What follows belongs to an exercise in optimizing a design on an open flow for small area; a production flow would make more cautious choices. At most, simulation tests tie the RTL to the original design; equivalence was not proved. The series may have gaps, and a smaller design here may also do less where the tests do not look. No functional check of the RTL was part of run 7.

$ cat flow/config.mk
export PLATFORM = sky130hd
export DESIGN_NAME = ds18b20_top
export DESIGN_NICKNAME = ds18b20_top
export VERILOG_FILES = /design/flow/design.v
export SDC_FILE = /design/flow/constraint.sdc
export NUM_CORES = 4
export LEC_CHECK = 0
export CAP_MARGIN = 20
export CORE_MARGIN = 2
export CORE_UTILIZATION = 40
export SLEW_MARGIN = 20
$ cat flow/constraint.sdc
create_clock -name core_clock -period 130.0 [get_ports {sys_clk}]
set_input_delay 26.0000 -clock core_clock [delete_from_list [all_inputs] [get_ports {sys_clk}]]
set_output_delay 26.0000 -clock core_clock [all_outputs]
set_load 0.01 [all_outputs]
$ cat flow/design.v
module ds18b20_ctrl(
   input                       sys_clk     ,  
   input                       sys_rst_n   ,  
   output     [13:0]           temp_data_r , 
   output reg                  temp_sign   , 
   output reg                  temp_over   ,
   input                       dq_in       ,
   output                      dq_out_o    ,
   output                      dq_oe_o
);
parameter TIME_1US               = 5'd24          ;
parameter TIME_750MS             = 20'd749_999    ;
parameter IDLE                   = 4'd0           ;
parameter RESET_PULSES           = 4'd1           ;
parameter PRESENCE_PULSES        = 4'd2           ;
parameter WR_RCC_CMD             = 4'd3           ;
parameter WAIT_750MS             = 4'd4           ;
parameter RESET_PULSES_2         = 4'd5           ;
parameter PRESENCE_PULSES_2      = 4'd6           ;
parameter WR_RCC_CMD_2           = 4'd7           ;
parameter RD_TEMP                = 4'd8           ;
parameter CC44              = 16'b0100010011001100;
parameter CCBE              = 16'b1011111011001100;
reg    [4:0 ]   cnt_1us                           ;
reg    [19:0]   cnt_us                            ;
reg            dq_out,dq_en                       ;
wire            end_cnt_us                        ;
assign          dq_out_o=dq_out                   ;
assign          dq_oe_o=dq_en                     ;
reg             clk_us                            ;
wire            us_tick                           ;
assign          us_tick=(cnt_1us==TIME_1US)&&(clk_us==1'b0);
reg    [3:0 ]   state_c                           ;
reg    [3:0 ]   state_n                           ;
reg    [3:0 ]   bit_num                           ; 
reg             start_flag                        ;
reg    [15:0]   data                              ;
reg    [15:0]   data_r                            ;
reg    [20:0]   temp_data                         ; 
assign temp_data_r=temp_data/100;
always @(posedge sys_clk or negedge sys_rst_n)begin 
    if(!sys_rst_n)begin
        cnt_1us <= 5'd0;
    end 
    else if(cnt_1us==TIME_1US)begin 
        cnt_1us <= 5'd0;
    end 
    else begin 
        cnt_1us <= cnt_1us + 1'd1;
    end 
end
always @(posedge sys_clk or negedge sys_rst_n)begin 
    if(!sys_rst_n)begin
        clk_us <= 1'd0;
    end 
    else if(cnt_1us==TIME_1US)begin 
        clk_us <= ~clk_us;
    end 
    else begin 
        clk_us <= clk_us;
    end 
end
always @(posedge sys_clk or negedge sys_rst_n)begin 
    if(!sys_rst_n)begin
        cnt_us <= 20'd0;
    end 
    else if(!us_tick)begin
    end
    else if(end_cnt_us)begin 
        cnt_us <= 20'd0;
    end 
    else begin 
        cnt_us <= cnt_us + 1'd1;
    end 
end
always @(posedge sys_clk or negedge sys_rst_n) begin
    if(!sys_rst_n)begin
        temp_over <= 1'b0;
    end
    else if(state_c==RD_TEMP&&cnt_us==64&&bit_num==15)begin
        temp_over <= 1'b1;
    end
    else begin
        temp_over <= 1'b0;
    end
end
assign end_cnt_us=(cnt_us==499&&(state_c==RESET_PULSES||state_c==RESET_PULSES_2||state_c==PRESENCE_PULSES||state_c==PRESENCE_PULSES_2))||(state_c==RD_TEMP&&cnt_us==64)||(cnt_us==74&&(state_c==WR_RCC_CMD||state_c==WR_RCC_CMD_2))||state_c==IDLE||(state_c==WAIT_750MS&&cnt_us==TIME_750MS);
always @(posedge sys_clk or negedge sys_rst_n)begin 
    if(!sys_rst_n)begin
        state_c <= IDLE;
    end 
    else if(!us_tick)begin
    end
    else begin 
        state_c <= state_n;
    end 
end
always @(posedge sys_clk or negedge sys_rst_n) begin
    if(!sys_rst_n)begin
        start_flag <= 1'b0;
    end
    else if(!us_tick)begin
    end
    else if(state_c==PRESENCE_PULSES||state_c==PRESENCE_PULSES_2)begin
        if(cnt_us==70&&dq_in==0)begin
            start_flag <= 1'b1;
        end
        else begin
            start_flag <= start_flag;
        end
    end
    else begin
        start_flag <= 1'b0;
    end
end
always @(posedge sys_clk or negedge sys_rst_n) begin
    if(!sys_rst_n)begin
        bit_num <= 4'd0;
    end
    else if(!us_tick)begin
    end
    else if(state_c==WR_RCC_CMD||WR_RCC_CMD_2||RD_TEMP)begin
        if((state_c==WR_RCC_CMD&&cnt_us==74)||(state_c==WR_RCC_CMD_2&&cnt_us==74)||(state_c==RD_TEMP&&cnt_us==64))begin
            bit_num <= bit_num + 1'd1;
        end
        else begin
            bit_num <= bit_num;
        end
    end
    else begin
        bit_num <= 4'd0;
    end
end
always @(*)begin 
    case (state_c)
        IDLE             :begin
            state_n = RESET_PULSES;
        end
        RESET_PULSES     :begin
            if(cnt_us==499)begin
                state_n = PRESENCE_PULSES;
            end
            else begin
                state_n = RESET_PULSES;
            end
        end
        PRESENCE_PULSES  :begin
            if(start_flag==1 &&cnt_us==499)begin
                state_n = WR_RCC_CMD;
            end
            else if(start_flag==0&&cnt_us==499)begin
                state_n = IDLE;
            end
            else begin
                state_n = PRESENCE_PULSES;
            end
        end
        WR_RCC_CMD       :begin
            if(cnt_us==74&&bit_num==15)begin
                state_n = WAIT_750MS;
            end
            else begin
                state_n = WR_RCC_CMD;
            end
        end
        WAIT_750MS       :begin
            if(cnt_us==TIME_750MS)begin
                state_n = RESET_PULSES_2;
            end
            else begin
                state_n = WAIT_750MS;
            end
        end
        RESET_PULSES_2   :begin
            if(cnt_us==499)begin
                state_n = PRESENCE_PULSES_2;
            end
            else begin
                state_n = RESET_PULSES_2;
            end
        end
        PRESENCE_PULSES_2:begin
            if(start_flag==1&&cnt_us==499)begin
                state_n = WR_RCC_CMD_2;
            end
            else if(start_flag==0&&cnt_us==499)begin
                state_n = IDLE;
            end
            else begin
                state_n = PRESENCE_PULSES_2;
            end
        end
        WR_RCC_CMD_2     :begin
            if(cnt_us==74&&bit_num==15)begin
                state_n = RD_TEMP;
            end
            else begin
                state_n = WR_RCC_CMD_2;
            end
        end
        RD_TEMP          :begin
            if(cnt_us==64&&bit_num==15)begin
                state_n = IDLE;
            end
            else begin
                state_n = RD_TEMP;
            end
        end
        default: state_n = IDLE;
    endcase
end
always @(*) begin
    dq_out=1'b0;
    dq_en =1'b0;
    case (state_c)
        IDLE             :begin
            dq_out=1'b0;
            dq_en =1'b0;
        end
        RESET_PULSES     :begin
            dq_out=1'b0;
            dq_en =1'b1;
        end
        PRESENCE_PULSES  :begin
            dq_out=1'b0;
            dq_en =1'b0;
        end
        WR_RCC_CMD       :begin
            if(cnt_us>62)begin
               dq_out=1'b0;
               dq_en =1'b0; 
            end
            else if(cnt_us<=1)begin
                dq_out=1'b0;
                dq_en =1'b1; 
            end
            else if(CC44[bit_num]==0)begin
                dq_out=1'b0;
                dq_en =1'b1; 
            end
            else if(CC44[bit_num]==1)begin
                dq_out=1'b0;
                dq_en =1'b0; 
            end
        end
        WAIT_750MS       :begin
            dq_out=1'b1;
            dq_en =1'b1;
        end
        RESET_PULSES_2   :begin
            dq_out=1'b0;
            dq_en =1'b1;
        end
        PRESENCE_PULSES_2:begin
            dq_out=1'b0;
            dq_en =1'b0;
        end
        WR_RCC_CMD_2     :begin
            if(cnt_us>62)begin
               dq_out=1'b0;
               dq_en =1'b0; 
            end
            else if(cnt_us<=1)begin
                dq_out=1'b0;
                dq_en =1'b1; 
            end
            else if(CCBE[bit_num]==0)begin
                dq_out=1'b0;
                dq_en =1'b1; 
            end
            else if(CCBE[bit_num]==1)begin
                dq_out=1'b0;
                dq_en =1'b0; 
            end
        end
        RD_TEMP          :begin
            if(cnt_us<=2)begin
                    dq_out=1'b0;
                    dq_en =1'b1;
                end
            else begin
                dq_out=1'b0;
                dq_en =1'b0;
            end
        end
        default: begin
            dq_out=1'b0;
            dq_en =1'b0;
        end
    endcase
end
always @(posedge sys_clk or negedge sys_rst_n) begin
    if(!sys_rst_n)begin
        data <= 16'd0;
    end
    else if(!us_tick)begin
    end
    else if(state_c==RD_TEMP)begin
        if(cnt_us==14)begin
            data[bit_num] <= dq_in;
        end
        else begin
            data <= data;
        end
    end
    else begin
        data <= 16'd0;
    end
end
always @(posedge sys_clk or negedge sys_rst_n)begin 
    if(!sys_rst_n)begin
        data_r <= 16'd0;
    end 
    else if(!us_tick)begin
    end
    else if(state_c==IDLE)begin
        data_r <= 16'd0;
    end
    else if((data[15]==1)&&state_c==RD_TEMP&&cnt_us==20&&bit_num==15)begin 
        data_r <= ~data + 1;
    end 
    else if((data[15]==0)&&state_c==RD_TEMP&&cnt_us==20&&bit_num==15)begin
        data_r <= data;
    end
    else begin
        data_r <= data_r;
    end
end
always @(posedge sys_clk or negedge sys_rst_n) begin
    if(!sys_rst_n)begin
        temp_data <= 21'd0; 
    end
    else if(!us_tick)begin
    end
    else if(state_c==RD_TEMP&&cnt_us==63&&bit_num==15)begin
        temp_data <= data_r[0]*625+data_r[1]*1250+data_r[2]*2500+data_r[3]*5000+data_r[4]*10000+data_r[5]*20000+data_r[6]*40000+data_r[7]*80000+data_r[8]*160000+data_r[9]*320000+data_r[10]*640000;
    end
    else begin
        temp_data <= temp_data ;
    end
end
always @(posedge sys_clk or negedge sys_rst_n)begin 
    if(!sys_rst_n)begin
        temp_sign <= 1'b0;
    end 
    else if(state_c==RD_TEMP&&cnt_us==63&&bit_num==15)begin 
        temp_sign <= data[15];
    end 
    else begin 
        temp_sign <= temp_sign ;
    end 
end
endmodule
module seg_driver(
	input                       Clk     ,  
	input                       Rst_n   ,  
	input              [05:00]	point  	,  
	input              [23:00]	data_in ,  
	input                       sign    ,
	output    reg      [05:00]	dig_sel , 
	output    reg      [07:00]	dig_seg   
);
	parameter MAX_1MS = 50_000;
	localparam  
		SYB_0 = 8'b1100_0000,
		SYB_1 = 8'b1111_1001,
		SYB_2 = 8'b1010_0100,
		SYB_3 = 8'b1011_0000,
		SYB_4 = 8'b1001_1001,
		SYB_5 = 8'b1001_0010,
		SYB_6 = 8'b1000_0010,
		SYB_7 = 8'b1111_1000,
		SYB_8 = 8'b1000_0000,
		SYB_9 = 8'b1001_0000,
		SYB_A = 8'b1000_1000,
		SYB_B = 8'b1000_0011,
		SYB_C = 8'b1100_0110,
		SYB_D = 8'b1010_0001,
		SYB_E = 8'b1000_0110,
		SYB_F = 8'b1000_1110;
	reg          [15:00]    cnt_1ms     ;  
	wire                    add_cnt_1ms ;  
	wire                    end_cnt_1ms ;  
	reg      	[03:00]		data_tmp 	; 
	reg 					dot 		;  
	always @(posedge Clk or negedge Rst_n)begin
		if(!Rst_n)begin  
			cnt_1ms <= 'd0; 
		end  
		else if(add_cnt_1ms)begin  
			if(end_cnt_1ms)begin  
				cnt_1ms <= 'd0; 
			end  
			else begin  
				cnt_1ms <= cnt_1ms + 1'b1; 
			end  
		end  
		else begin  
			cnt_1ms <= 'd0;  
		end  
	end 
	assign add_cnt_1ms = 1'b1; 
	assign end_cnt_1ms = add_cnt_1ms && cnt_1ms >= MAX_1MS - 1; 
	always @(posedge Clk or negedge Rst_n)begin 
		if(!Rst_n)begin
			dig_sel <= 6'b011_111;
		end  
		else if(end_cnt_1ms)begin
			dig_sel <= {dig_sel[0],dig_sel[5:1]};  
		end  
		else begin
			dig_sel <= dig_sel;
		end
	end  
	always @(posedge Clk or negedge Rst_n)begin 
		if(!Rst_n)begin
			data_tmp <= 4'd0;
			dot      <= 1'b1;
		end  
		else begin
			case(dig_sel)
				6'b011_111:begin data_tmp <= data_in % 10 		  ;dot <= point[0] ;end  
				6'b101_111:begin data_tmp <= data_in / 10 % 10 	  ;dot <= point[1] ;end  
				6'b110_111:begin data_tmp <= data_in / 100 % 10   ;dot <= point[2] ;end  
				6'b111_011:begin data_tmp <= data_in / 1000 % 10  ;dot <= point[3] ;end  
				6'b111_101:begin data_tmp <= data_in / 10000 % 10 ;dot <= point[4] ;end  
				6'b111_110:begin 
					if(sign==1)begin
					dot <= point[5] ; 
					data_tmp <= 10;
				    end 
				    else begin
					    dot <= point[5] ;  
					    data_tmp <= 11;
				    end
	                end
				default: ;
			endcase
		end
	end  
	always @(posedge Clk or negedge Rst_n)begin 
		if(!Rst_n)begin
			dig_seg <= SYB_0;
		end   
		else begin
			case(data_tmp)
				0:dig_seg <= {dot,SYB_0[6:0]};
				1:dig_seg <= {dot,SYB_1[6:0]};
				2:dig_seg <= {dot,SYB_2[6:0]};
				3:dig_seg <= {dot,SYB_3[6:0]};
				4:dig_seg <= {dot,SYB_4[6:0]};
				5:dig_seg <= {dot,SYB_5[6:0]};
				6:dig_seg <= {dot,SYB_6[6:0]};
				7:dig_seg <= {dot,SYB_7[6:0]};
				8:dig_seg <= {dot,SYB_8[6:0]};
				9:dig_seg <= {dot,SYB_9[6:0]};
				10:dig_seg <= {dot,7'b0111111};
				11:dig_seg <= {dot,7'b1111111};
				default: ;
			endcase
		end
	end  
endmodule 
module uart_tx(
   input    wire               sys_clk     ,  
   input    wire               sys_rst_n   ,  
   input    wire               start_flag_x  ,  
   input    wire   [16:0]      baud_rate   , 
   input    wire   [7 :0]      data        ,  
   output                      over_flag   ,
   output   reg                tx    
);
parameter TIME_1S = 26'd5000_0000;
parameter START   = 2'b01        ,
          SEND    = 2'b10        ;
wire [12:0] bit_time  ; 
wire [10:0] rx_data;
reg  [1:0]  state_c   ;
reg  [1:0]  state_n   ;
reg  [12:0] cnt_bit   ;
reg  [3:0]  bit_num   ;
reg         parity_bit;
assign bit_time=(TIME_1S/baud_rate)-1;  
assign rx_data = {1'b1,parity_bit,data, 1'b0};  
always @(posedge sys_clk or negedge sys_rst_n) begin
   if(!sys_rst_n)begin
      state_c <= START;  
   end
   else begin
      state_c <= state_n;  
   end
end
always @(*) begin
   case (state_c)
      START:begin
         if(start_flag_x==1)begin
            state_n = SEND;  
         end
         else begin
            state_n = START;  
         end
      end
      SEND :begin
         if(cnt_bit==bit_time&&bit_num==10)begin
            state_n = START;  
         end
         else begin
            state_n = SEND;  
         end
      end
      default: state_n = START;  
   endcase
end
always @(posedge sys_clk or negedge sys_rst_n) begin
   if (!sys_rst_n) begin
      parity_bit <= 1'b0;  
   end
   else begin
      case (state_c)
         START: parity_bit <= 1'b0;  
         SEND: begin
            if (cnt_bit == bit_time && bit_num == 8) begin
               if (data[0] ^ data[1] ^ data[2] ^ data[3] ^ data[4] ^ data[5] ^ data[6] ^ data[7]) begin
                  parity_bit <= 1'b0;  
               end
               else begin
                  parity_bit <= 1'b1;  
               end
            end
            else begin
               parity_bit <= parity_bit;
            end
         end
         default: parity_bit <= 1'b0;  
      endcase
   end
end
always @(posedge sys_clk or negedge sys_rst_n) begin
   if(!sys_rst_n)begin
      cnt_bit <= 13'b0;  
   end
   else if(cnt_bit == bit_time&&state_c==SEND)begin
      cnt_bit <= 13'b0;  
   end
   else if(state_c==SEND)begin
      cnt_bit <= cnt_bit + 1'b1;  
   end
   else begin
      cnt_bit <= 13'b0;  
   end
end
always @(posedge sys_clk or negedge sys_rst_n) begin
   if(!sys_rst_n)begin
      bit_num <= 1'b0;  
   end
   else if(state_c==SEND)begin
      if(cnt_bit==bit_time)begin
         if(bit_num==10)begin
            bit_num <= 1'b0;  
         end
         else begin
            bit_num <= bit_num + 1'b1;  
         end
      end
      else begin
         bit_num <= bit_num;  
      end
   end
   else begin
      bit_num <= 1'b0;  
   end
end
always @(*) begin
   if(!sys_rst_n)begin
      tx = 1'b1;  
   end
   else begin
      case (state_c)
         START:tx = 1'b1;  
         SEND :tx = rx_data[bit_num];  
         default:tx = 1'b1;  
      endcase
   end
end
reg flag_send_data;
always @(posedge sys_clk or negedge sys_rst_n) begin
      if(!sys_rst_n) begin
         flag_send_data <= 0;
      end
      else if(start_flag_x) begin
         flag_send_data <= 1;
      end
      else if(cnt_bit==bit_time&&bit_num==10) begin
         flag_send_data <= 0;
      end
      else begin
         flag_send_data <= flag_send_data;
      end
   end
assign over_flag = ~flag_send_data  ;
endmodule
module tx_fifo(
	input              aclr_n ,
	input              clock  ,
	input      [7:0]   data   ,
	input              rdreq  ,
	input              wrreq  ,
	output             empty  ,
	output             full   ,
	output reg [7:0]   q
);
reg [7:0] mem [0:15];
reg [3:0] wptr;
reg [3:0] rptr;
reg [4:0] count;
wire do_wr = wrreq && !full;
wire do_rd = rdreq && !empty;
assign empty = (count == 5'd0);
assign full  = (count == 5'd16);
always @(posedge clock) begin
	if (do_wr)
		mem[wptr] <= data;
end
always @(posedge clock or negedge aclr_n) begin
	if (!aclr_n) begin
		wptr  <= 4'd0;
		rptr  <= 4'd0;
		count <= 5'd0;
		q     <= 8'd0;
	end
	else begin
		if (do_wr)
			wptr <= wptr + 4'd1;
		if (do_rd) begin
			rptr <= rptr + 4'd1;
			q    <= mem[rptr];
		end
		case ({do_wr, do_rd})
			2'b10: count <= count + 5'd1;
			2'b01: count <= count - 5'd1;
			default: count <= count;
		endcase
	end
end
endmodule
module ds18b20_top(
   input                       sys_clk     ,  
   input                       sys_rst_n   ,  
   output             [05:00]  dig_sel     , 
   output             [07:00]  dig_seg     , 
   output                      tx          ,
   input                       dq_in       ,  
   output                      dq_out      ,  
   output                      dq_oe          
);
wire                            over_flag       ;
wire        [13:0]              temp_data_r     ;
wire                            temp_sign       ;
reg         [ 7:0 ]             data            ;
wire							rdreq			;
wire							wrreq			;
wire							empty			;
wire							full			;
wire		[ 7:0 ]			    data_in			;
reg								send_flag		;
reg								flag			;
reg			[ 3:0 ]				cnt_byte		;
wire                            temp_over       ;
wire        [19:0]              temp            ;
reg		    [25:00]			    cnt             ;	
wire						    add_cnt         ;
wire						    end_cnt         ;
assign temp[3:0]   =temp_data_r%10;
assign temp[7:4]   =temp_data_r/10%10;
assign temp[11:8]  =temp_data_r/100%10;
assign temp[15:12] =temp_data_r/1000%10;
assign temp[19:16] =temp_data_r/10000%10;
parameter TIME_1S = 26'd99999;
ds18b20_ctrl #(.TIME_750MS(20'd999)) u_ds18b20_ctrl(
    .sys_clk     (sys_clk     ),
    .sys_rst_n   (sys_rst_n   ),
    .temp_data_r (temp_data_r ),
    .temp_sign   (temp_sign   ),
    .temp_over   (temp_over   ),
    .dq_in       (dq_in       ),
    .dq_out_o    (dq_out      ),
    .dq_oe_o     (dq_oe       )
);
seg_driver #(.MAX_1MS(1000)) u_seg_driver(
.Clk    (sys_clk    ),
.Rst_n  (sys_rst_n  ),
.point  (6'b111011  ),
.data_in({10'd0,temp_data_r}),
.sign   (temp_sign  ),
.dig_sel(dig_sel),
.dig_seg(dig_seg)
);
uart_tx u_uart_tx(
.sys_clk     (sys_clk     ),
.sys_rst_n   (sys_rst_n   ),
.start_flag_x(rdreq       ),
.baud_rate   (115200      ),
.data        (data_in     ),
.over_flag   (over_flag   ),
.tx          (tx          )
);
tx_fifo	tx_fifo_inst (
	.aclr_n ( sys_rst_n ),
	.clock ( sys_clk),
	.data ( data ),
	.rdreq ( rdreq ),
	.wrreq ( wrreq ),
	.empty ( empty ),
	.full ( full ),
	.q ( data_in )
	);
assign rdreq = over_flag && ~empty;
assign wrreq = ~full && send_flag && flag;
always @(posedge sys_clk or negedge sys_rst_n) begin
    if(!sys_rst_n) begin
        send_flag <= 0;
    end
    else if(cnt_byte==11)begin
        send_flag <= 0;
    end
    else if(cnt_byte==0&&end_cnt)begin
        send_flag <= ~send_flag;
    end
    else begin
        send_flag <= send_flag;
    end
end
always @(posedge sys_clk or negedge sys_rst_n)begin 
    if(!sys_rst_n)begin
        cnt <= 0;
    end 
    else if(add_cnt)begin 
        if(end_cnt)begin 
            cnt <= 0;
        end
        else begin 
            cnt <= cnt + 1;
        end 
    end
end 
assign add_cnt = 1;
assign end_cnt = add_cnt && cnt == TIME_1S ;
always @(posedge sys_clk or negedge sys_rst_n) begin
    if(!sys_rst_n) begin
        cnt_byte <= 0;
    end
    else if(cnt_byte == 11) begin
        cnt_byte <= 0;
    end
    else if(send_flag==0)begin
        cnt_byte <= 0;
    end
    else if(send_flag) begin
        cnt_byte <= cnt_byte + 1;
    end
end
always @(*) begin
    if(!sys_rst_n) begin
        flag = 0;
    end
    else if(!send_flag) begin
        flag = 0;
    end
    else if(cnt_byte<5) begin
        flag = 1;
    end
    else if(cnt_byte==5&&temp_sign==1)begin
        flag = 1;
    end
    else if(cnt_byte==6&&data>48)begin
        flag = 1;
    end
    else if(cnt_byte>6)begin
        flag = 1;
    end
    else begin
        flag = 0;
    end
end
always @(*) begin
    data = 0;
    if(!sys_rst_n) begin
        data =0;
    end
    else if(send_flag) begin
        case (cnt_byte)
            0 : data = 116; 
            1 : data = 101; 
            2 : data = 109; 
            3 : data = 112; 
            4 : data = 58 ; 
            5 : data = 45 ; 
            6 : data = temp[19:16] +  48 ;
            7 : data = temp[15:12] +  48 ;
            8 : data = temp[11:8]  +  48 ;
            9 : data = 46 ; 
            10: data = temp[7:4]   +  48 ;
            11: data = temp[3:0]   +  48 ;
            default: data =0;
        endcase
    end
end
endmodule
$ cat flow/run.sh
#!/bin/bash
# synth_recipe.tcl (not shown) runs the flow's synth.tcl, then flattens the netlist and writes it again
# the make line also repeats each setting of config.mk as NAME=value (left out here)
make -C /OpenROAD-flow-scripts/flow DESIGN_CONFIG=/design/flow/config.mk WORK_HOME=/design/flow/orfs CLKGATE_MAP_FILE= SYNTH_SCRIPT=/design/flow/synth_recipe.tcl finish
==> run_1/power_grid.png <==
Scale: 2 px per um. Pins as bars on the die edge.
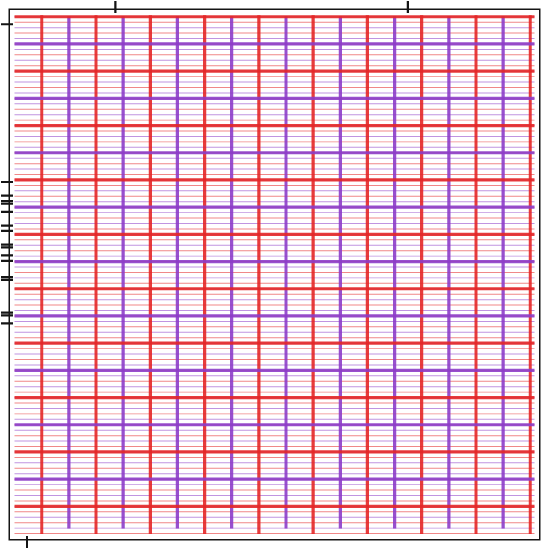
color	net
purple	VDD
red	VSS
rows	95
met1 rails	96
met5 straps	19
met4 straps	19
Die X-Extent: 265 um
core area: 67200 um2
Die H: 265 um

==> run_1/placement_by_type.png <==
Scale: 1.5 px per um. Fill, decap, tap and diode cells in gray.
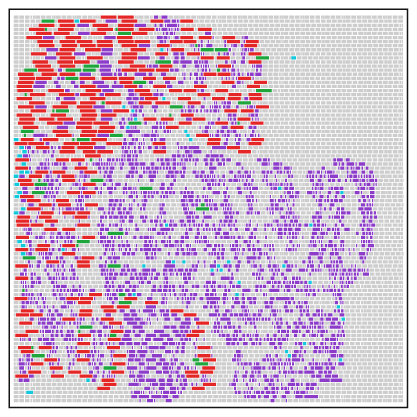
color	class	cells
purple	combinational and other logic	2670
cyan	other buffers and delay cells	52
red	flops	297
green	clock drivers and dummy loads	56
Finished Cell Area: 29000 um2
fraction of area in registers: 0.276
number of core rows: 95
fin util: 0.431

==> run_1/clk_routes.png <==
Scale: 2 px per um.
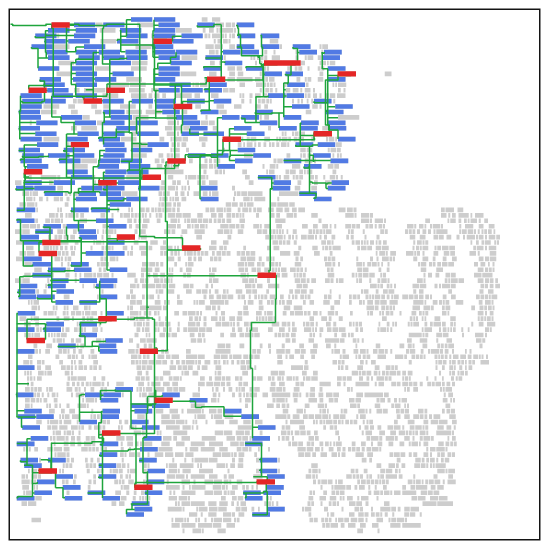
[blue] flip-flops | count: 297
[red] clock drivers | count: 30
[green] clock wires | length: 3970 um
routed clock nets	31
clk_skew: 13.6 ps

==> impl_metrics.json, run 1 <==
{
  "use_met3": 0.0351,
  "firstDrtPassIters": 8,
  "status": "finished clean",
  "worstMarginPinSlew_ps": 1130,
  "layout_setup_ws_ps": 77040,
  "ys_seq_area_frac": 0.295,
  "grt_max_degree": 76,
  "reg2reg_from": "u_ds18b20_ctrl.temp_data[19]$_DFFE_PN0P_",
  "crit_chain": "clkbuf_8 > o2111ai_1 > clkdlybuf4s50_1",
  "largest_register_ffs": 112,
  "ys_warn_count": 6,
  "holdWs_ps": 458,
  "taps": 873,
  "antenna_found_initial": 0,
  "pre_cts_slack_ps": 76990,
  "drt_iter0_markers": 1986,
  "ys_seq_elements": 297,
  "cts_resized": 0,
  "netlist_area_um2": 27100,
  "required_ps": 104000,
  "hold_start": "u_seg_driver.cnt_1ms[0]$_DFF_PN0_",
  "via_per_inst": 6.13,
  "fill_cells": 6493,
  "hold_violations": 0,
  "synth_top_family_by_area": "compound AO/OA/AOI/OAI gates",
  "synthMuxAreaShare": 0.0646,
  "wl_met2_um": 32700,
  "crit_fanout": 6,
  "clkTransAtPathRegs_ps": 60
}
--- run 2 (changed files replaced; the others as in run 1) ---
==> flow/design.v <==
module ds18b20_top(
   input              sys_clk  ,
   input              sys_rst_n,
   output     [5:0]   dig_sel  ,
   output     [7:0]   dig_seg  ,
   output             tx       ,
   input              dq_in    ,
   output             dq_out   ,
   output             dq_oe
);
reg [5:0] P;
reg [4:0] K;
reg [6:0] H;
wire p_end = (P == 6'd49);
wire k_end = (K == 5'd19);
wire rot   = p_end && k_end;             
always @(posedge sys_clk or negedge sys_rst_n) begin
    if (!sys_rst_n) begin
        P <= 6'd0; K <= 5'd0; H <= 7'd127;
    end else begin
        P <= p_end ? 6'd0 : P + 6'd1;
        if (p_end) K <= k_end ? 5'd0 : K + 5'd1;
        if (rot)   H <= (H == 7'd99) ? 7'd0 : H + 7'd1;
    end
end
wire tick    = (P == 6'd24);             
wire started = (H != 7'd127);            
wire trig    = (H == 7'd99) && (K == 5'd0) && (P == 6'd1);    
wire recent  = started && (K == 5'd0) && (P[5:1] == 5'd0);    
localparam S_IDLE=4'd0, S_RST=4'd1, S_PRES=4'd2, S_WR=4'd3, S_WAIT=4'd4,
           S_RST2=4'd5, S_PRES2=4'd6, S_WR2=4'd7, S_RD=4'd8;
localparam [15:0] CC44 = 16'b0100010011001100;
localparam [15:0] CCBE = 16'b1011111011001100;
reg [3:0] st;
reg [9:0] cu;
reg [3:0] bn;
reg       sf;
reg [11:0] D;            
reg [18:0] acc;          
reg [16:0] L;            
reg        SG;           
wire is_rp  = (st == S_RST) || (st == S_PRES) || (st == S_RST2) || (st == S_PRES2);
wire is_wr  = (st == S_WR) || (st == S_WR2);
wire is_rd  = (st == S_RD);
wire end_cu = (st == S_IDLE) || (is_rp && cu == 10'd499) || (is_wr && cu == 10'd74) ||
              (is_rd && cu == 10'd64) || (st == S_WAIT && cu == 10'd999);
reg [3:0] st_n;
always @(*) begin
    st_n = st;
    case (st)
        S_IDLE : st_n = S_RST;
        S_RST  : if (cu == 10'd499) st_n = S_PRES;
        S_PRES : if (cu == 10'd499) st_n = sf ? S_WR : S_IDLE;
        S_WR   : if (cu == 10'd74 && bn == 4'd15) st_n = S_WAIT;
        S_WAIT : if (cu == 10'd999) st_n = S_RST2;
        S_RST2 : if (cu == 10'd499) st_n = S_PRES2;
        S_PRES2: if (cu == 10'd499) st_n = sf ? S_WR2 : S_IDLE;
        S_WR2  : if (cu == 10'd74 && bn == 4'd15) st_n = S_RD;
        S_RD   : if (cu == 10'd64 && bn == 4'd15) st_n = S_IDLE;
        default: st_n = S_IDLE;
    endcase
end
always @(posedge sys_clk or negedge sys_rst_n) begin
    if (!sys_rst_n) begin
        st <= S_IDLE; cu <= 10'd0; bn <= 4'd0;
    end else if (tick) begin
        st <= st_n;
        cu <= end_cu ? 10'd0 : cu + 10'd1;
        if ((is_wr && cu == 10'd74) || (is_rd && cu == 10'd64)) bn <= bn + 4'd1;
    end
end
always @(posedge sys_clk)
    if (tick && cu == 10'd70) sf <= ~dq_in;
reg oe;
always @(*) begin
    oe = 1'b0;
    case (st)
        S_RST, S_RST2, S_WAIT: oe = 1'b1;
        S_WR : oe = (cu <= 10'd62) && ((cu <= 10'd1) || !CC44[bn]);
        S_WR2: oe = (cu <= 10'd62) && ((cu <= 10'd1) || !CCBE[bn]);
        S_RD : oe = (cu <= 10'd2);
        default: oe = 1'b0;
    endcase
end
assign dq_oe  = oe;
assign dq_out = (st == S_WAIT);
wire last = is_rd && (bn == 4'd15);
wire cen  = last && (cu >= 10'd16) && (D[10:0] != 11'd0);
always @(posedge sys_clk) begin
    if (tick && is_rd && cu == 10'd14 && !(bn >= 4'd11 && bn <= 4'd14))
        D <= {dq_in, D[11:1]};
    else if (cen)
        D[10:0] <= D[11] ? D[10:0] + 11'd1 : D[10:0] - 11'd1;
end
wire [1:0] fr = acc[1:0] + 2'd1;
wire       fc = (acc[1:0] == 2'd3);
wire [4:0] a0 = {1'b0, acc[5:2]} + (fc ? 5'd7 : 5'd6);
wire       c0 = (a0 >= 5'd10);
wire [3:0] n0 = c0 ? a0[3:0] - 4'd10 : a0[3:0];
wire [3:0] n1 = c0 ? ((acc[9:6]   == 4'd9) ? 4'd0 : acc[9:6]   + 4'd1) : acc[9:6];
wire       c1 = c0 && (acc[9:6] == 4'd9);
wire [3:0] n2 = c1 ? ((acc[13:10] == 4'd9) ? 4'd0 : acc[13:10] + 4'd1) : acc[13:10];
wire       c2 = c1 && (acc[13:10] == 4'd9);
wire [3:0] n3 = c2 ? ((acc[17:14] == 4'd9) ? 4'd0 : acc[17:14] + 4'd1) : acc[17:14];
wire       c3 = c2 && (acc[17:14] == 4'd9);
wire       n4 = acc[18] ^ c3;
always @(posedge sys_clk) begin
    if (cu < 10'd16) acc <= 19'd0;
    else if (cen)    acc <= {n4, n3, n2, n1, n0, fr};
end
always @(posedge sys_clk or negedge sys_rst_n) begin
    if (!sys_rst_n) begin
        L <= 17'd0; SG <= 1'b0;
    end else begin
        if (last && cu == 10'd64 && P == 6'd26) L  <= acc[18:2];
        if (last && cu == 10'd63 && P == 6'd27) SG <= D[11];
    end
end
reg [5:0] sel;
always @(posedge sys_clk or negedge sys_rst_n) begin
    if (!sys_rst_n) sel <= 6'b011111;
    else if (rot)   sel <= {sel[0], sel[5:1]};
end
assign dig_sel = sel;
wire [5:0] sel2 = recent ? {sel[4:0], sel[5]} : sel;    
reg [3:0] code;
always @(*) begin
    case (1'b0)
        sel2[5]: code = L[3:0];
        sel2[4]: code = L[7:4];
        sel2[3]: code = L[11:8];
        sel2[2]: code = L[15:12];
        sel2[1]: code = {3'b000, L[16]};
        default: code = SG ? 4'd10 : 4'd11;
    endcase
end
reg [6:0] seg;
always @(*) begin
    case (code)
        4'd0: seg = 7'b1000000;
        4'd1: seg = 7'b1111001;
        4'd2: seg = 7'b0100100;
        4'd3: seg = 7'b0110000;
        4'd4: seg = 7'b0011001;
        4'd5: seg = 7'b0010010;
        4'd6: seg = 7'b0000010;
        4'd7: seg = 7'b1111000;
        4'd8: seg = 7'b0000000;
        4'd9: seg = 7'b0010000;
        4'd10: seg = 7'b0111111;
        default: seg = 7'b1111111;
    endcase
end
assign dig_seg = {sel2[3], seg};
reg [3:0] slot;           
reg [3:0] ub;
reg [8:0] cb;
reg       ssg, s4;
reg [15:0] sd;
always @(posedge sys_clk)
    if (trig) begin ssg <= SG; s4 <= L[16]; sd <= L[15:0]; end
wire cb_end = (ub == 4'd10) ? (cb == 9'd434) : (cb == 9'd433);
reg [3:0] nslot;
always @(*) begin
    case (slot)
        4'd4:  nslot = ssg ? 4'd5 : (s4 ? 4'd6 : 4'd7);
        4'd5:  nslot = s4 ? 4'd6 : 4'd7;
        4'd11: nslot = 4'd15;
        default: nslot = slot + 4'd1;
    endcase
end
always @(posedge sys_clk or negedge sys_rst_n) begin
    if (!sys_rst_n) begin
        slot <= 4'd15; ub <= 4'd0; cb <= 9'd0;
    end else if (trig) begin
        slot <= 4'd0; ub <= 4'd0; cb <= 9'd0;
    end else if (slot != 4'd15) begin
        if (cb_end) begin
            cb <= 9'd0;
            if (ub == 4'd10) begin ub <= 4'd0; slot <= nslot; end
            else ub <= ub + 4'd1;
        end else cb <= cb + 9'd1;
    end
end
reg [7:0] byte_;
always @(*) begin
    case (slot)
        4'd0: byte_ = 8'h74;
        4'd1: byte_ = 8'h65;
        4'd2: byte_ = 8'h6D;
        4'd3: byte_ = 8'h70;
        4'd4: byte_ = 8'h3A;
        4'd5: byte_ = 8'h2D;
        4'd6: byte_ = 8'h31;
        4'd7: byte_ = {4'h3, sd[15:12]};
        4'd8: byte_ = {4'h3, sd[11:8]};
        4'd9: byte_ = 8'h2E;
        4'd10: byte_ = {4'h3, sd[7:4]};
        default: byte_ = {4'h3, sd[3:0]};
    endcase
end
wire [10:0] frame = {1'b1, ~^byte_, byte_, 1'b0};
assign tx = (slot == 4'd15) || (ub > 4'd10) || frame[ub];
endmodule
==> run_2/layout.png <==
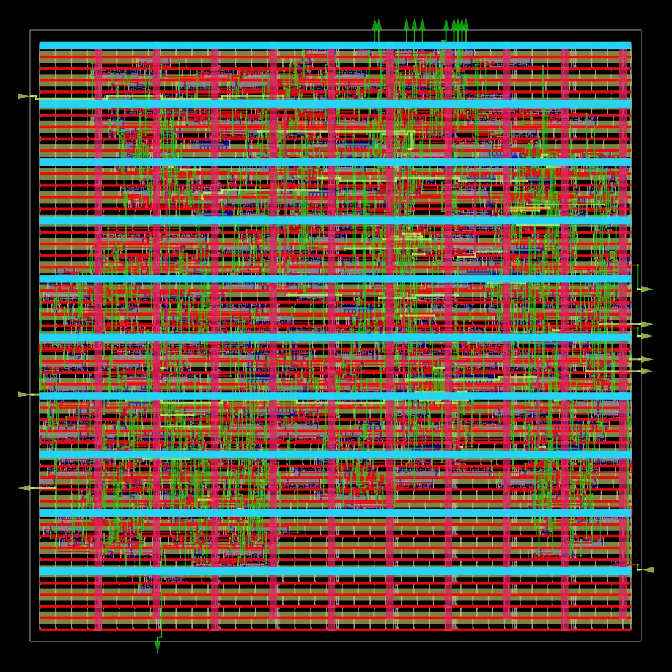
Finished Cell Area: 8600 um2
Die ar.: 20200 um2
Final Non-Filler Cells: 1089

==> run_2/power_grid.png <==
Scale: 3 px per um. Pins as bars on the die edge.
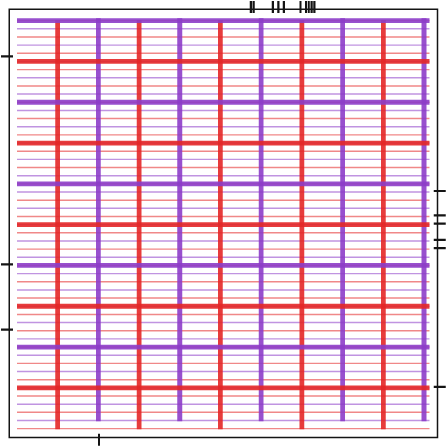
color	net
red	VSS
purple	VDD
met5 straps	10
signal pins	20
core area: 18700 um2

==> impl_metrics.json, run 2 <==
{
  "status": "finished clean",
  "top_layer": "met4",
  "clockBufferDepth": 2,
  "wl_met2_um": 7330,
  "die_w_um": 142,
  "netlist_area_um2": 7650,
  "clock_area_frac": 0.0681,
  "ys_warn_count": 1,
  "drt_iter0_markers": 416,
  "reg2reg_from": "acc[0]$_SDFFE_PP0P_",
  "post-route-util": 0.460,
  "crit_family": "compound AO/OA/AOI/OAI gates",
  "largest_register_ffs": 19,
  "r2r_cells": 13,
  "via_per_inst": 5.45,
  "required_ps": 104000,
  "crit_start": "H[0]$_DFFE_PN1P_",
  "ys_seq_area_frac": 0.426,
  "sh_seq_area": 0.379,
  "pre_cts_slack_ps": 100540,
  "wl_per_cell_um": 14.8,
  "synth_top_cell_area_share": 0.200,
  "grt_max_degree": 78,
  "crit_fanout": 11,
  "clockBufferCount": 24,
  "fill_cells": 1750,
  "hold_start": "cb[8]$_DFFE_PN0P_",
  "fp-row-count": 50,
  "synthMuxAreaShare": 0.0479,
  "vias": 5931,
  "taps": 234,
  "layout_setup_ws_ps": 100110,
  "hold_depth": 1,
  "antenna_found_initial": 0,
  "use_met3": 0.0421,
  "fin_nets": 887,
  "synth_top_family_by_area": "simple AND/OR/NAND/NOR gates",
  "ys_seq_elements": 127,
  "layout.nonclk_buf_frac": 0.0257,
  "crit_chain": "ha_1 > nand3_1 > o21ai_2 > o21ai_0 > o2bb2a_1 > o2111ai_1 > o221a_2 > mux2_2 > a22oi_1 > clkdlybuf4s50_1",
  "cts_resized": 0,
  "finalClockSkew_ps": 8.31,
  "holdWs_ps": 478,
  "finalCritPeriodShare": 0.230,
  "hold_violations": 0,
  "clkTransAtPathRegs_ps": 60,
  "die_y_um": 142,
  "globalplace.congestion": 0.923,
  "worstMarginPinSlew_ps": 935,
  "rrSetupSlack_ps": 126730,
  "firstDrtPassIters": 5
}
==> run 3: a larger rewrite; changed files in full <==
==> flow/design.v <==
module ds18b20_ctrl(input clk, input rst_n, input [5:0] P, input trig, input dq_in,
                    output dq_out, output dq_oe, output [16:0] L, output SG,
                    output [16:0] A, output chg);
localparam S_IDLE=4'd0, S_RST=4'd1, S_PRES=4'd2, S_WR=4'd3, S_WAIT=4'd4,
           S_RST2=4'd5, S_PRES2=4'd6, S_WR2=4'd7, S_RD=4'd8;
localparam [15:0] CC44 = 16'b0100010011001100;
localparam [15:0] CCBE = 16'b1011111011001100;
reg [3:0] st;
reg [9:0] cu;            
reg [3:0] bn;            
reg       sf;            
wire tick   = P[5] & P[4] & ~P[3] & ~P[1] & ~P[0];               
wire is_rd  = st[3];
wire is_wr  = st[1] & st[0];
wire is_rp  = st[1] ^ st[0];
wire is_pr  = st[1] & ~st[0];
wire is_wt  = st[2] & ~st[1] & ~st[0];
wire is_id  = ~st[3] & ~st[2] & ~st[1] & ~st[0];
wire c499 = &cu[8:4] & cu[1] & cu[0];                
wire c74  = cu[6] & cu[3] & cu[1];                   
wire c64  = cu[6];                                   
wire c999 = &cu[9:5] & cu[2] & cu[1] & cu[0];        
wire end_slot = (is_wr & c74) | (is_rd & c64);
wire end_cu = is_id | (is_rp & c499) | end_slot | (is_wt & c999);
wire adv = end_cu & (~(is_wr | is_rd) | (bn == 4'd15));
always @(posedge clk or negedge rst_n) begin
    if (!rst_n) begin
        st <= S_IDLE; bn <= 4'd0;
    end else if (tick) begin
        if (is_pr & c499 & ~sf)   st <= S_IDLE;
        else if (is_rd & adv)     st <= S_IDLE;
        else if (adv)             st <= st + 4'd1;
        if (end_slot) bn <= bn + 4'd1;
    end
end
always @(posedge clk)
    if (tick) cu <= end_cu ? 10'd0 : cu + 10'd1;
always @(posedge clk)
    if (tick && cu[8:0] == 9'd70) sf <= ~dq_in;
wire lo1 = (cu[6:1] == 6'd0);                        
wire hi  = cu[6] | (&cu[5:0]);                       
wire cbit = st[2] ? CCBE[bn] : CC44[bn];
assign dq_oe  = (is_rp & ~st[1]) | is_wt |
                (is_wr & ~hi & (lo1 | ~cbit)) |
                (is_rd & (cu[6:2] == 5'd0) & ~(cu[1] & cu[0]));
assign dq_out = is_wt;
wire last = is_rd & (bn == 4'd15);
temp_conv u_conv (.clk(clk), .rst_n(rst_n), .dq_in(dq_in), .trig(trig),
  .shift(tick & is_rd & (cu[5:0] == 6'd14) & ~(bn[3] & (bn[2] | (bn[1] & bn[0])) & ~(&bn))),
  .clr(last & ~(cu[6] | cu[5] | cu[4])), .cnt(last & (cu[6] | cu[5] | cu[4])),
  .up_l(last & cu[6] & ~P[5] & ~P[3] & ~P[2] & ~P[0]),       
  .up_s(last & (&cu[5:0]) & ~P[4] & ~P[3] & ~P[1] & ~P[0]),    
  .L(L), .SG(SG), .A(A), .chg(chg));
endmodule
module temp_conv(input clk, input rst_n, input dq_in, input trig, input shift, input clr,
                 input cnt, input up_l, input up_s,
                 output reg [16:0] L, output reg SG, output [16:0] A, output reg chg);
reg [11:0] D;            
reg [18:0] acc;          
assign A = acc[18:2];
wire cen = cnt & (D[10:0] != 11'd0);
always @(posedge clk) begin
    if (shift)
        D <= {dq_in, D[11:1]};
    else if (cen)
        D[10:0] <= D[11] ? D[10:0] + 11'd1 : D[10:0] - 11'd1;
end
wire [1:0] fr = acc[1:0] + 2'd1;
wire       fc = &acc[1:0];
wire [4:0] a0 = {1'b0, acc[5:2]} + (fc ? 5'd7 : 5'd6);
wire       c0 = (a0 >= 5'd10);
wire [3:0] n0 = c0 ? a0[3:0] - 4'd10 : a0[3:0];
wire       c1 = c0 && (acc[9:6] == 4'd9);
wire [3:0] n1 = c0 ? (c1 ? 4'd0 : acc[9:6]   + 4'd1) : acc[9:6];
wire       c2 = c1 && (acc[13:10] == 4'd9);
wire [3:0] n2 = c1 ? (c2 ? 4'd0 : acc[13:10] + 4'd1) : acc[13:10];
wire       c3 = c2 && (acc[17:14] == 4'd9);
wire [3:0] n3 = c2 ? (c3 ? 4'd0 : acc[17:14] + 4'd1) : acc[17:14];
wire       n4 = acc[18] ^ c3;
always @(posedge clk) begin
    if (clr)       acc <= 19'd0;
    else if (cen)  acc <= {n4, n3, n2, n1, n0, fr};
    else if (up_l) acc[18:2] <= L;
end
always @(posedge clk or negedge rst_n) begin
    if (!rst_n) begin
        L <= 17'd0; SG <= 1'b0;
    end else begin
        if (up_l) L  <= acc[18:2];
        if (up_s) SG <= D[11];
    end
end
always @(posedge clk)
    if (up_l) chg <= 1'b1;
    else if (trig) chg <= 1'b0;
endmodule
module seg_driver(input clk, input rst_n, input rot, input recent, input [16:0] L, input SG,
                  output [5:0] dig_sel, output [7:0] dig_seg);
reg [2:0] J;             
always @(posedge clk or negedge rst_n) begin
    if (!rst_n)   J <= 3'b000;
    else if (rot) J <= {J[1:0], ~J[2]};
end
assign dig_sel = {~(~J[2] & ~J[0]), ~(~J[1] & J[0]), ~(~J[2] & J[1]),
                  ~(J[2] & J[0]), ~(J[1] & ~J[0]), ~(J[2] & ~J[1])};
wire [2:0] Q = recent ? {~J[0], J[2:1]} : J;    
reg [3:0] code;
always @(*) begin
    casez (Q)
        3'b0?0: code = L[3:0];
        3'b?01: code = L[7:4];
        3'b01?: code = L[11:8];
        3'b1?1: code = L[15:12];
        3'b?10: code = {3'b000, L[16]};
        default: code = SG ? 4'd10 : 4'd11;
    endcase
end
reg [6:0] seg;
always @(*) begin
    case (code)
        4'd0: seg = 7'b1000000;
        4'd1: seg = 7'b1111001;
        4'd2: seg = 7'b0100100;
        4'd3: seg = 7'b0110000;
        4'd4: seg = 7'b0011001;
        4'd5: seg = 7'b0010010;
        4'd6: seg = 7'b0000010;
        4'd7: seg = 7'b1111000;
        4'd8: seg = 7'b0000000;
        4'd9: seg = 7'b0010000;
        4'd10: seg = 7'b0111111;
        default: seg = 7'b1111111;
    endcase
end
assign dig_seg = {~(~Q[2] & Q[1]), seg};
endmodule
module uart_tx(input clk, input rst_n, input trig, input [16:0] L, input SG, input [16:0] A,
               input chg, output tx);
reg [3:0] slot;           
reg [3:0] ub;             
reg [8:0] cb;             
reg       ssg;            
always @(posedge clk)
    if (trig) ssg <= SG;
wire [16:0] V = chg ? A : L;      
wire cb_end = (ub == 4'd10) ? (~cb[8] & ~cb[7] & cb[5] & cb[4] & ~cb[3] & ~cb[1] & cb[0])    
                            : (~cb[8] & ~cb[7] & ~cb[6] & cb[4] & cb[3] & ~cb[2] & ~cb[0]);   
reg [3:0] nslot;
always @(*) begin
    case (slot)
        4'd4:  nslot = ssg ? 4'd5 : (V[16] ? 4'd6 : 4'd7);
        4'd5:  nslot = V[16] ? 4'd6 : 4'd7;
        4'd11: nslot = 4'd15;
        default: nslot = slot + 4'd1;
    endcase
end
always @(posedge clk or negedge rst_n) begin
    if (!rst_n)                                slot <= 4'd15;
    else if (trig)                             slot <= 4'd0;
    else if (slot != 4'd15 && cb_end && ub == 4'd10) slot <= nslot;
end
always @(posedge clk) begin
    if (trig) begin
        ub <= 4'd0; cb <= 9'd37;
    end else if (cb_end) begin
        cb <= 9'd37;
        ub <= (ub == 4'd10) ? 4'd0 : ub + 4'd1;
    end else cb <= {cb[7:0], cb[8] ^ cb[3]};
end
reg [7:0] byte_;
always @(*) begin
    case (slot)
        4'd0: byte_ = 8'h74;
        4'd1: byte_ = 8'h65;
        4'd2: byte_ = 8'h6D;
        4'd3: byte_ = 8'h70;
        4'd4: byte_ = 8'h3A;
        4'd5: byte_ = 8'h2D;
        4'd6: byte_ = 8'h31;
        4'd7: byte_ = {4'h3, V[15:12]};
        4'd8: byte_ = {4'h3, V[11:8]};
        4'd9: byte_ = 8'h2E;
        4'd10: byte_ = {4'h3, V[7:4]};
        default: byte_ = {4'h3, V[3:0]};
    endcase
end
wire [10:0] frame = {1'b1, ~^byte_, byte_, 1'b0};
assign tx = (slot == 4'd15) | frame[ub];
endmodule
module ds18b20_top(
   input              sys_clk  ,
   input              sys_rst_n,
   output     [5:0]   dig_sel  ,
   output     [7:0]   dig_seg  ,
   output             tx       ,
   input              dq_in    ,
   output             dq_out   ,
   output             dq_oe
);
wire [5:0]  P;
wire        k0, rot, started, trig;
wire [16:0] L;
wire        SG;
wire [16:0] A;
wire        chg;
timebase u_tb (.clk(sys_clk), .rst_n(sys_rst_n), .P(P), .k0(k0), .rot(rot),
               .started(started), .trig(trig));
ds18b20_ctrl u_ctrl (.clk(sys_clk), .rst_n(sys_rst_n), .P(P), .trig(trig), .dq_in(dq_in),
                     .dq_out(dq_out), .dq_oe(dq_oe), .L(L), .SG(SG), .A(A), .chg(chg));
seg_driver u_seg (.clk(sys_clk), .rst_n(sys_rst_n), .rot(rot),
                  .recent(started & k0 & ~P[5] & P[3] & P[2] & P[1] & P[0]), .L(L), .SG(SG),
                  .dig_sel(dig_sel), .dig_seg(dig_seg));
uart_tx u_uart (.clk(sys_clk), .rst_n(sys_rst_n), .trig(trig), .L(L), .SG(SG), .A(A),
                .chg(chg), .tx(tx));
endmodule
module timebase(input clk, input rst_n, output reg [5:0] P, output k0, output rot,
                output started, output trig);
reg [4:0] K;
reg [6:0] H;
wire p_end = ~P[4] & ~P[3] & ~P[2] & P[0];               
wire k_end = ~K[4] & ~K[3] & ~K[0];                      
wire h_end = H[6] & H[5] & ~H[4] & H[3] & H[0];          
assign rot     = p_end & k_end;                          
assign k0      = ~K[2] & K[1] & ~K[0];                   
assign started = ~(H[6] & ~H[5] & H[4] & H[3] & ~H[2]);  
assign trig    = h_end & k0 & ~P[5] & P[4] & P[3] & P[2] & P[1] & P[0];   
always @(posedge clk or negedge rst_n) begin
    if (!rst_n) begin
        P <= 6'd15; K <= 5'd10; H <= 7'd89;
    end else begin
        P <= p_end ? 6'd15 : {P[4:0], P[5] ^ P[0]};
        if (p_end) K <= k_end ? 5'd10 : {K[3:0], K[4] ^ K[1]};
        if (rot)   H <= h_end ? 7'd50 : {H[5:0], H[6] ^ H[0]};
    end
end
endmodule
==> flow/config.mk <==
export PLATFORM = sky130hd
export DESIGN_NAME = ds18b20_top
export DESIGN_NICKNAME = ds18b20_top
export VERILOG_FILES = /design/flow/design.v
export SDC_FILE = /design/flow/constraint.sdc
export NUM_CORES = 4
export LEC_CHECK = 0
export CAP_MARGIN = 20
export CORE_MARGIN = 2
export CORE_UTILIZATION = 70
export CTS_BUF_LIST = sky130_fd_sc_hd__clkbuf_8
export SLEW_MARGIN = 20
==> impl_metrics.json, run 3 <==
{
  "worstMarginPinSlew_ps": 1010,
  "hold_depth": 0,
  "crit_family": "compound AO/OA/AOI/OAI gates",
  "fill_cells": 721,
  "layout.nonclk_buf_frac": 0.0325,
  "holdWs_ps": 411,
  "die_y_um": 103,
  "postLayoutCellArea_um2": 7310,
  "clock_area_frac": 0.0272,
  "stdcell_count": 909,
  "reg2reg_from": "u_tb.P[0]$_DFF_PN1_",
  "via_per_inst": 6.23,
  "fp-row-count": 36,
  "ys_seq_elements": 108,
  "ys_seq_area_frac": 0.389,
  "largest_register_ffs": 19,
  "fin_nets": 809,
  "top_layer": "met4",
  "pre_cts_slack_ps": 100150,
  "clockBufferDepth": 2,
  "dieArea_um2": 10600,
  "hold_start": "u_tb.P[0]$_DFF_PN1_",
  "status": "finished clean",
  "synth_top_cell_area_share": 0.134,
  "die_w_um": 103,
  "wl_per_cell_um": 16.6,
  "crit_chain": "nand4b_1 > o211ai_2 > and2_1 > a22oi_1 > o31ai_1 > inv_1 > ha_1 > and2_1 > o21ai_1 > o21a_1 > clkdlybuf4s50_1",
  "antenna_found_initial": 0,
  "rrSetupSlack_ps": 126830,
  "r2r_cells": 8,
  "ys_warn_count": 5,
  "layout_setup_ws_ps": 99680,
  "sh_seq_area": 0.366,
  "synthMuxAreaShare": 0.0736,
  "synth_top_family_by_area": "simple AND/OR/NAND/NOR gates",
  "firstDrtPassIters": 5
}
==> run_3/clk_routes.png <==
Scale: 4 px per um.
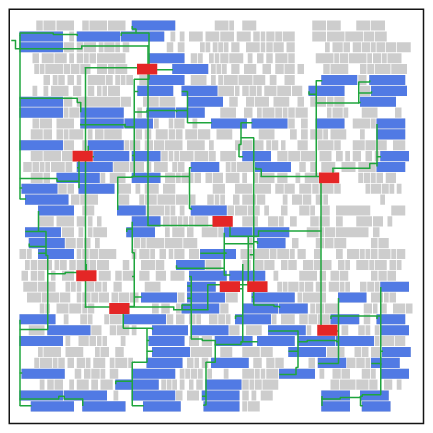
[red] clock drivers | count: 9
[green] clock wires | length: 1150 um
[blue] flip-flops | count: 108
routed clock nets	10
clk_skew: 18.1 ps
clk latency of the worst-skew pair: 390 ps

==> run_3/wires.png <==
Scale: 4 px per um.
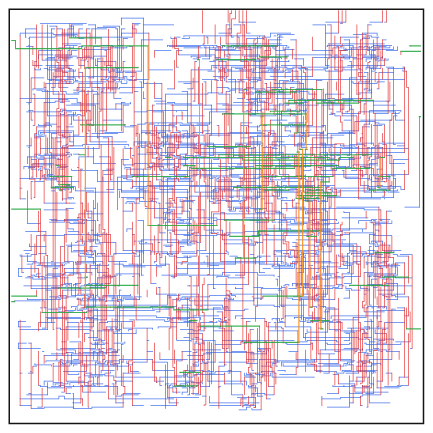
color	layer	wire length
blue	metal 1	6570 um
orange	metal 4	407 um
red	metal 2	7420 um
green	metal 3	721 um
vias: 5661
Post-Route WL: 15100 um
total track usage: 0.291

==> run_3/placement_by_type.png <==
Scale: 4 px per um. Fill, decap, tap and diode cells in gray.
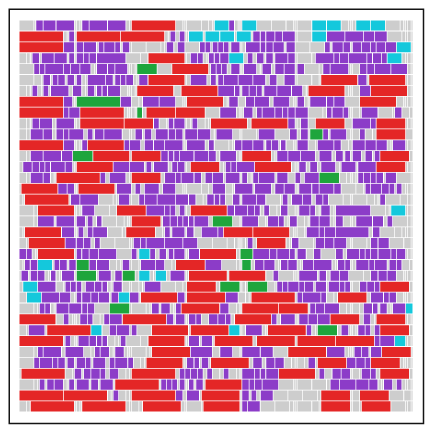

## Run 4: what changed since run 3
==> flow/flow/run.sh (new file) <==
#!/bin/bash
# Layout flow: the standard flow (standard.sh) with three changes that only make
# the layout smaller:
#  - synthesis maps the logic with an area-oriented ABC script (my_synth.tcl, area.abc);
#  - ports are buffered with the smallest buffer, sky130_fd_sc_hd__buf_1;
#  - clock tree synthesis inserts no dummy loads.
set -euo pipefail
W=$PWD
export MY_WORK=$W
export MY_ABC_SCRIPT=$W/flow/area.abc
export CTS_ARGS="-sink_clustering_enable -repair_clock_nets -buf_list sky130_fd_sc_hd__clkbuf_8 -dont_use_dummy_load"
export BUFFER_PORTS_ARGS="-buffer_cell sky130_fd_sc_hd__buf_1"
sed "s#SYNTH_SCRIPT=[^ ]*#SYNTH_SCRIPT=$W/flow/my_synth.tcl#" standard.sh > my_standard.sh
bash my_standard.sh > flow.log 2>&1
==> flow/flow/area.abc (new file) <==
strash
&get -n
&fraig -x
&put
scorr
dc2
strash
&get -n
&deepsyn -T 20
&put
dch -f
amap
==> flow/flow/my_synth.tcl (new file) <==
# The standard flow's synthesis script, unchanged, with its final technology mapping done by an
# area-oriented ABC script (flow/area.abc) instead of ORFS's speed script. ABC only
# remaps the combinational logic, so the registers are those of the standard synthesis.
proc abc {args} {
  set i [lsearch -exact $args -script]
  if {$i >= 0} { lset args [expr {$i + 1}] $::env(MY_ABC_SCRIPT) }
  yosys abc {*}$args
}
source $::env(MY_WORK)/synth_recipe.tcl
==> flow/standard.sh (new file) <==
#!/bin/bash
# synth_recipe.tcl (not shown) runs the flow's synth.tcl, then flattens the netlist and writes it again
# the make line also repeats each setting of config.mk as NAME=value (left out here)
make -C /OpenROAD-flow-scripts/flow DESIGN_CONFIG=/design/flow/config.mk WORK_HOME=/design/flow/orfs CLKGATE_MAP_FILE= SYNTH_SCRIPT=/design/flow/synth_recipe.tcl "${@:-finish}"
removed: flow/run.sh
==> run_4/placement_by_type.png <==
Scale: 4 px per um. Fill, decap, tap and diode cells in gray.
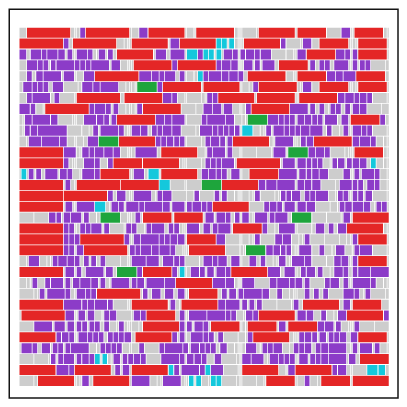
color	class	cells
cyan	other buffers and delay cells	25
purple	combinational and other logic	615
red	flops	108
green	clock drivers	9
number of core rows: 33
core area: 8300 um2
fraction of area in registers: 0.417
Finished Cell Area: 6410 um2

==> impl_metrics.json, run 4 <==
{
  "largest_register_ffs": 19,
  "clockBufferDepth": 2,
  "wl_per_cell_um": 15.9,
  "vias": 5424,
  "crit_family": "simple AND/OR/NAND/NOR gates",
  "status": "finished clean",
  "drt_wl_total_um": 13700,
  "ys_warn_count": 5,
  "hold_start": "u_tb.P[0]$_DFF_PN1_",
  "ys_seq_area_frac": 0.444,
  "ys_seq_elements": 108,
  "worstMarginPinSlew_ps": 883,
  "grt_max_degree": 52,
  "clock_area_frac": 0.0193,
  "die_w_um": 96.8,
  "layout.nonclk_buf_frac": 0.0184,
  "synth_top_family_by_area": "compound AO/OA/AOI/OAI gates",
  "via_per_inst": 6.29,
  "firstDrtPassIters": 6,
  "hold_depth": 0,
  "drt_iter0_markers": 430,
  "rrSetupSlack_ps": 125230,
  "holdWs_ps": 401,
  "top_layer": "met4",
  "post-route-util": 0.772
}
==> run_4/power_grid.png <==
Scale: 4 px per um. Pins as bars on the die edge.
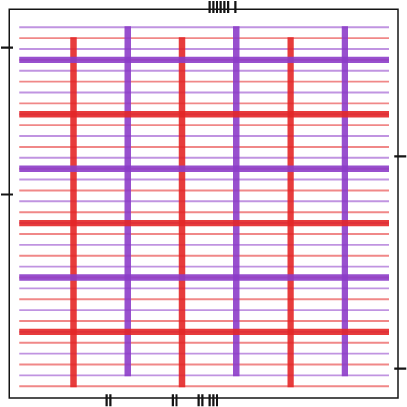
color	net
purple	VDD
red	VSS
met1 rails	34
signal pins	20
rows	33
Die H: 96.8 um

## Run 5: what changed since run 4
--- a/flow/design.v
+++ b/flow/design.v
@@ -36,7 +36,7 @@
 always @(posedge clk)
     if (tick) cu <= end_cu ? 10'd0 : cu + 10'd1;
 always @(posedge clk)
-    if (tick && cu[8:0] == 9'd70) sf <= ~dq_in;
+    if (tick & ~cu[8] & ~cu[7] & ~cu[5] & ~cu[4] & ~cu[3] & ~cu[0]) sf <= ~dq_in;    
 wire lo1 = (cu[6:1] == 6'd0);                        
 wire hi  = cu[6] | (&cu[5:0]);                       
 wire cbit = st[2] ? CCBE[bn] : CC44[bn];
@@ -58,24 +58,37 @@
 reg [11:0] D;            
 reg [18:0] acc;          
 assign A = acc[18:2];
-wire cen = cnt & (D[10:0] != 11'd0);
+wire cen = cnt & (|D[10:0]);
+wire [10:0] tg;                        
+assign tg[0] = 1'b1;
+genvar gi;
+generate for (gi = 1; gi < 11; gi = gi + 1) begin : g_tg
+    assign tg[gi] = tg[gi-1] & (D[gi-1] ^ ~D[11]);
+end endgenerate
 always @(posedge clk) begin
     if (shift)
         D <= {dq_in, D[11:1]};
     else if (cen)
-        D[10:0] <= D[11] ? D[10:0] + 11'd1 : D[10:0] - 11'd1;
-end
-wire [1:0] fr = acc[1:0] + 2'd1;
+        D[10:0] <= D[10:0] ^ tg;
+end
+function [4:0] inc10;                  
+    input [3:0] d;
+    inc10 = {d[3] & d[0], d[3] ? ~d[0] : &d[2:0], d[2] ^ (d[1] & d[0]), (d[1] ^ d[0]) & ~d[3], ~d[0]};
+endfunction
+wire [1:0] fr = {acc[1] ^ acc[0], ~acc[0]};
 wire       fc = &acc[1:0];
 wire [4:0] a0 = {1'b0, acc[5:2]} + (fc ? 5'd7 : 5'd6);
 wire       c0 = (a0 >= 5'd10);
 wire [3:0] n0 = c0 ? a0[3:0] - 4'd10 : a0[3:0];
-wire       c1 = c0 && (acc[9:6] == 4'd9);
-wire [3:0] n1 = c0 ? (c1 ? 4'd0 : acc[9:6]   + 4'd1) : acc[9:6];
-wire       c2 = c1 && (acc[13:10] == 4'd9);
-wire [3:0] n2 = c1 ? (c2 ? 4'd0 : acc[13:10] + 4'd1) : acc[13:10];
-wire       c3 = c2 && (acc[17:14] == 4'd9);
-wire [3:0] n3 = c2 ? (c3 ? 4'd0 : acc[17:14] + 4'd1) : acc[17:14];
+wire [4:0] s1 = inc10(acc[9:6]);
+wire [4:0] s2 = inc10(acc[13:10]);
+wire [4:0] s3 = inc10(acc[17:14]);
+wire       c1 = c0 & s1[4];
+wire       c2 = c1 & s2[4];
+wire       c3 = c2 & s3[4];
+wire [3:0] n1 = c0 ? s1[3:0] : acc[9:6];
+wire [3:0] n2 = c1 ? s2[3:0] : acc[13:10];
+wire [3:0] n3 = c2 ? s3[3:0] : acc[17:14];
 wire       n4 = acc[18] ^ c3;
 always @(posedge clk) begin
     if (clr)       acc <= 19'd0;
==> flow/flow/area.abc (replaced) <==
strash
&get -n
&fraig -x
&put
scorr
dc2
strash
&get -n
&deepsyn -T 60
&put
dch -f
amap -m -F 4 -A 8
==> run_5/clk_routes.png <==
Scale: 4 px per um.
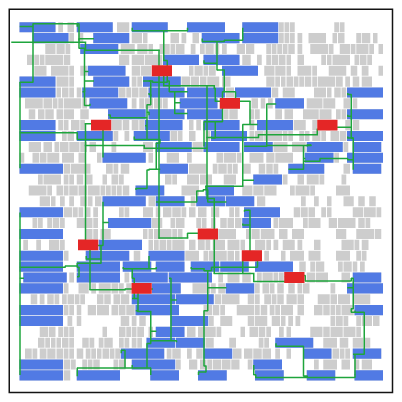
[red] clock drivers | count: 9
[blue] flip-flops | count: 108
[green] clock wires | length: 1120 um
routed clock nets	10
flops lie	spread over the die
clk latency of the worst-skew pair: 380 ps

==> run_5/layout.png <==
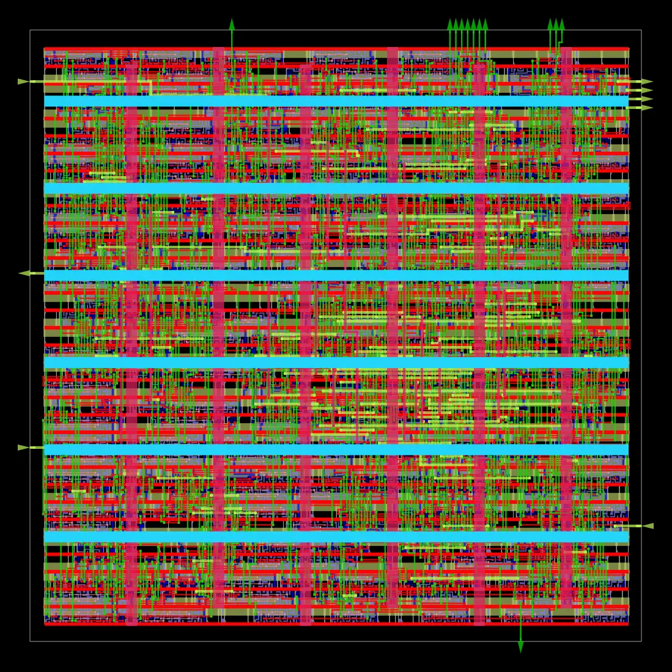
Die ar.: 9110 um2
Final Non-Filler Cells: 826
I/O Pins: 20
Die H: 95.4 um
Post-Route WL: 14000 um

==> impl_metrics.json, run 5 <==
{
  "top_layer": "met4",
  "finalCritPeriodShare": 0.238,
  "globalplace.congestion": 1.04,
  "crit_start": "u_tb.K[1]$_DFFE_PN1P_",
  "fp-row-count": 33,
  "clock_area_frac": 0.0199,
  "fin_nets": 751,
  "post-route-util": 0.761,
  "ys_warn_count": 5,
  "firstDrtPassIters": 7,
  "via_per_inst": 6.45,
  "wl_per_cell_um": 16.9,
  "reg2reg_from": "u_ctrl.bn[1]$_DFFE_PN0P_",
  "crit_fanout": 6,
  "antenna_found_initial": 0,
  "die_w_um": 95.4,
  "drt_iter0_markers": 420,
  "fill_cells": 586,
  "clockBufferCount": 9,
  "required_ps": 104000,
  "hp-class": "reg2reg",
  "largest_register_ffs": 19,
  "hold_start": "u_tb.P[0]$_DFF_PN1_",
  "finalClockSkew_ps": 28.9,
  "crit_chain": "nand2_1 > or4_1 > a31oi_1 > clkinv_1 > o21ai_0 > nand2_1 > nor2_1 > nand3_1 > nand2_1 > nor2_1 > a222oi_1 > nor2_1 > a21oi_1 > clkinv_1 > o21ai_0 > a21boi_0 > o21ai_0 > buf_1",
  "r2r_cells": 9,
  "vias": 5324,
  "track_usage": 0.319,
  "wl_met2_um": 6760,
  "status": "finished clean",
  "core_um2": 8180,
  "sh_seq_area": 0.430,
  "worstMarginPinSlew_ps": 970,
  "synth_top_cell_area_share": 0.158,
  "crit_family": "compound AO/OA/AOI/OAI gates",
  "cts_resized": 0,
  "ys_seq_elements": 108,
  "hold_depth": 0,
  "synthMuxAreaShare": 0,
  "postLayoutCellArea_um2": 6220
}
## Run 6: what changed since run 5
--- a/flow/flow/run.sh
+++ b/flow/flow/run.sh
@@ -8,7 +8,7 @@
 W=$PWD
 export MY_WORK=$W
 export MY_ABC_SCRIPT=$W/flow/area.abc
-export CTS_ARGS="-sink_clustering_enable -repair_clock_nets -buf_list sky130_fd_sc_hd__clkbuf_8 -dont_use_dummy_load"
+export CTS_ARGS="-sink_clustering_enable -repair_clock_nets -buf_list sky130_fd_sc_hd__clkbuf_16 -sink_clustering_size 30 -dont_use_dummy_load"
 export BUFFER_PORTS_ARGS="-buffer_cell sky130_fd_sc_hd__buf_1"
 sed "s#SYNTH_SCRIPT=[^ ]*#SYNTH_SCRIPT=$W/flow/my_synth.tcl#" standard.sh > my_standard.sh
 bash my_standard.sh > flow.log 2>&1
==> run_6/power_grid.png <==
Scale: 4 px per um. Pins as bars on the die edge.
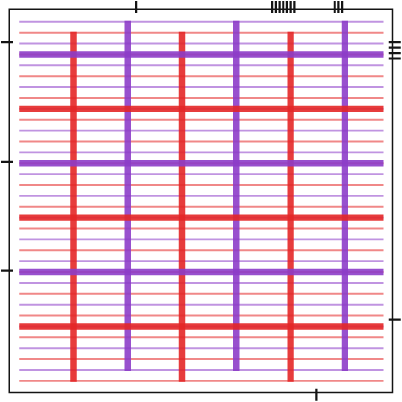
color	net
purple	VDD
red	VSS
met5 straps	6
met1 rails	34
rows	33
signal pins	20
met4 straps	6
core area: 8180 um2
Die X-Extent: 95.4 um

==> run_6/wires.png <==
Scale: 4 px per um.
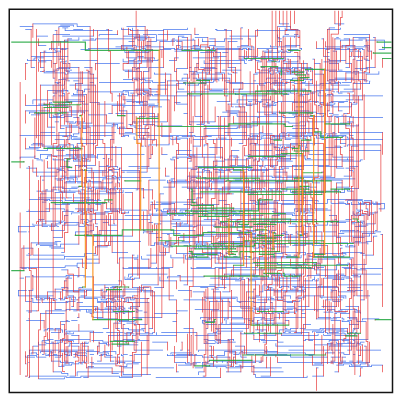
color	layer	wire length
red	metal 2	6730 um
green	metal 3	956 um
blue	metal 1	6040 um
orange	metal 4	363 um
DR WL/cell: 17.1 um
total track usage: 0.325
vias: 5313

==> impl_metrics.json, run 6 <==
{
  "status": "finished clean",
  "synth_top_cell_area_share": 0.158,
  "post-route-util": 0.774,
  "hold_depth": 0,
  "layout_setup_ws_ps": 98960,
  "globalplace.congestion": 1.04,
  "drt_wl_total_um": 14100,
  "crit_family": "compound AO/OA/AOI/OAI gates",
  "cts_resized": 0,
  "io_pins": 20,
  "top_layer": "met4",
  "ys_seq_elements": 108,
  "pre_cts_slack_ps": 99620,
  "fin_nets": 751,
  "hp-class": "reg2reg",
  "drt_iter0_markers": 470,
  "fp-row-count": 33,
  "firstDrtPassIters": 6,
  "holdWs_ps": 403,
  "required_ps": 104000,
  "largest_register_ffs": 19,
  "wl_met2_um": 6730,
  "finalCritPeriodShare": 0.239,
  "crit_chain": "nand4_1 > or4_1 > a31oi_1 > clkinv_1 > o21ai_0 > nand2_1 > nor2_1 > nand3_1 > nand2_1 > nor2_1 > a222oi_1 > nor2_1 > a21oi_1 > clkinv_1 > o21ai_0 > a21boi_0 > o21ai_0 > buf_1",
  "clockBufferCount": 9,
  "stdcell_count": 826,
  "antenna_found_initial": 0,
  "rrSetupSlack_ps": 126110,
  "synth_top_family_by_area": "compound AO/OA/AOI/OAI gates",
  "clock_latency_ps": 350,
  "taps": 105,
  "hold_start": "u_tb.P[0]$_DFF_PN1_",
  "fill_cells": 579,
  "ys_warn_count": 5,
  "postLayoutCellArea_um2": 6330,
  "netlist_area_um2": 5850,
  "crit_fanout": 6,
  "sh_seq_area": 0.423,
  "ys_seq_area_frac": 0.457,
  "via_per_inst": 6.43,
  "clockBufferDepth": 2
}
## Run 7: what changed since run 6
--- a/flow/design.v
+++ b/flow/design.v
@@ -1,27 +1,26 @@
 module ds18b20_ctrl(input clk, input rst_n, input [5:0] P, input trig, input dq_in,
                     output dq_out, output dq_oe, output [16:0] L, output SG,
                     output [16:0] A, output chg);
-localparam S_IDLE=4'd0, S_RST=4'd1, S_PRES=4'd2, S_WR=4'd3, S_WAIT=4'd4,
+localparam S_IDLE=4'd0, S_RST=4'd1, S_PRES=4'd2, S_WR=4'd3, S_WAIT=4'd4, S_WAIT_B=4'd12,
            S_RST2=4'd5, S_PRES2=4'd6, S_WR2=4'd7, S_RD=4'd8;
 localparam [15:0] CC44 = 16'b0100010011001100;
 localparam [15:0] CCBE = 16'b1011111011001100;
 reg [3:0] st;
-reg [9:0] cu;            
+reg [8:0] cu;            
 reg [3:0] bn;            
 reg       sf;            
 wire tick   = P[5] & P[4] & ~P[3] & ~P[1] & ~P[0];               
-wire is_rd  = st[3];
+wire is_rd  = st[3] & ~st[2];
 wire is_wr  = st[1] & st[0];
 wire is_rp  = st[1] ^ st[0];
 wire is_pr  = st[1] & ~st[0];
-wire is_wt  = st[2] & ~st[1] & ~st[0];
+wire is_wt  = st[2] & ~st[1] & ~st[0];                  
 wire is_id  = ~st[3] & ~st[2] & ~st[1] & ~st[0];
 wire c499 = &cu[8:4] & cu[1] & cu[0];                
 wire c74  = cu[6] & cu[3] & cu[1];                   
 wire c64  = cu[6];                                   
-wire c999 = &cu[9:5] & cu[2] & cu[1] & cu[0];        
 wire end_slot = (is_wr & c74) | (is_rd & c64);
-wire end_cu = is_id | (is_rp & c499) | end_slot | (is_wt & c999);
+wire end_cu = is_id | ((is_rp | is_wt) & c499) | end_slot;
 wire adv = end_cu & (~(is_wr | is_rd) | (bn == 4'd15));
 always @(posedge clk or negedge rst_n) begin
     if (!rst_n) begin
@@ -29,12 +28,13 @@
     end else if (tick) begin
         if (is_pr & c499 & ~sf)   st <= S_IDLE;
         else if (is_rd & adv)     st <= S_IDLE;
+        else if (adv & is_wt)     st <= st[3] ? S_RST2 : S_WAIT_B;
         else if (adv)             st <= st + 4'd1;
         if (end_slot) bn <= bn + 4'd1;
     end
 end
 always @(posedge clk)
-    if (tick) cu <= end_cu ? 10'd0 : cu + 10'd1;
+    if (tick) cu <= end_cu ? 9'd0 : cu + 9'd1;
 always @(posedge clk)
     if (tick & ~cu[8] & ~cu[7] & ~cu[5] & ~cu[4] & ~cu[3] & ~cu[0]) sf <= ~dq_in;    
 wire lo1 = (cu[6:1] == 6'd0);                        
--- a/flow/flow/run.sh
+++ b/flow/flow/run.sh
@@ -8,7 +8,7 @@
 W=$PWD
 export MY_WORK=$W
 export MY_ABC_SCRIPT=$W/flow/area.abc
-export CTS_ARGS="-sink_clustering_enable -repair_clock_nets -buf_list sky130_fd_sc_hd__clkbuf_16 -sink_clustering_size 30 -dont_use_dummy_load"
+export CTS_ARGS="-sink_clustering_enable -repair_clock_nets -buf_list sky130_fd_sc_hd__clkbuf_8 -dont_use_dummy_load"
 export BUFFER_PORTS_ARGS="-buffer_cell sky130_fd_sc_hd__buf_1"
 sed "s#SYNTH_SCRIPT=[^ ]*#SYNTH_SCRIPT=$W/flow/my_synth.tcl#" standard.sh > my_standard.sh
 bash my_standard.sh > flow.log 2>&1
==> flow/flow/area.abc (replaced) <==
strash
&get -n
&fraig -x
&put
scorr
dc2
strash
&get -n
&syn4
&deepsyn -T 60
&put
dch -f
amap -m -F 4 -A 8
==> impl_metrics.json, run 7 <==
{
  "crit_chain": "nand4_1 > nand4b_1 > a31oi_1 > clkinv_1 > o22ai_1 > nor2_1 > a222oi_1 > o311ai_0 > clkinv_1 > ha_1 > o22ai_1 > buf_1",
  "r2r_cells": 17,
  "layout.nonclk_buf_frac": 0.0180,
  "wl_per_cell_um": 16.8,
  "drt_wl_total_um": 13700,
  "stdcell_count": 815,
  "hold_start": "u_tb.P[0]$_DFF_PN1_",
  "via_per_inst": 6.49,
  "status": "finished clean",
  "pre_cts_slack_ps": 100590,
  "drv_cap": 0,
  "cts_resized": 0,
  "synth_top_cell_area_share": 0.160,
  "sh_seq_area": 0.431,
  "crit_family": "compound AO/OA/AOI/OAI gates",
  "crit_start": "u_tb.P[0]$_DFF_PN1_",
  "hold_depth": 0,
  "track_usage": 0.322,
  "largest_register_ffs": 19,
  "worstMarginPinSlew_ps": 984,
  "fill_cells": 576,
  "firstDrtPassIters": 7,
  "synth_common_cells": "clkinv_1 (127), nor2_1 (103), o21ai_0 (48)",
  "rrSetupSlack_ps": 126490,
  "clock_area_frac": 0.0202,
  "use_met3": 0.0519,
  "synth.area.top_cells": "dfrtp_1 (16%), edfxtp_1 (12%), dfxtp_1 (11%)",
  "drt_iter0_markers": 506,
  "dieArea_um2": 8990,
  "ys_seq_elements": 107,
  "clkTransAtPathRegs_ps": 90,
  "ys_warn_count": 5,
  "vias": 5290,
  "wl_met2_um": 6750,
  "postLayoutCellArea_um2": 6130,
  "globalplace.congestion": 1.04,
  "top_layer": "met4",
  "fin_nets": 740,
  "required_ps": 104000,
  "layout_setup_ws_ps": 100120,
  "hold_violations": 0,
  "fp-row-count": 33,
  "netlist_area_um2": 5770,
  "reg2reg_from": "u_ctrl.u_conv.acc[0]$_SDFFE_PP0P_",
  "clockBufferCount": 9,
  "synthMuxAreaShare": 0.00368,
  "crit_fanout": 5
}
==> run_7/power_grid.png <==
Scale: 4 px per um. Pins as bars on the die edge.
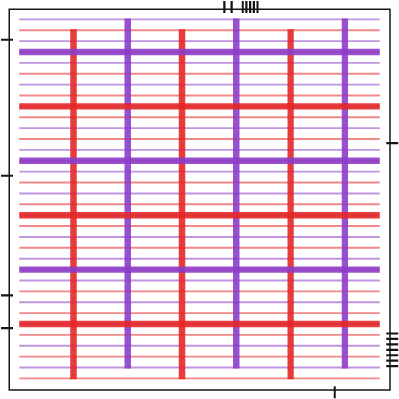
color	net
red	VSS
purple	VDD
met1 rails	34
met5 straps	6
core area: 8090 um2
Die X-Extent: 94.8 um

==> run_7/clk_routes.png <==
Scale: 4 px per um.
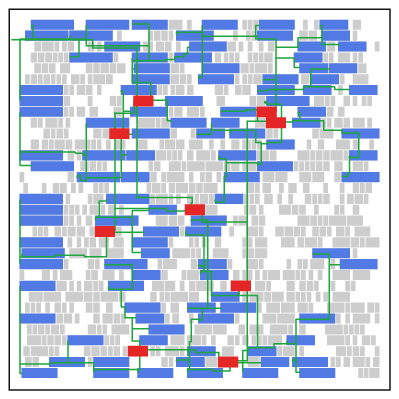
[blue] flip-flops | count: 107
[green] clock wires | length: 1150 um
[red] clock drivers | count: 9
routed clock nets	10
flops lie	spread over the die
clk_skew: 31.1 ps

## Run 8: what changed since run 7
--- a/flow/design.v
+++ b/flow/design.v
@@ -147,42 +147,42 @@
 end
 assign dig_seg = {~(~Q[2] & Q[1]), seg};
 endmodule
-module uart_tx(input clk, input rst_n, input trig, input [16:0] L, input SG, input [16:0] A,
-               input chg, output tx);
-reg [3:0] slot;           
+module uart_tx(input clk, input rst_n, input [16:0] L, input SG, input [16:0] A, input chg,
+               output trig, output tx);
+reg [5:0] slot;           
 reg [3:0] ub;             
 reg [8:0] cb;             
 reg       ssg;            
+wire [16:0] V = chg ? A : L;      
+wire ub10     = (ub == 4'd10);
+wire lastslot = &slot;
+wire cb_end   = ub10 ? (lastslot ? (&cb[6:0])                                              
+                                 : (cb[7] & cb[6] & cb[5] & cb[4] & cb[2] & cb[1] & cb[0]))   
+                     : (~cb[8] & cb[6] & cb[5] & cb[4] & cb[3] & cb[1] & cb[0]);             
+assign trig = cb_end & ub10 & lastslot;     
 always @(posedge clk)
     if (trig) ssg <= SG;
-wire [16:0] V = chg ? A : L;      
-wire cb_end = (ub == 4'd10) ? (~cb[8] & ~cb[7] & cb[5] & cb[4] & ~cb[3] & ~cb[1] & cb[0])    
-                            : (~cb[8] & ~cb[7] & ~cb[6] & cb[4] & cb[3] & ~cb[2] & ~cb[0]);   
-reg [3:0] nslot;
+reg [5:0] nslot;
 always @(*) begin
     case (slot)
-        4'd4:  nslot = ssg ? 4'd5 : (V[16] ? 4'd6 : 4'd7);
-        4'd5:  nslot = V[16] ? 4'd6 : 4'd7;
-        4'd11: nslot = 4'd15;
-        default: nslot = slot + 4'd1;
-    endcase
-end
-always @(posedge clk or negedge rst_n) begin
-    if (!rst_n)                                slot <= 4'd15;
-    else if (trig)                             slot <= 4'd0;
-    else if (slot != 4'd15 && cb_end && ub == 4'd10) slot <= nslot;
-end
-always @(posedge clk) begin
-    if (trig) begin
-        ub <= 4'd0; cb <= 9'd37;
+        6'd4:  nslot = ssg ? 6'd5 : (V[16] ? 6'd6 : 6'd7);
+        6'd5:  nslot = V[16] ? 6'd6 : 6'd7;
+        6'd11: nslot = 6'd53 + ssg + V[16];
+        default: nslot = slot + 6'd1;
+    endcase
+end
+always @(posedge clk or negedge rst_n) begin
+    if (!rst_n) begin
+        slot <= 6'd42; ub <= 4'd10; cb <= 9'd251;         
     end else if (cb_end) begin
-        cb <= 9'd37;
-        ub <= (ub == 4'd10) ? 4'd0 : ub + 4'd1;
+        cb <= 9'd43;
+        if (ub10) begin ub <= 4'd0; slot <= nslot; end
+        else ub <= ub + 4'd1;
     end else cb <= {cb[7:0], cb[8] ^ cb[3]};
 end
 reg [7:0] byte_;
 always @(*) begin
-    case (slot)
+    case (slot[3:0])
         4'd0: byte_ = 8'h74;
         4'd1: byte_ = 8'h65;
         4'd2: byte_ = 8'h6D;
@@ -198,7 +198,7 @@
     endcase
 end
 wire [10:0] frame = {1'b1, ~^byte_, byte_, 1'b0};
-assign tx = (slot == 4'd15) | frame[ub];
+assign tx = slot[5] | slot[4] | (slot[3] & slot[2]) | frame[ub];
 endmodule
 module ds18b20_top(
    input              sys_clk  ,
@@ -211,39 +211,32 @@
    output             dq_oe
 );
 wire [5:0]  P;
-wire        k0, rot, started, trig;
+wire        rot, recent, trig;
 wire [16:0] L;
 wire        SG;
 wire [16:0] A;
 wire        chg;
-timebase u_tb (.clk(sys_clk), .rst_n(sys_rst_n), .P(P), .k0(k0), .rot(rot),
-               .started(started), .trig(trig));
+timebase u_tb (.clk(sys_clk), .rst_n(sys_rst_n), .P(P), .rot(rot), .recent(recent));
 ds18b20_ctrl u_ctrl (.clk(sys_clk), .rst_n(sys_rst_n), .P(P), .trig(trig), .dq_in(dq_in),
                      .dq_out(dq_out), .dq_oe(dq_oe), .L(L), .SG(SG), .A(A), .chg(chg));
-seg_driver u_seg (.clk(sys_clk), .rst_n(sys_rst_n), .rot(rot),
-                  .recent(started & k0 & ~P[5] & P[3] & P[2] & P[1] & P[0]), .L(L), .SG(SG),
+seg_driver u_seg (.clk(sys_clk), .rst_n(sys_rst_n), .rot(rot), .recent(recent), .L(L), .SG(SG),
                   .dig_sel(dig_sel), .dig_seg(dig_seg));
-uart_tx u_uart (.clk(sys_clk), .rst_n(sys_rst_n), .trig(trig), .L(L), .SG(SG), .A(A),
-                .chg(chg), .tx(tx));
-endmodule
-module timebase(input clk, input rst_n, output reg [5:0] P, output k0, output rot,
-                output started, output trig);
+uart_tx u_uart (.clk(sys_clk), .rst_n(sys_rst_n), .L(L), .SG(SG), .A(A), .chg(chg),
+                .trig(trig), .tx(tx));
+endmodule
+module timebase(input clk, input rst_n, output reg [5:0] P, output rot, output recent);
 reg [4:0] K;
-reg [6:0] H;
 wire p_end = ~P[4] & ~P[3] & ~P[2] & P[0];               
-wire k_end = ~K[4] & ~K[3] & ~K[0];                      
-wire h_end = H[6] & H[5] & ~H[4] & H[3] & H[0];          
-assign rot     = p_end & k_end;                          
-assign k0      = ~K[2] & K[1] & ~K[0];                   
-assign started = ~(H[6] & ~H[5] & H[4] & H[3] & ~H[2]);  
-assign trig    = h_end & k0 & ~P[5] & P[4] & P[3] & P[2] & P[1] & P[0];   
-always @(posedge clk or negedge rst_n) begin
-    if (!rst_n) begin
-        P <= 6'd15; K <= 5'd10; H <= 7'd89;
+wire k18   = ~K[4] & ~K[1] & K[0];                       
+wire k19   = ~K[2] & K[1] & ~K[0];                       
+assign rot    = p_end & k18;                             
+assign recent = k19 & ~P[5] & P[3] & P[2] & P[1] & P[0];    
+always @(posedge clk or negedge rst_n) begin
+    if (!rst_n) begin
+        P <= 6'd15; K <= 5'd21;
     end else begin
         P <= p_end ? 6'd15 : {P[4:0], P[5] ^ P[0]};
-        if (p_end) K <= k_end ? 5'd10 : {K[3:0], K[4] ^ K[1]};
-        if (rot)   H <= h_end ? 7'd50 : {H[5:0], H[6] ^ H[0]};
+        if (p_end) K <= k19 ? 5'd11 : {K[3:0], K[4] ^ K[1]};
     end
 end
 endmodule
==> run_8/power_grid.png <==
Scale: 4 px per um. Pins as bars on the die edge.
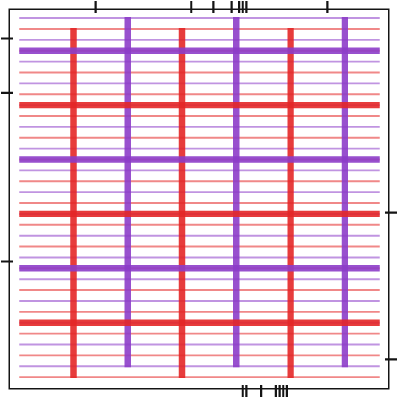
color	net
red	VSS
purple	VDD
signal pins	20
met1 rails	34
Die X-Extent: 94.5 um

==> impl_metrics.json, run 8 <==
{
  "status": "finished clean",
  "wl_per_cell_um": 16.5,
  "cts_resized": 0,
  "hold_depth": 0,
  "sh_seq_area": 0.426,
  "hold_violations": 0,
  "crit_family": "compound AO/OA/AOI/OAI gates",
  "wl_met2_um": 6830,
  "grt_max_degree": 60,
  "antenna_found_initial": 0,
  "clockBufferCount": 9,
  "track_usage": 0.320,
  "postLayoutCellArea_um2": 6080,
  "synth_top_family_by_area": "compound AO/OA/AOI/OAI gates",
  "clock_latency_ps": 370,
  "hp-class": "reg2reg",
  "fin_nets": 742,
  "finalCritPeriodShare": 0.230,
  "synth_common_cells": "clkinv_1 (125), nor2_1 (99), o21ai_0 (53)",
  "ys_seq_elements": 102,
  "largest_register_ffs": 19,
  "synthMuxAreaShare": 0,
  "stdcell_count": 813,
  "fill_cells": 568,
  "core_um2": 8090,
  "clock_area_frac": 0.0204,
  "top_layer": "met4",
  "layout.nonclk_buf_frac": 0.0169,
  "ys_seq_area_frac": 0.452,
  "synth_top_cell_area_share": 0.175,
  "clockBufferDepth": 2,
  "synth.area.top_cells": "dfrtp_1 (17%), edfxtp_1 (12%), dfstp_2 (8.7%)",
  "holdWs_ps": 373,
  "io_pins": 20,
  "use_met3": 0.0678,
  "r2r_cells": 14,
  "netlist_area_um2": 5730,
  "hold_start": "u_uart.cb[0]$_DFF_PN1_",
  "crit_chain": "ha_1 > clkinv_1 > o21ai_0 > nor2_1 > a2111oi_0 > nor2_1 > a2111oi_0 > nor2_1 > nor2_1 > o221ai_1 > o22ai_1 > nor2_1 > nor3_1 > clkinv_1 > nand2b_1 > buf_1",
  "rrSetupSlack_ps": 125790,
  "drv_cap": 0,
  "firstDrtPassIters": 5,
  "crit_fanout": 5,
  "worstMarginPinSlew_ps": 1020,
  "pre_cts_slack_ps": 100560,
  "reg2reg_from": "u_ctrl.st[3]$_DFFE_PN0P_",
  "taps": 105,
  "via_per_inst": 6.37,
  "fp-row-count": 33,
  "vias": 5176,
  "crit_start": "u_uart.slot[1]$_DFFE_PN1P_",
  "globalplace.congestion": 0.948
}
==> run_8/clk_routes.png <==
Scale: 4 px per um.
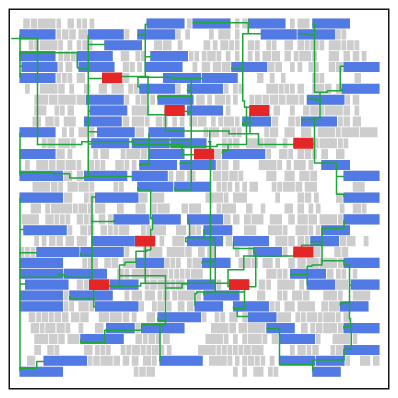
[green] clock wires | length: 1100 um
[red] clock drivers | count: 9
[blue] flip-flops | count: 102
routed clock nets	10
flops lie	spread over the die
clk_skew: 32.9 ps

## Run 9: what changed since run 8
--- a/flow/design.v
+++ b/flow/design.v
@@ -164,11 +164,11 @@
     if (trig) ssg <= SG;
 reg [5:0] nslot;
 always @(*) begin
-    case (slot)
-        6'd4:  nslot = ssg ? 6'd5 : (V[16] ? 6'd6 : 6'd7);
-        6'd5:  nslot = V[16] ? 6'd6 : 6'd7;
-        6'd11: nslot = 6'd53 + ssg + V[16];
-        default: nslot = slot + 6'd1;
+    casez (slot)
+        6'b0?0100: nslot = ssg ? 6'd5 : (V[16] ? 6'd6 : 6'd7);
+        6'b0?0101: nslot = V[16] ? 6'd6 : 6'd7;
+        6'b0?1011: nslot = 6'd53 + ssg + V[16];
+        default:   nslot = slot + 6'd1;
     endcase
 end
 always @(posedge clk or negedge rst_n) begin
@@ -198,7 +198,7 @@
     endcase
 end
 wire [10:0] frame = {1'b1, ~^byte_, byte_, 1'b0};
-assign tx = slot[5] | slot[4] | (slot[3] & slot[2]) | frame[ub];
+assign tx = slot[5] | frame[ub];
 endmodule
 module ds18b20_top(
    input              sys_clk  ,
==> run_9/layout.png <==
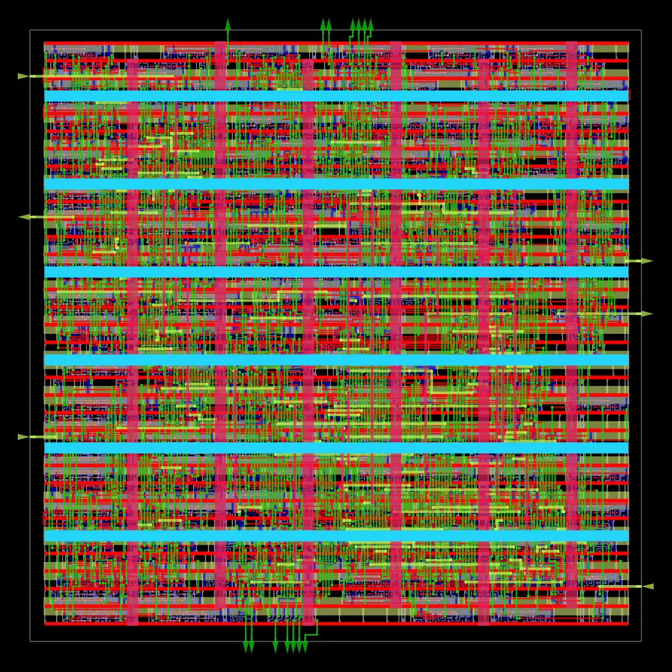
Die ar.: 8940 um2
Finished Cell Area: 6070 um2
Die X-Extent: 94.5 um
Post-Route WL: 13900 um

==> impl_metrics.json, run 9 <==
{
  "stdcell_count": 805,
  "holdWs_ps": 372,
  "r2r_cells": 17,
  "layout_setup_ws_ps": 99970,
  "required_ps": 104000,
  "taps": 105,
  "synth_top_family_by_area": "compound AO/OA/AOI/OAI gates",
  "cts_resized": 0,
  "fp-row-count": 33,
  "drt_iter0_markers": 439,
  "synth_common_cells": "clkinv_1 (132), nor2_1 (83), o21ai_0 (57)",
  "clockBufferDepth": 2,
  "synthMuxAreaShare": 0,
  "clock_area_frac": 0.0204,
  "ys_seq_elements": 102,
  "hold_depth": 0,
  "sh_seq_area": 0.427,
  "synth_top_cell_area_share": 0.174,
  "reg2reg_from": "u_ctrl.u_conv.acc[0]$_SDFFE_PP0P_",
  "synth_async_sr_flop_share": 0.578,
  "hold_violations": 0,
  "wl_met2_um": 7110,
  "crit_chain": "clkinv_1 > nor2_1 > nand2_1 > o21ai_0 > or2_0 > nor2_1 > a221o_1 > a21oi_1 > nor2_1 > a21oi_1 > clkinv_1 > o221ai_1 > xor2_1 > nor4_1 > or4b_1 > buf_1",
  "core_um2": 8090,
  "cp-start-kind": "register",
  "layout.nonclk_buf_frac": 0.0157,
  "ys_seq_area_frac": 0.452,
  "top_layer": "met4",
  "via_per_inst": 6.43,
  "hp-class": "reg2reg",
  "globalplace.congestion": 1.03,
  "yosysUniqueCellTypes": 45,
  "finalClockSkew_ps": 26.7,
  "status": "finished clean",
  "fill_cells": 600,
  "crit_start": "u_uart.slot[3]$_DFFE_PN1P_",
  "crit_family": "simple AND/OR/NAND/NOR gates",
  "cts_inserted_buffers": 9,
  "hold_start": "u_uart.cb[0]$_DFF_PN1_",
  "worstMarginPinSlew_ps": 902,
  "largest_register_ffs": 19,
  "use_met3": 0.0471,
  "busiest_layer": "met2",
  "fin_nets": 734,
  "clkTransAtPathRegs_ps": 90,
  "synth.area.top_cells": "dfrtp_1 (17%), edfxtp_1 (12%), dfstp_2 (8.7%)",
  "pre_cts_slack_ps": 100410
}
==> run_9/wires.png <==
Scale: 4 px per um.
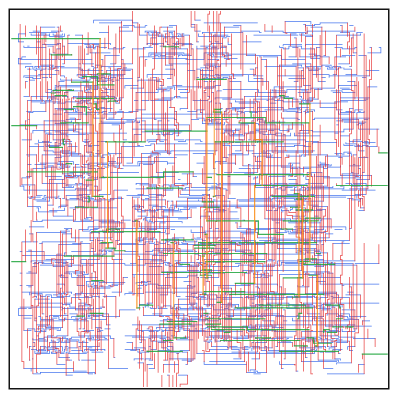
color	layer	wire length
green	metal 3	791 um
orange	metal 4	396 um
red	metal 2	7110 um
blue	metal 1	5620 um
vias: 5178
DR WL/cell: 17.3 um
total track usage: 0.327

==> run_9/clk_routes.png <==
Scale: 4 px per um.
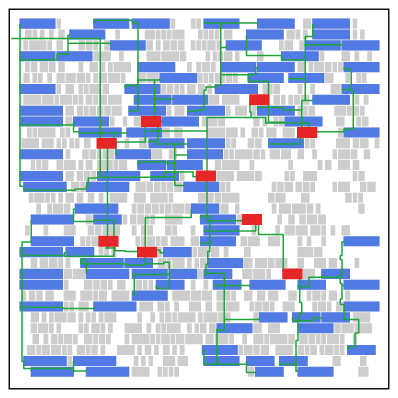

## Run 10: what changed since run 9
--- a/flow/design.v
+++ b/flow/design.v
@@ -6,7 +6,7 @@
 localparam [15:0] CC44 = 16'b0100010011001100;
 localparam [15:0] CCBE = 16'b1011111011001100;
 reg [3:0] st;
-reg [8:0] cu;            
+reg [6:0] cu;            
 reg [3:0] bn;            
 reg       sf;            
 wire tick   = P[5] & P[4] & ~P[3] & ~P[1] & ~P[0];               
@@ -16,27 +16,30 @@
 wire is_pr  = st[1] & ~st[0];
 wire is_wt  = st[2] & ~st[1] & ~st[0];                  
 wire is_id  = ~st[3] & ~st[2] & ~st[1] & ~st[0];
-wire c499 = &cu[8:4] & cu[1] & cu[0];                
+wire c124 = &cu[6:2];                                
 wire c74  = cu[6] & cu[3] & cu[1];                   
 wire c64  = cu[6];                                   
+wire is_lg  = is_rp | is_wt;                         
+wire end_q  = is_lg & c124;                          
+wire end_lg = end_q & bn[3] & bn[2];                 
 wire end_slot = (is_wr & c74) | (is_rd & c64);
-wire end_cu = is_id | ((is_rp | is_wt) & c499) | end_slot;
+wire end_cu = is_id | end_lg | end_slot;
 wire adv = end_cu & (~(is_wr | is_rd) | (bn == 4'd15));
 always @(posedge clk or negedge rst_n) begin
     if (!rst_n) begin
         st <= S_IDLE; bn <= 4'd0;
     end else if (tick) begin
-        if (is_pr & c499 & ~sf)   st <= S_IDLE;
+        if (is_pr & end_lg & ~sf) st <= S_IDLE;
         else if (is_rd & adv)     st <= S_IDLE;
         else if (adv & is_wt)     st <= st[3] ? S_RST2 : S_WAIT_B;
         else if (adv)             st <= st + 4'd1;
-        if (end_slot) bn <= bn + 4'd1;
+        if (end_slot | end_q) bn <= bn + {1'b0, end_q, 1'b0, end_slot};
     end
 end
 always @(posedge clk)
-    if (tick) cu <= end_cu ? 9'd0 : cu + 9'd1;
-always @(posedge clk)
-    if (tick & ~cu[8] & ~cu[7] & ~cu[5] & ~cu[4] & ~cu[3] & ~cu[0]) sf <= ~dq_in;    
+    if (tick) cu <= (end_cu | end_q) ? 7'd0 : cu + 7'd1;
+always @(posedge clk)
+    if (tick & ~bn[3] & ~bn[2] & ~cu[5] & ~cu[4] & ~cu[3] & ~cu[0]) sf <= ~dq_in;    
 wire lo1 = (cu[6:1] == 6'd0);                        
 wire hi  = cu[6] | (&cu[5:0]);                       
 wire cbit = st[2] ? CCBE[bn] : CC44[bn];
==> run_10/clk_routes.png <==
Scale: 4 px per um.
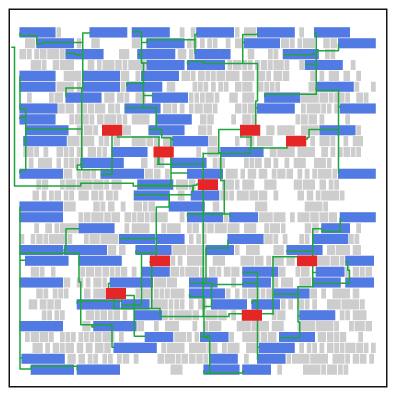
[red] clock drivers | count: 9
[green] clock wires | length: 1100 um
[blue] flip-flops | count: 100
flops lie	spread over the die
clk_skew: 29.8 ps

==> run_10/placement_by_type.png <==
Scale: 4 px per um. Fill, decap, tap and diode cells in gray.
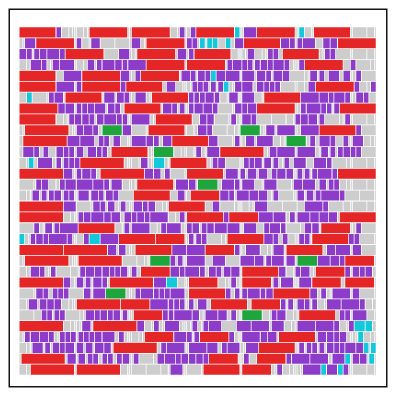
color	class	cells
red	flops	100
purple	combinational and other logic	559
cyan	other buffers and delay cells	23
green	clock drivers	9
fraction of area in registers: 0.421
core area: 7770 um2
number of core rows: 32
fin util: 0.774

==> impl_metrics.json, run 10 <==
{
  "wl_met2_um": 6820,
  "io_pins": 20,
  "crit_chain": "clkinv_1 > ha_1 > o21ai_0 > o21ai_0 > nand2b_1 > or2_0 > nor2_1 > a2111oi_0 > a21oi_1 > a31oi_1 > xnor2_1 > xor2_1 > or4_1 > nand2b_1 > buf_1",
  "holdWs_ps": 352,
  "firstDrtPassIters": 5,
  "drt_iter0_markers": 508,
  "clockBufferCount": 9,
  "hold_violations": 0,
  "busiest_layer": "met2",
  "via_per_inst": 6.54,
  "fill_cells": 561,
  "taps": 102,
  "netlist_area_um2": 5670,
  "r2r_cells": 12,
  "antenna_found_initial": 0,
  "clkTransAtPathRegs_ps": 90,
  "fin_nets": 726,
  "clock_area_frac": 0.0206,
  "wl_per_cell_um": 17.1,
  "crit_start": "u_uart.slot[0]$_DFFE_PN0P_",
  "vias": 5190,
  "layout_setup_ws_ps": 99800,
  "reg2reg_from": "u_ctrl.st[1]$_DFFE_PN0P_",
  "track_usage": 0.321,
  "status": "finished clean",
  "ys_seq_elements": 100,
  "finalCritPeriodShare": 0.232,
  "crit_fanout": 6,
  "postLayoutCellArea_um2": 6010,
  "synth_top_cell_area_share": 0.177,
  "cp-start-kind": "register",
  "worstMarginPinSlew_ps": 1040,
  "grt_max_degree": 60,
  "largest_register_ffs": 19,
  "top_layer": "met4",
  "synth.area.top_cells": "dfrtp_1 (18%), edfxtp_1 (11%), dfstp_2 (8.8%)",
  "cts_resized": 0,
  "synth_common_cells": "clkinv_1 (131), nor2_1 (92), o21ai_0 (48)",
  "globalplace.congestion": 0.986,
  "drt_wl_total_um": 13600,
  "clockBufferDepth": 2,
  "required_ps": 104000,
  "drv_cap": 0,
  "synth_async_sr_flop_share": 0.590
}
## Run 11: what changed since run 10
--- a/flow/design.v
+++ b/flow/design.v
@@ -1,7 +1,7 @@
 module ds18b20_ctrl(input clk, input rst_n, input [5:0] P, input trig, input dq_in,
                     output dq_out, output dq_oe, output [16:0] L, output SG,
                     output [16:0] A, output chg);
-localparam S_IDLE=4'd0, S_RST=4'd1, S_PRES=4'd2, S_WR=4'd3, S_WAIT=4'd4, S_WAIT_B=4'd12,
+localparam S_IDLE=4'd0, S_RST=4'd1, S_PRES=4'd2, S_WR=4'd3, S_WAIT=4'd4,
            S_RST2=4'd5, S_PRES2=4'd6, S_WR2=4'd7, S_RD=4'd8;
 localparam [15:0] CC44 = 16'b0100010011001100;
 localparam [15:0] CCBE = 16'b1011111011001100;
@@ -10,18 +10,18 @@
 reg [3:0] bn;            
 reg       sf;            
 wire tick   = P[5] & P[4] & ~P[3] & ~P[1] & ~P[0];               
-wire is_rd  = st[3] & ~st[2];
+wire is_rd  = st[3];
 wire is_wr  = st[1] & st[0];
 wire is_rp  = st[1] ^ st[0];
 wire is_pr  = st[1] & ~st[0];
-wire is_wt  = st[2] & ~st[1] & ~st[0];                  
+wire is_wt  = st[2] & ~st[1] & ~st[0];
 wire is_id  = ~st[3] & ~st[2] & ~st[1] & ~st[0];
 wire c124 = &cu[6:2];                                
 wire c74  = cu[6] & cu[3] & cu[1];                   
 wire c64  = cu[6];                                   
 wire is_lg  = is_rp | is_wt;                         
 wire end_q  = is_lg & c124;                          
-wire end_lg = end_q & bn[3] & bn[2];                 
+wire end_lg = end_q & bn[3] & bn[2] & (bn[1] | ~is_wt);    
 wire end_slot = (is_wr & c74) | (is_rd & c64);
 wire end_cu = is_id | end_lg | end_slot;
 wire adv = end_cu & (~(is_wr | is_rd) | (bn == 4'd15));
@@ -31,9 +31,8 @@
     end else if (tick) begin
         if (is_pr & end_lg & ~sf) st <= S_IDLE;
         else if (is_rd & adv)     st <= S_IDLE;
-        else if (adv & is_wt)     st <= st[3] ? S_RST2 : S_WAIT_B;
         else if (adv)             st <= st + 4'd1;
-        if (end_slot | end_q) bn <= bn + {1'b0, end_q, 1'b0, end_slot};
+        if (end_slot | end_q) bn <= bn + {1'b0, end_q & ~is_wt, end_q & is_wt, end_slot};
     end
 end
 always @(posedge clk)
==> run_11/wires.png <==
Scale: 4 px per um.
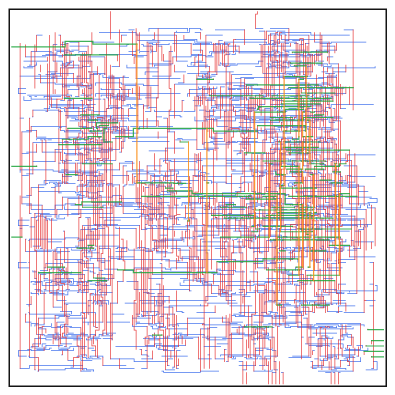
color	layer	wire length
blue	metal 1	5380 um
red	metal 2	6190 um
orange	metal 4	410 um
green	metal 3	925 um
vias: 5107
total track usage: 0.312
Post-Route WL: 12900 um

==> impl_metrics.json, run 11 <==
{
  "synth.area.top_cells": "dfrtp_1 (18%), edfxtp_1 (11%), dfstp_2 (8.8%)",
  "hold_depth": 0,
  "yosysUniqueCellTypes": 42,
  "cp-start-kind": "register",
  "via_per_inst": 6.51,
  "fp-row-count": 32,
  "globalplace.congestion": 1.11,
  "taps": 102,
  "drv_cap": 0,
  "antenna_found_initial": 0,
  "required_ps": 104000,
  "ys_warn_count": 5,
  "holdWs_ps": 368,
  "crit_chain": "clkinv_1 > ha_1 > clkinv_1 > nand2_1 > nor2_1 > o21ai_0 > o21ai_0 > clkinv_1 > nor2_1 > a222oi_1 > nand2_1 > a222oi_1 > o21ai_0 > a2111oi_0 > o21ai_0 > or4b_1 > buf_1",
  "hp-class": "reg2reg",
  "clockBufferCount": 9,
  "layout_setup_ws_ps": 99830,
  "dieArea_um2": 8810,
  "io_pins": 20,
  "firstDrtPassIters": 5,
  "hold_violations": 0,
  "finalCritPeriodShare": 0.232,
  "pre_cts_slack_ps": 100440,
  "die_y_um": 93.9,
  "crit_start": "u_uart.slot[0]$_DFFE_PN0P_",
  "status": "finished clean",
  "rrSetupSlack_ps": 125970,
  "fin_nets": 719,
  "cts_resized": 0,
  "use_met3": 0.0666,
  "reg2reg_from": "u_ctrl.bn[1]$_DFFE_PN0P_",
  "clock_latency_ps": 360,
  "stdcell_count": 784,
  "synth_common_cells": "clkinv_1 (119), nor2_1 (90), nand2_1 (46)"
}
==> run_11/placement_by_type.png <==
Scale: 4 px per um. Fill, decap, tap and diode cells in gray.
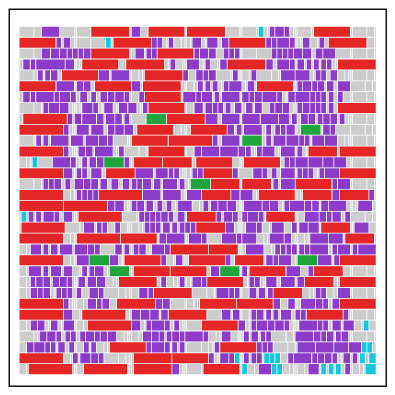
color	class	cells
purple	combinational and other logic	553
red	flops	100
cyan	other buffers and delay cells	20
green	clock drivers	9
fin util: 0.768
Finished Cell Area: 5960 um2
fraction of area in registers: 0.424

## Run 12: what changed since run 11
--- a/flow/design.v
+++ b/flow/design.v
@@ -154,7 +154,6 @@
 reg [5:0] slot;           
 reg [3:0] ub;             
 reg [8:0] cb;             
-reg       ssg;            
 wire [16:0] V = chg ? A : L;      
 wire ub10     = (ub == 4'd10);
 wire lastslot = &slot;
@@ -162,14 +161,13 @@
                                  : (cb[7] & cb[6] & cb[5] & cb[4] & cb[2] & cb[1] & cb[0]))   
                      : (~cb[8] & cb[6] & cb[5] & cb[4] & cb[3] & cb[1] & cb[0]);             
 assign trig = cb_end & ub10 & lastslot;     
-always @(posedge clk)
-    if (trig) ssg <= SG;
 reg [5:0] nslot;
 always @(*) begin
     casez (slot)
-        6'b0?0100: nslot = ssg ? 6'd5 : (V[16] ? 6'd6 : 6'd7);
-        6'b0?0101: nslot = V[16] ? 6'd6 : 6'd7;
-        6'b0?1011: nslot = 6'd53 + ssg + V[16];
+        6'b0?0100: nslot = slot[4] ? 6'd21 : (V[16] ? 6'd6 : 6'd7);
+        6'b0?0101: nslot = V[16] ? 6'd22 : 6'd23;
+        6'b0?1011: nslot = 6'd53 + slot[4] + V[16];
+        6'b111111: nslot = {1'b0, SG, 4'd0};         
         default:   nslot = slot + 6'd1;
     endcase
 end
==> run_12/placement_by_type.png <==
Scale: 4 px per um. Fill, decap, tap and diode cells in gray.
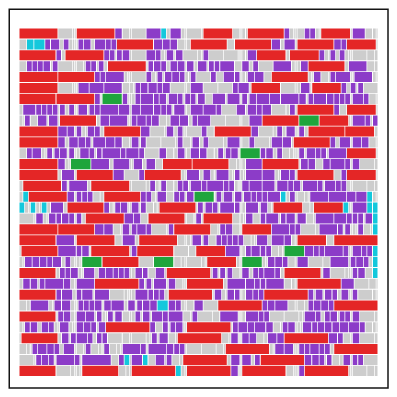
color	class	cells
green	clock drivers	9
purple	combinational and other logic	580
red	flops	99
cyan	other buffers and delay cells	21
Finished Cell Area: 6030 um2
fraction of area in registers: 0.415

==> run_12/wires.png <==
Scale: 4 px per um.
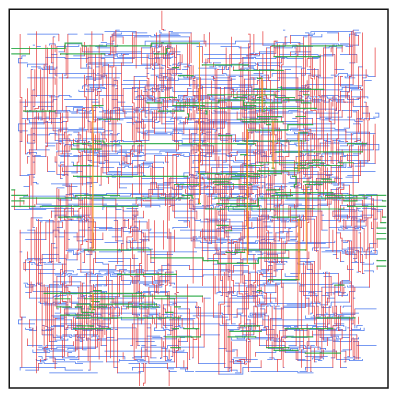
color	layer	wire length
orange	metal 4	173 um
blue	metal 1	6140 um
green	metal 3	1200 um
red	metal 2	6800 um
DR WL/cell: 17.6 um
vias: 5300
total track usage: 0.338
Post-Route WL: 14300 um

==> impl_metrics.json, run 12 <==
{
  "status": "finished clean",
  "hold_start": "u_uart.cb[0]$_DFF_PN1_",
  "layout.nonclk_buf_frac": 0.0145,
  "cts_inserted_buffers": 9,
  "synth_top_cell_area_share": 0.175,
  "grt_max_degree": 60,
  "synth_top_family_by_area": "compound AO/OA/AOI/OAI gates",
  "top_layer": "met4",
  "crit_start": "u_tb.K[1]$_DFFE_PN0P_",
  "clockBufferDepth": 2,
  "busiest_layer": "met2",
  "fp-row-count": 32,
  "synth.area.top_cells": "dfrtp_1 (18%), edfxtp_1 (11%), dfstp_2 (8.7%)",
  "synth_async_sr_flop_share": 0.596,
  "yosysUniqueCellTypes": 47,
  "taps": 102,
  "synth_common_cells": "clkinv_1 (129), nor2_1 (92), o21ai_0 (53)",
  "crit_fanout": 6,
  "via_per_inst": 6.54,
  "reg2reg_from": "u_ctrl.u_conv.acc[0]$_SDFFE_PP0P_",
  "clockBufferCount": 9
}

what the ideal ports hide:
The results above use ideal ports. As a check the final layouts listed here were re-extracted and re-timed, cells and wires unchanged. Step 1 sets driving cells, clkbuf_16 on the clock port and buf_2 on the other inputs (assumed; they add their load-dependent delay and slew). Step 2 also shifts input and output timing later by t, the mid clock arrival at the registers, as if the neighbouring blocks saw the same clock. Three values: ideal, step 1, step 2; two values: the first two.
run	t (ns)	slack for setup (ns)	hold WS [ns]	slew at the worst register clock pin (ns)	worst data-port slew with drivers (ns)
run 1	0.647	77.037 / 77.006 / 77.006	0.458 / 0.458 / 0.458	0.07 / 0.07	0.04
run 2	0.458	100.105 / 100.063 / 100.521	0.478 / 0.478 / 0.478	0.06 / 0.06	0.04
run 3	0.415	99.682 / 99.645 / 100.060	0.411 / 0.411 / 0.411	0.11 / 0.11	0.04
run 4	0.384	99.892 / 99.860 / 100.244	0.401 / 0.401 / 0.401	0.10 / 0.10	0.03
run 5	0.402	99.020 / 98.984 / 99.387	0.412 / 0.412 / 0.412	0.10 / 0.10	0.03
run 6	0.376	98.961 / 98.922 / 99.298	0.403 / 0.403 / 0.403	0.07 / 0.07	0.03
run 7	0.394	100.118 / 100.084 / 100.478	0.402 / 0.402 / 0.402	0.11 / 0.11	0.03
run 8	0.388	100.046 / 100.015 / 100.402	0.373 / 0.373 / 0.373	0.10 / 0.10	0.03
run 9	0.383	99.972 / 99.939 / 100.321	0.372 / 0.372 / 0.372	0.10 / 0.10	0.03
run 10	0.392	99.801 / 99.772 / 100.164	0.352 / 0.352 / 0.352	0.10 / 0.10	0.03
run 11	0.382	99.829 / 99.797 / 100.179	0.368 / 0.368 / 0.368	0.10 / 0.10	0.03
run 12	0.394	99.851 / 99.814 / 100.207	0.377 / 0.377 / 0.377	0.10 / 0.10	0.03
After both steps every run listed still meets setup and hold. The setup slack of run 1, which loses most, moves by -0.031 ns with the drivers and by -0.031 ns with both steps.
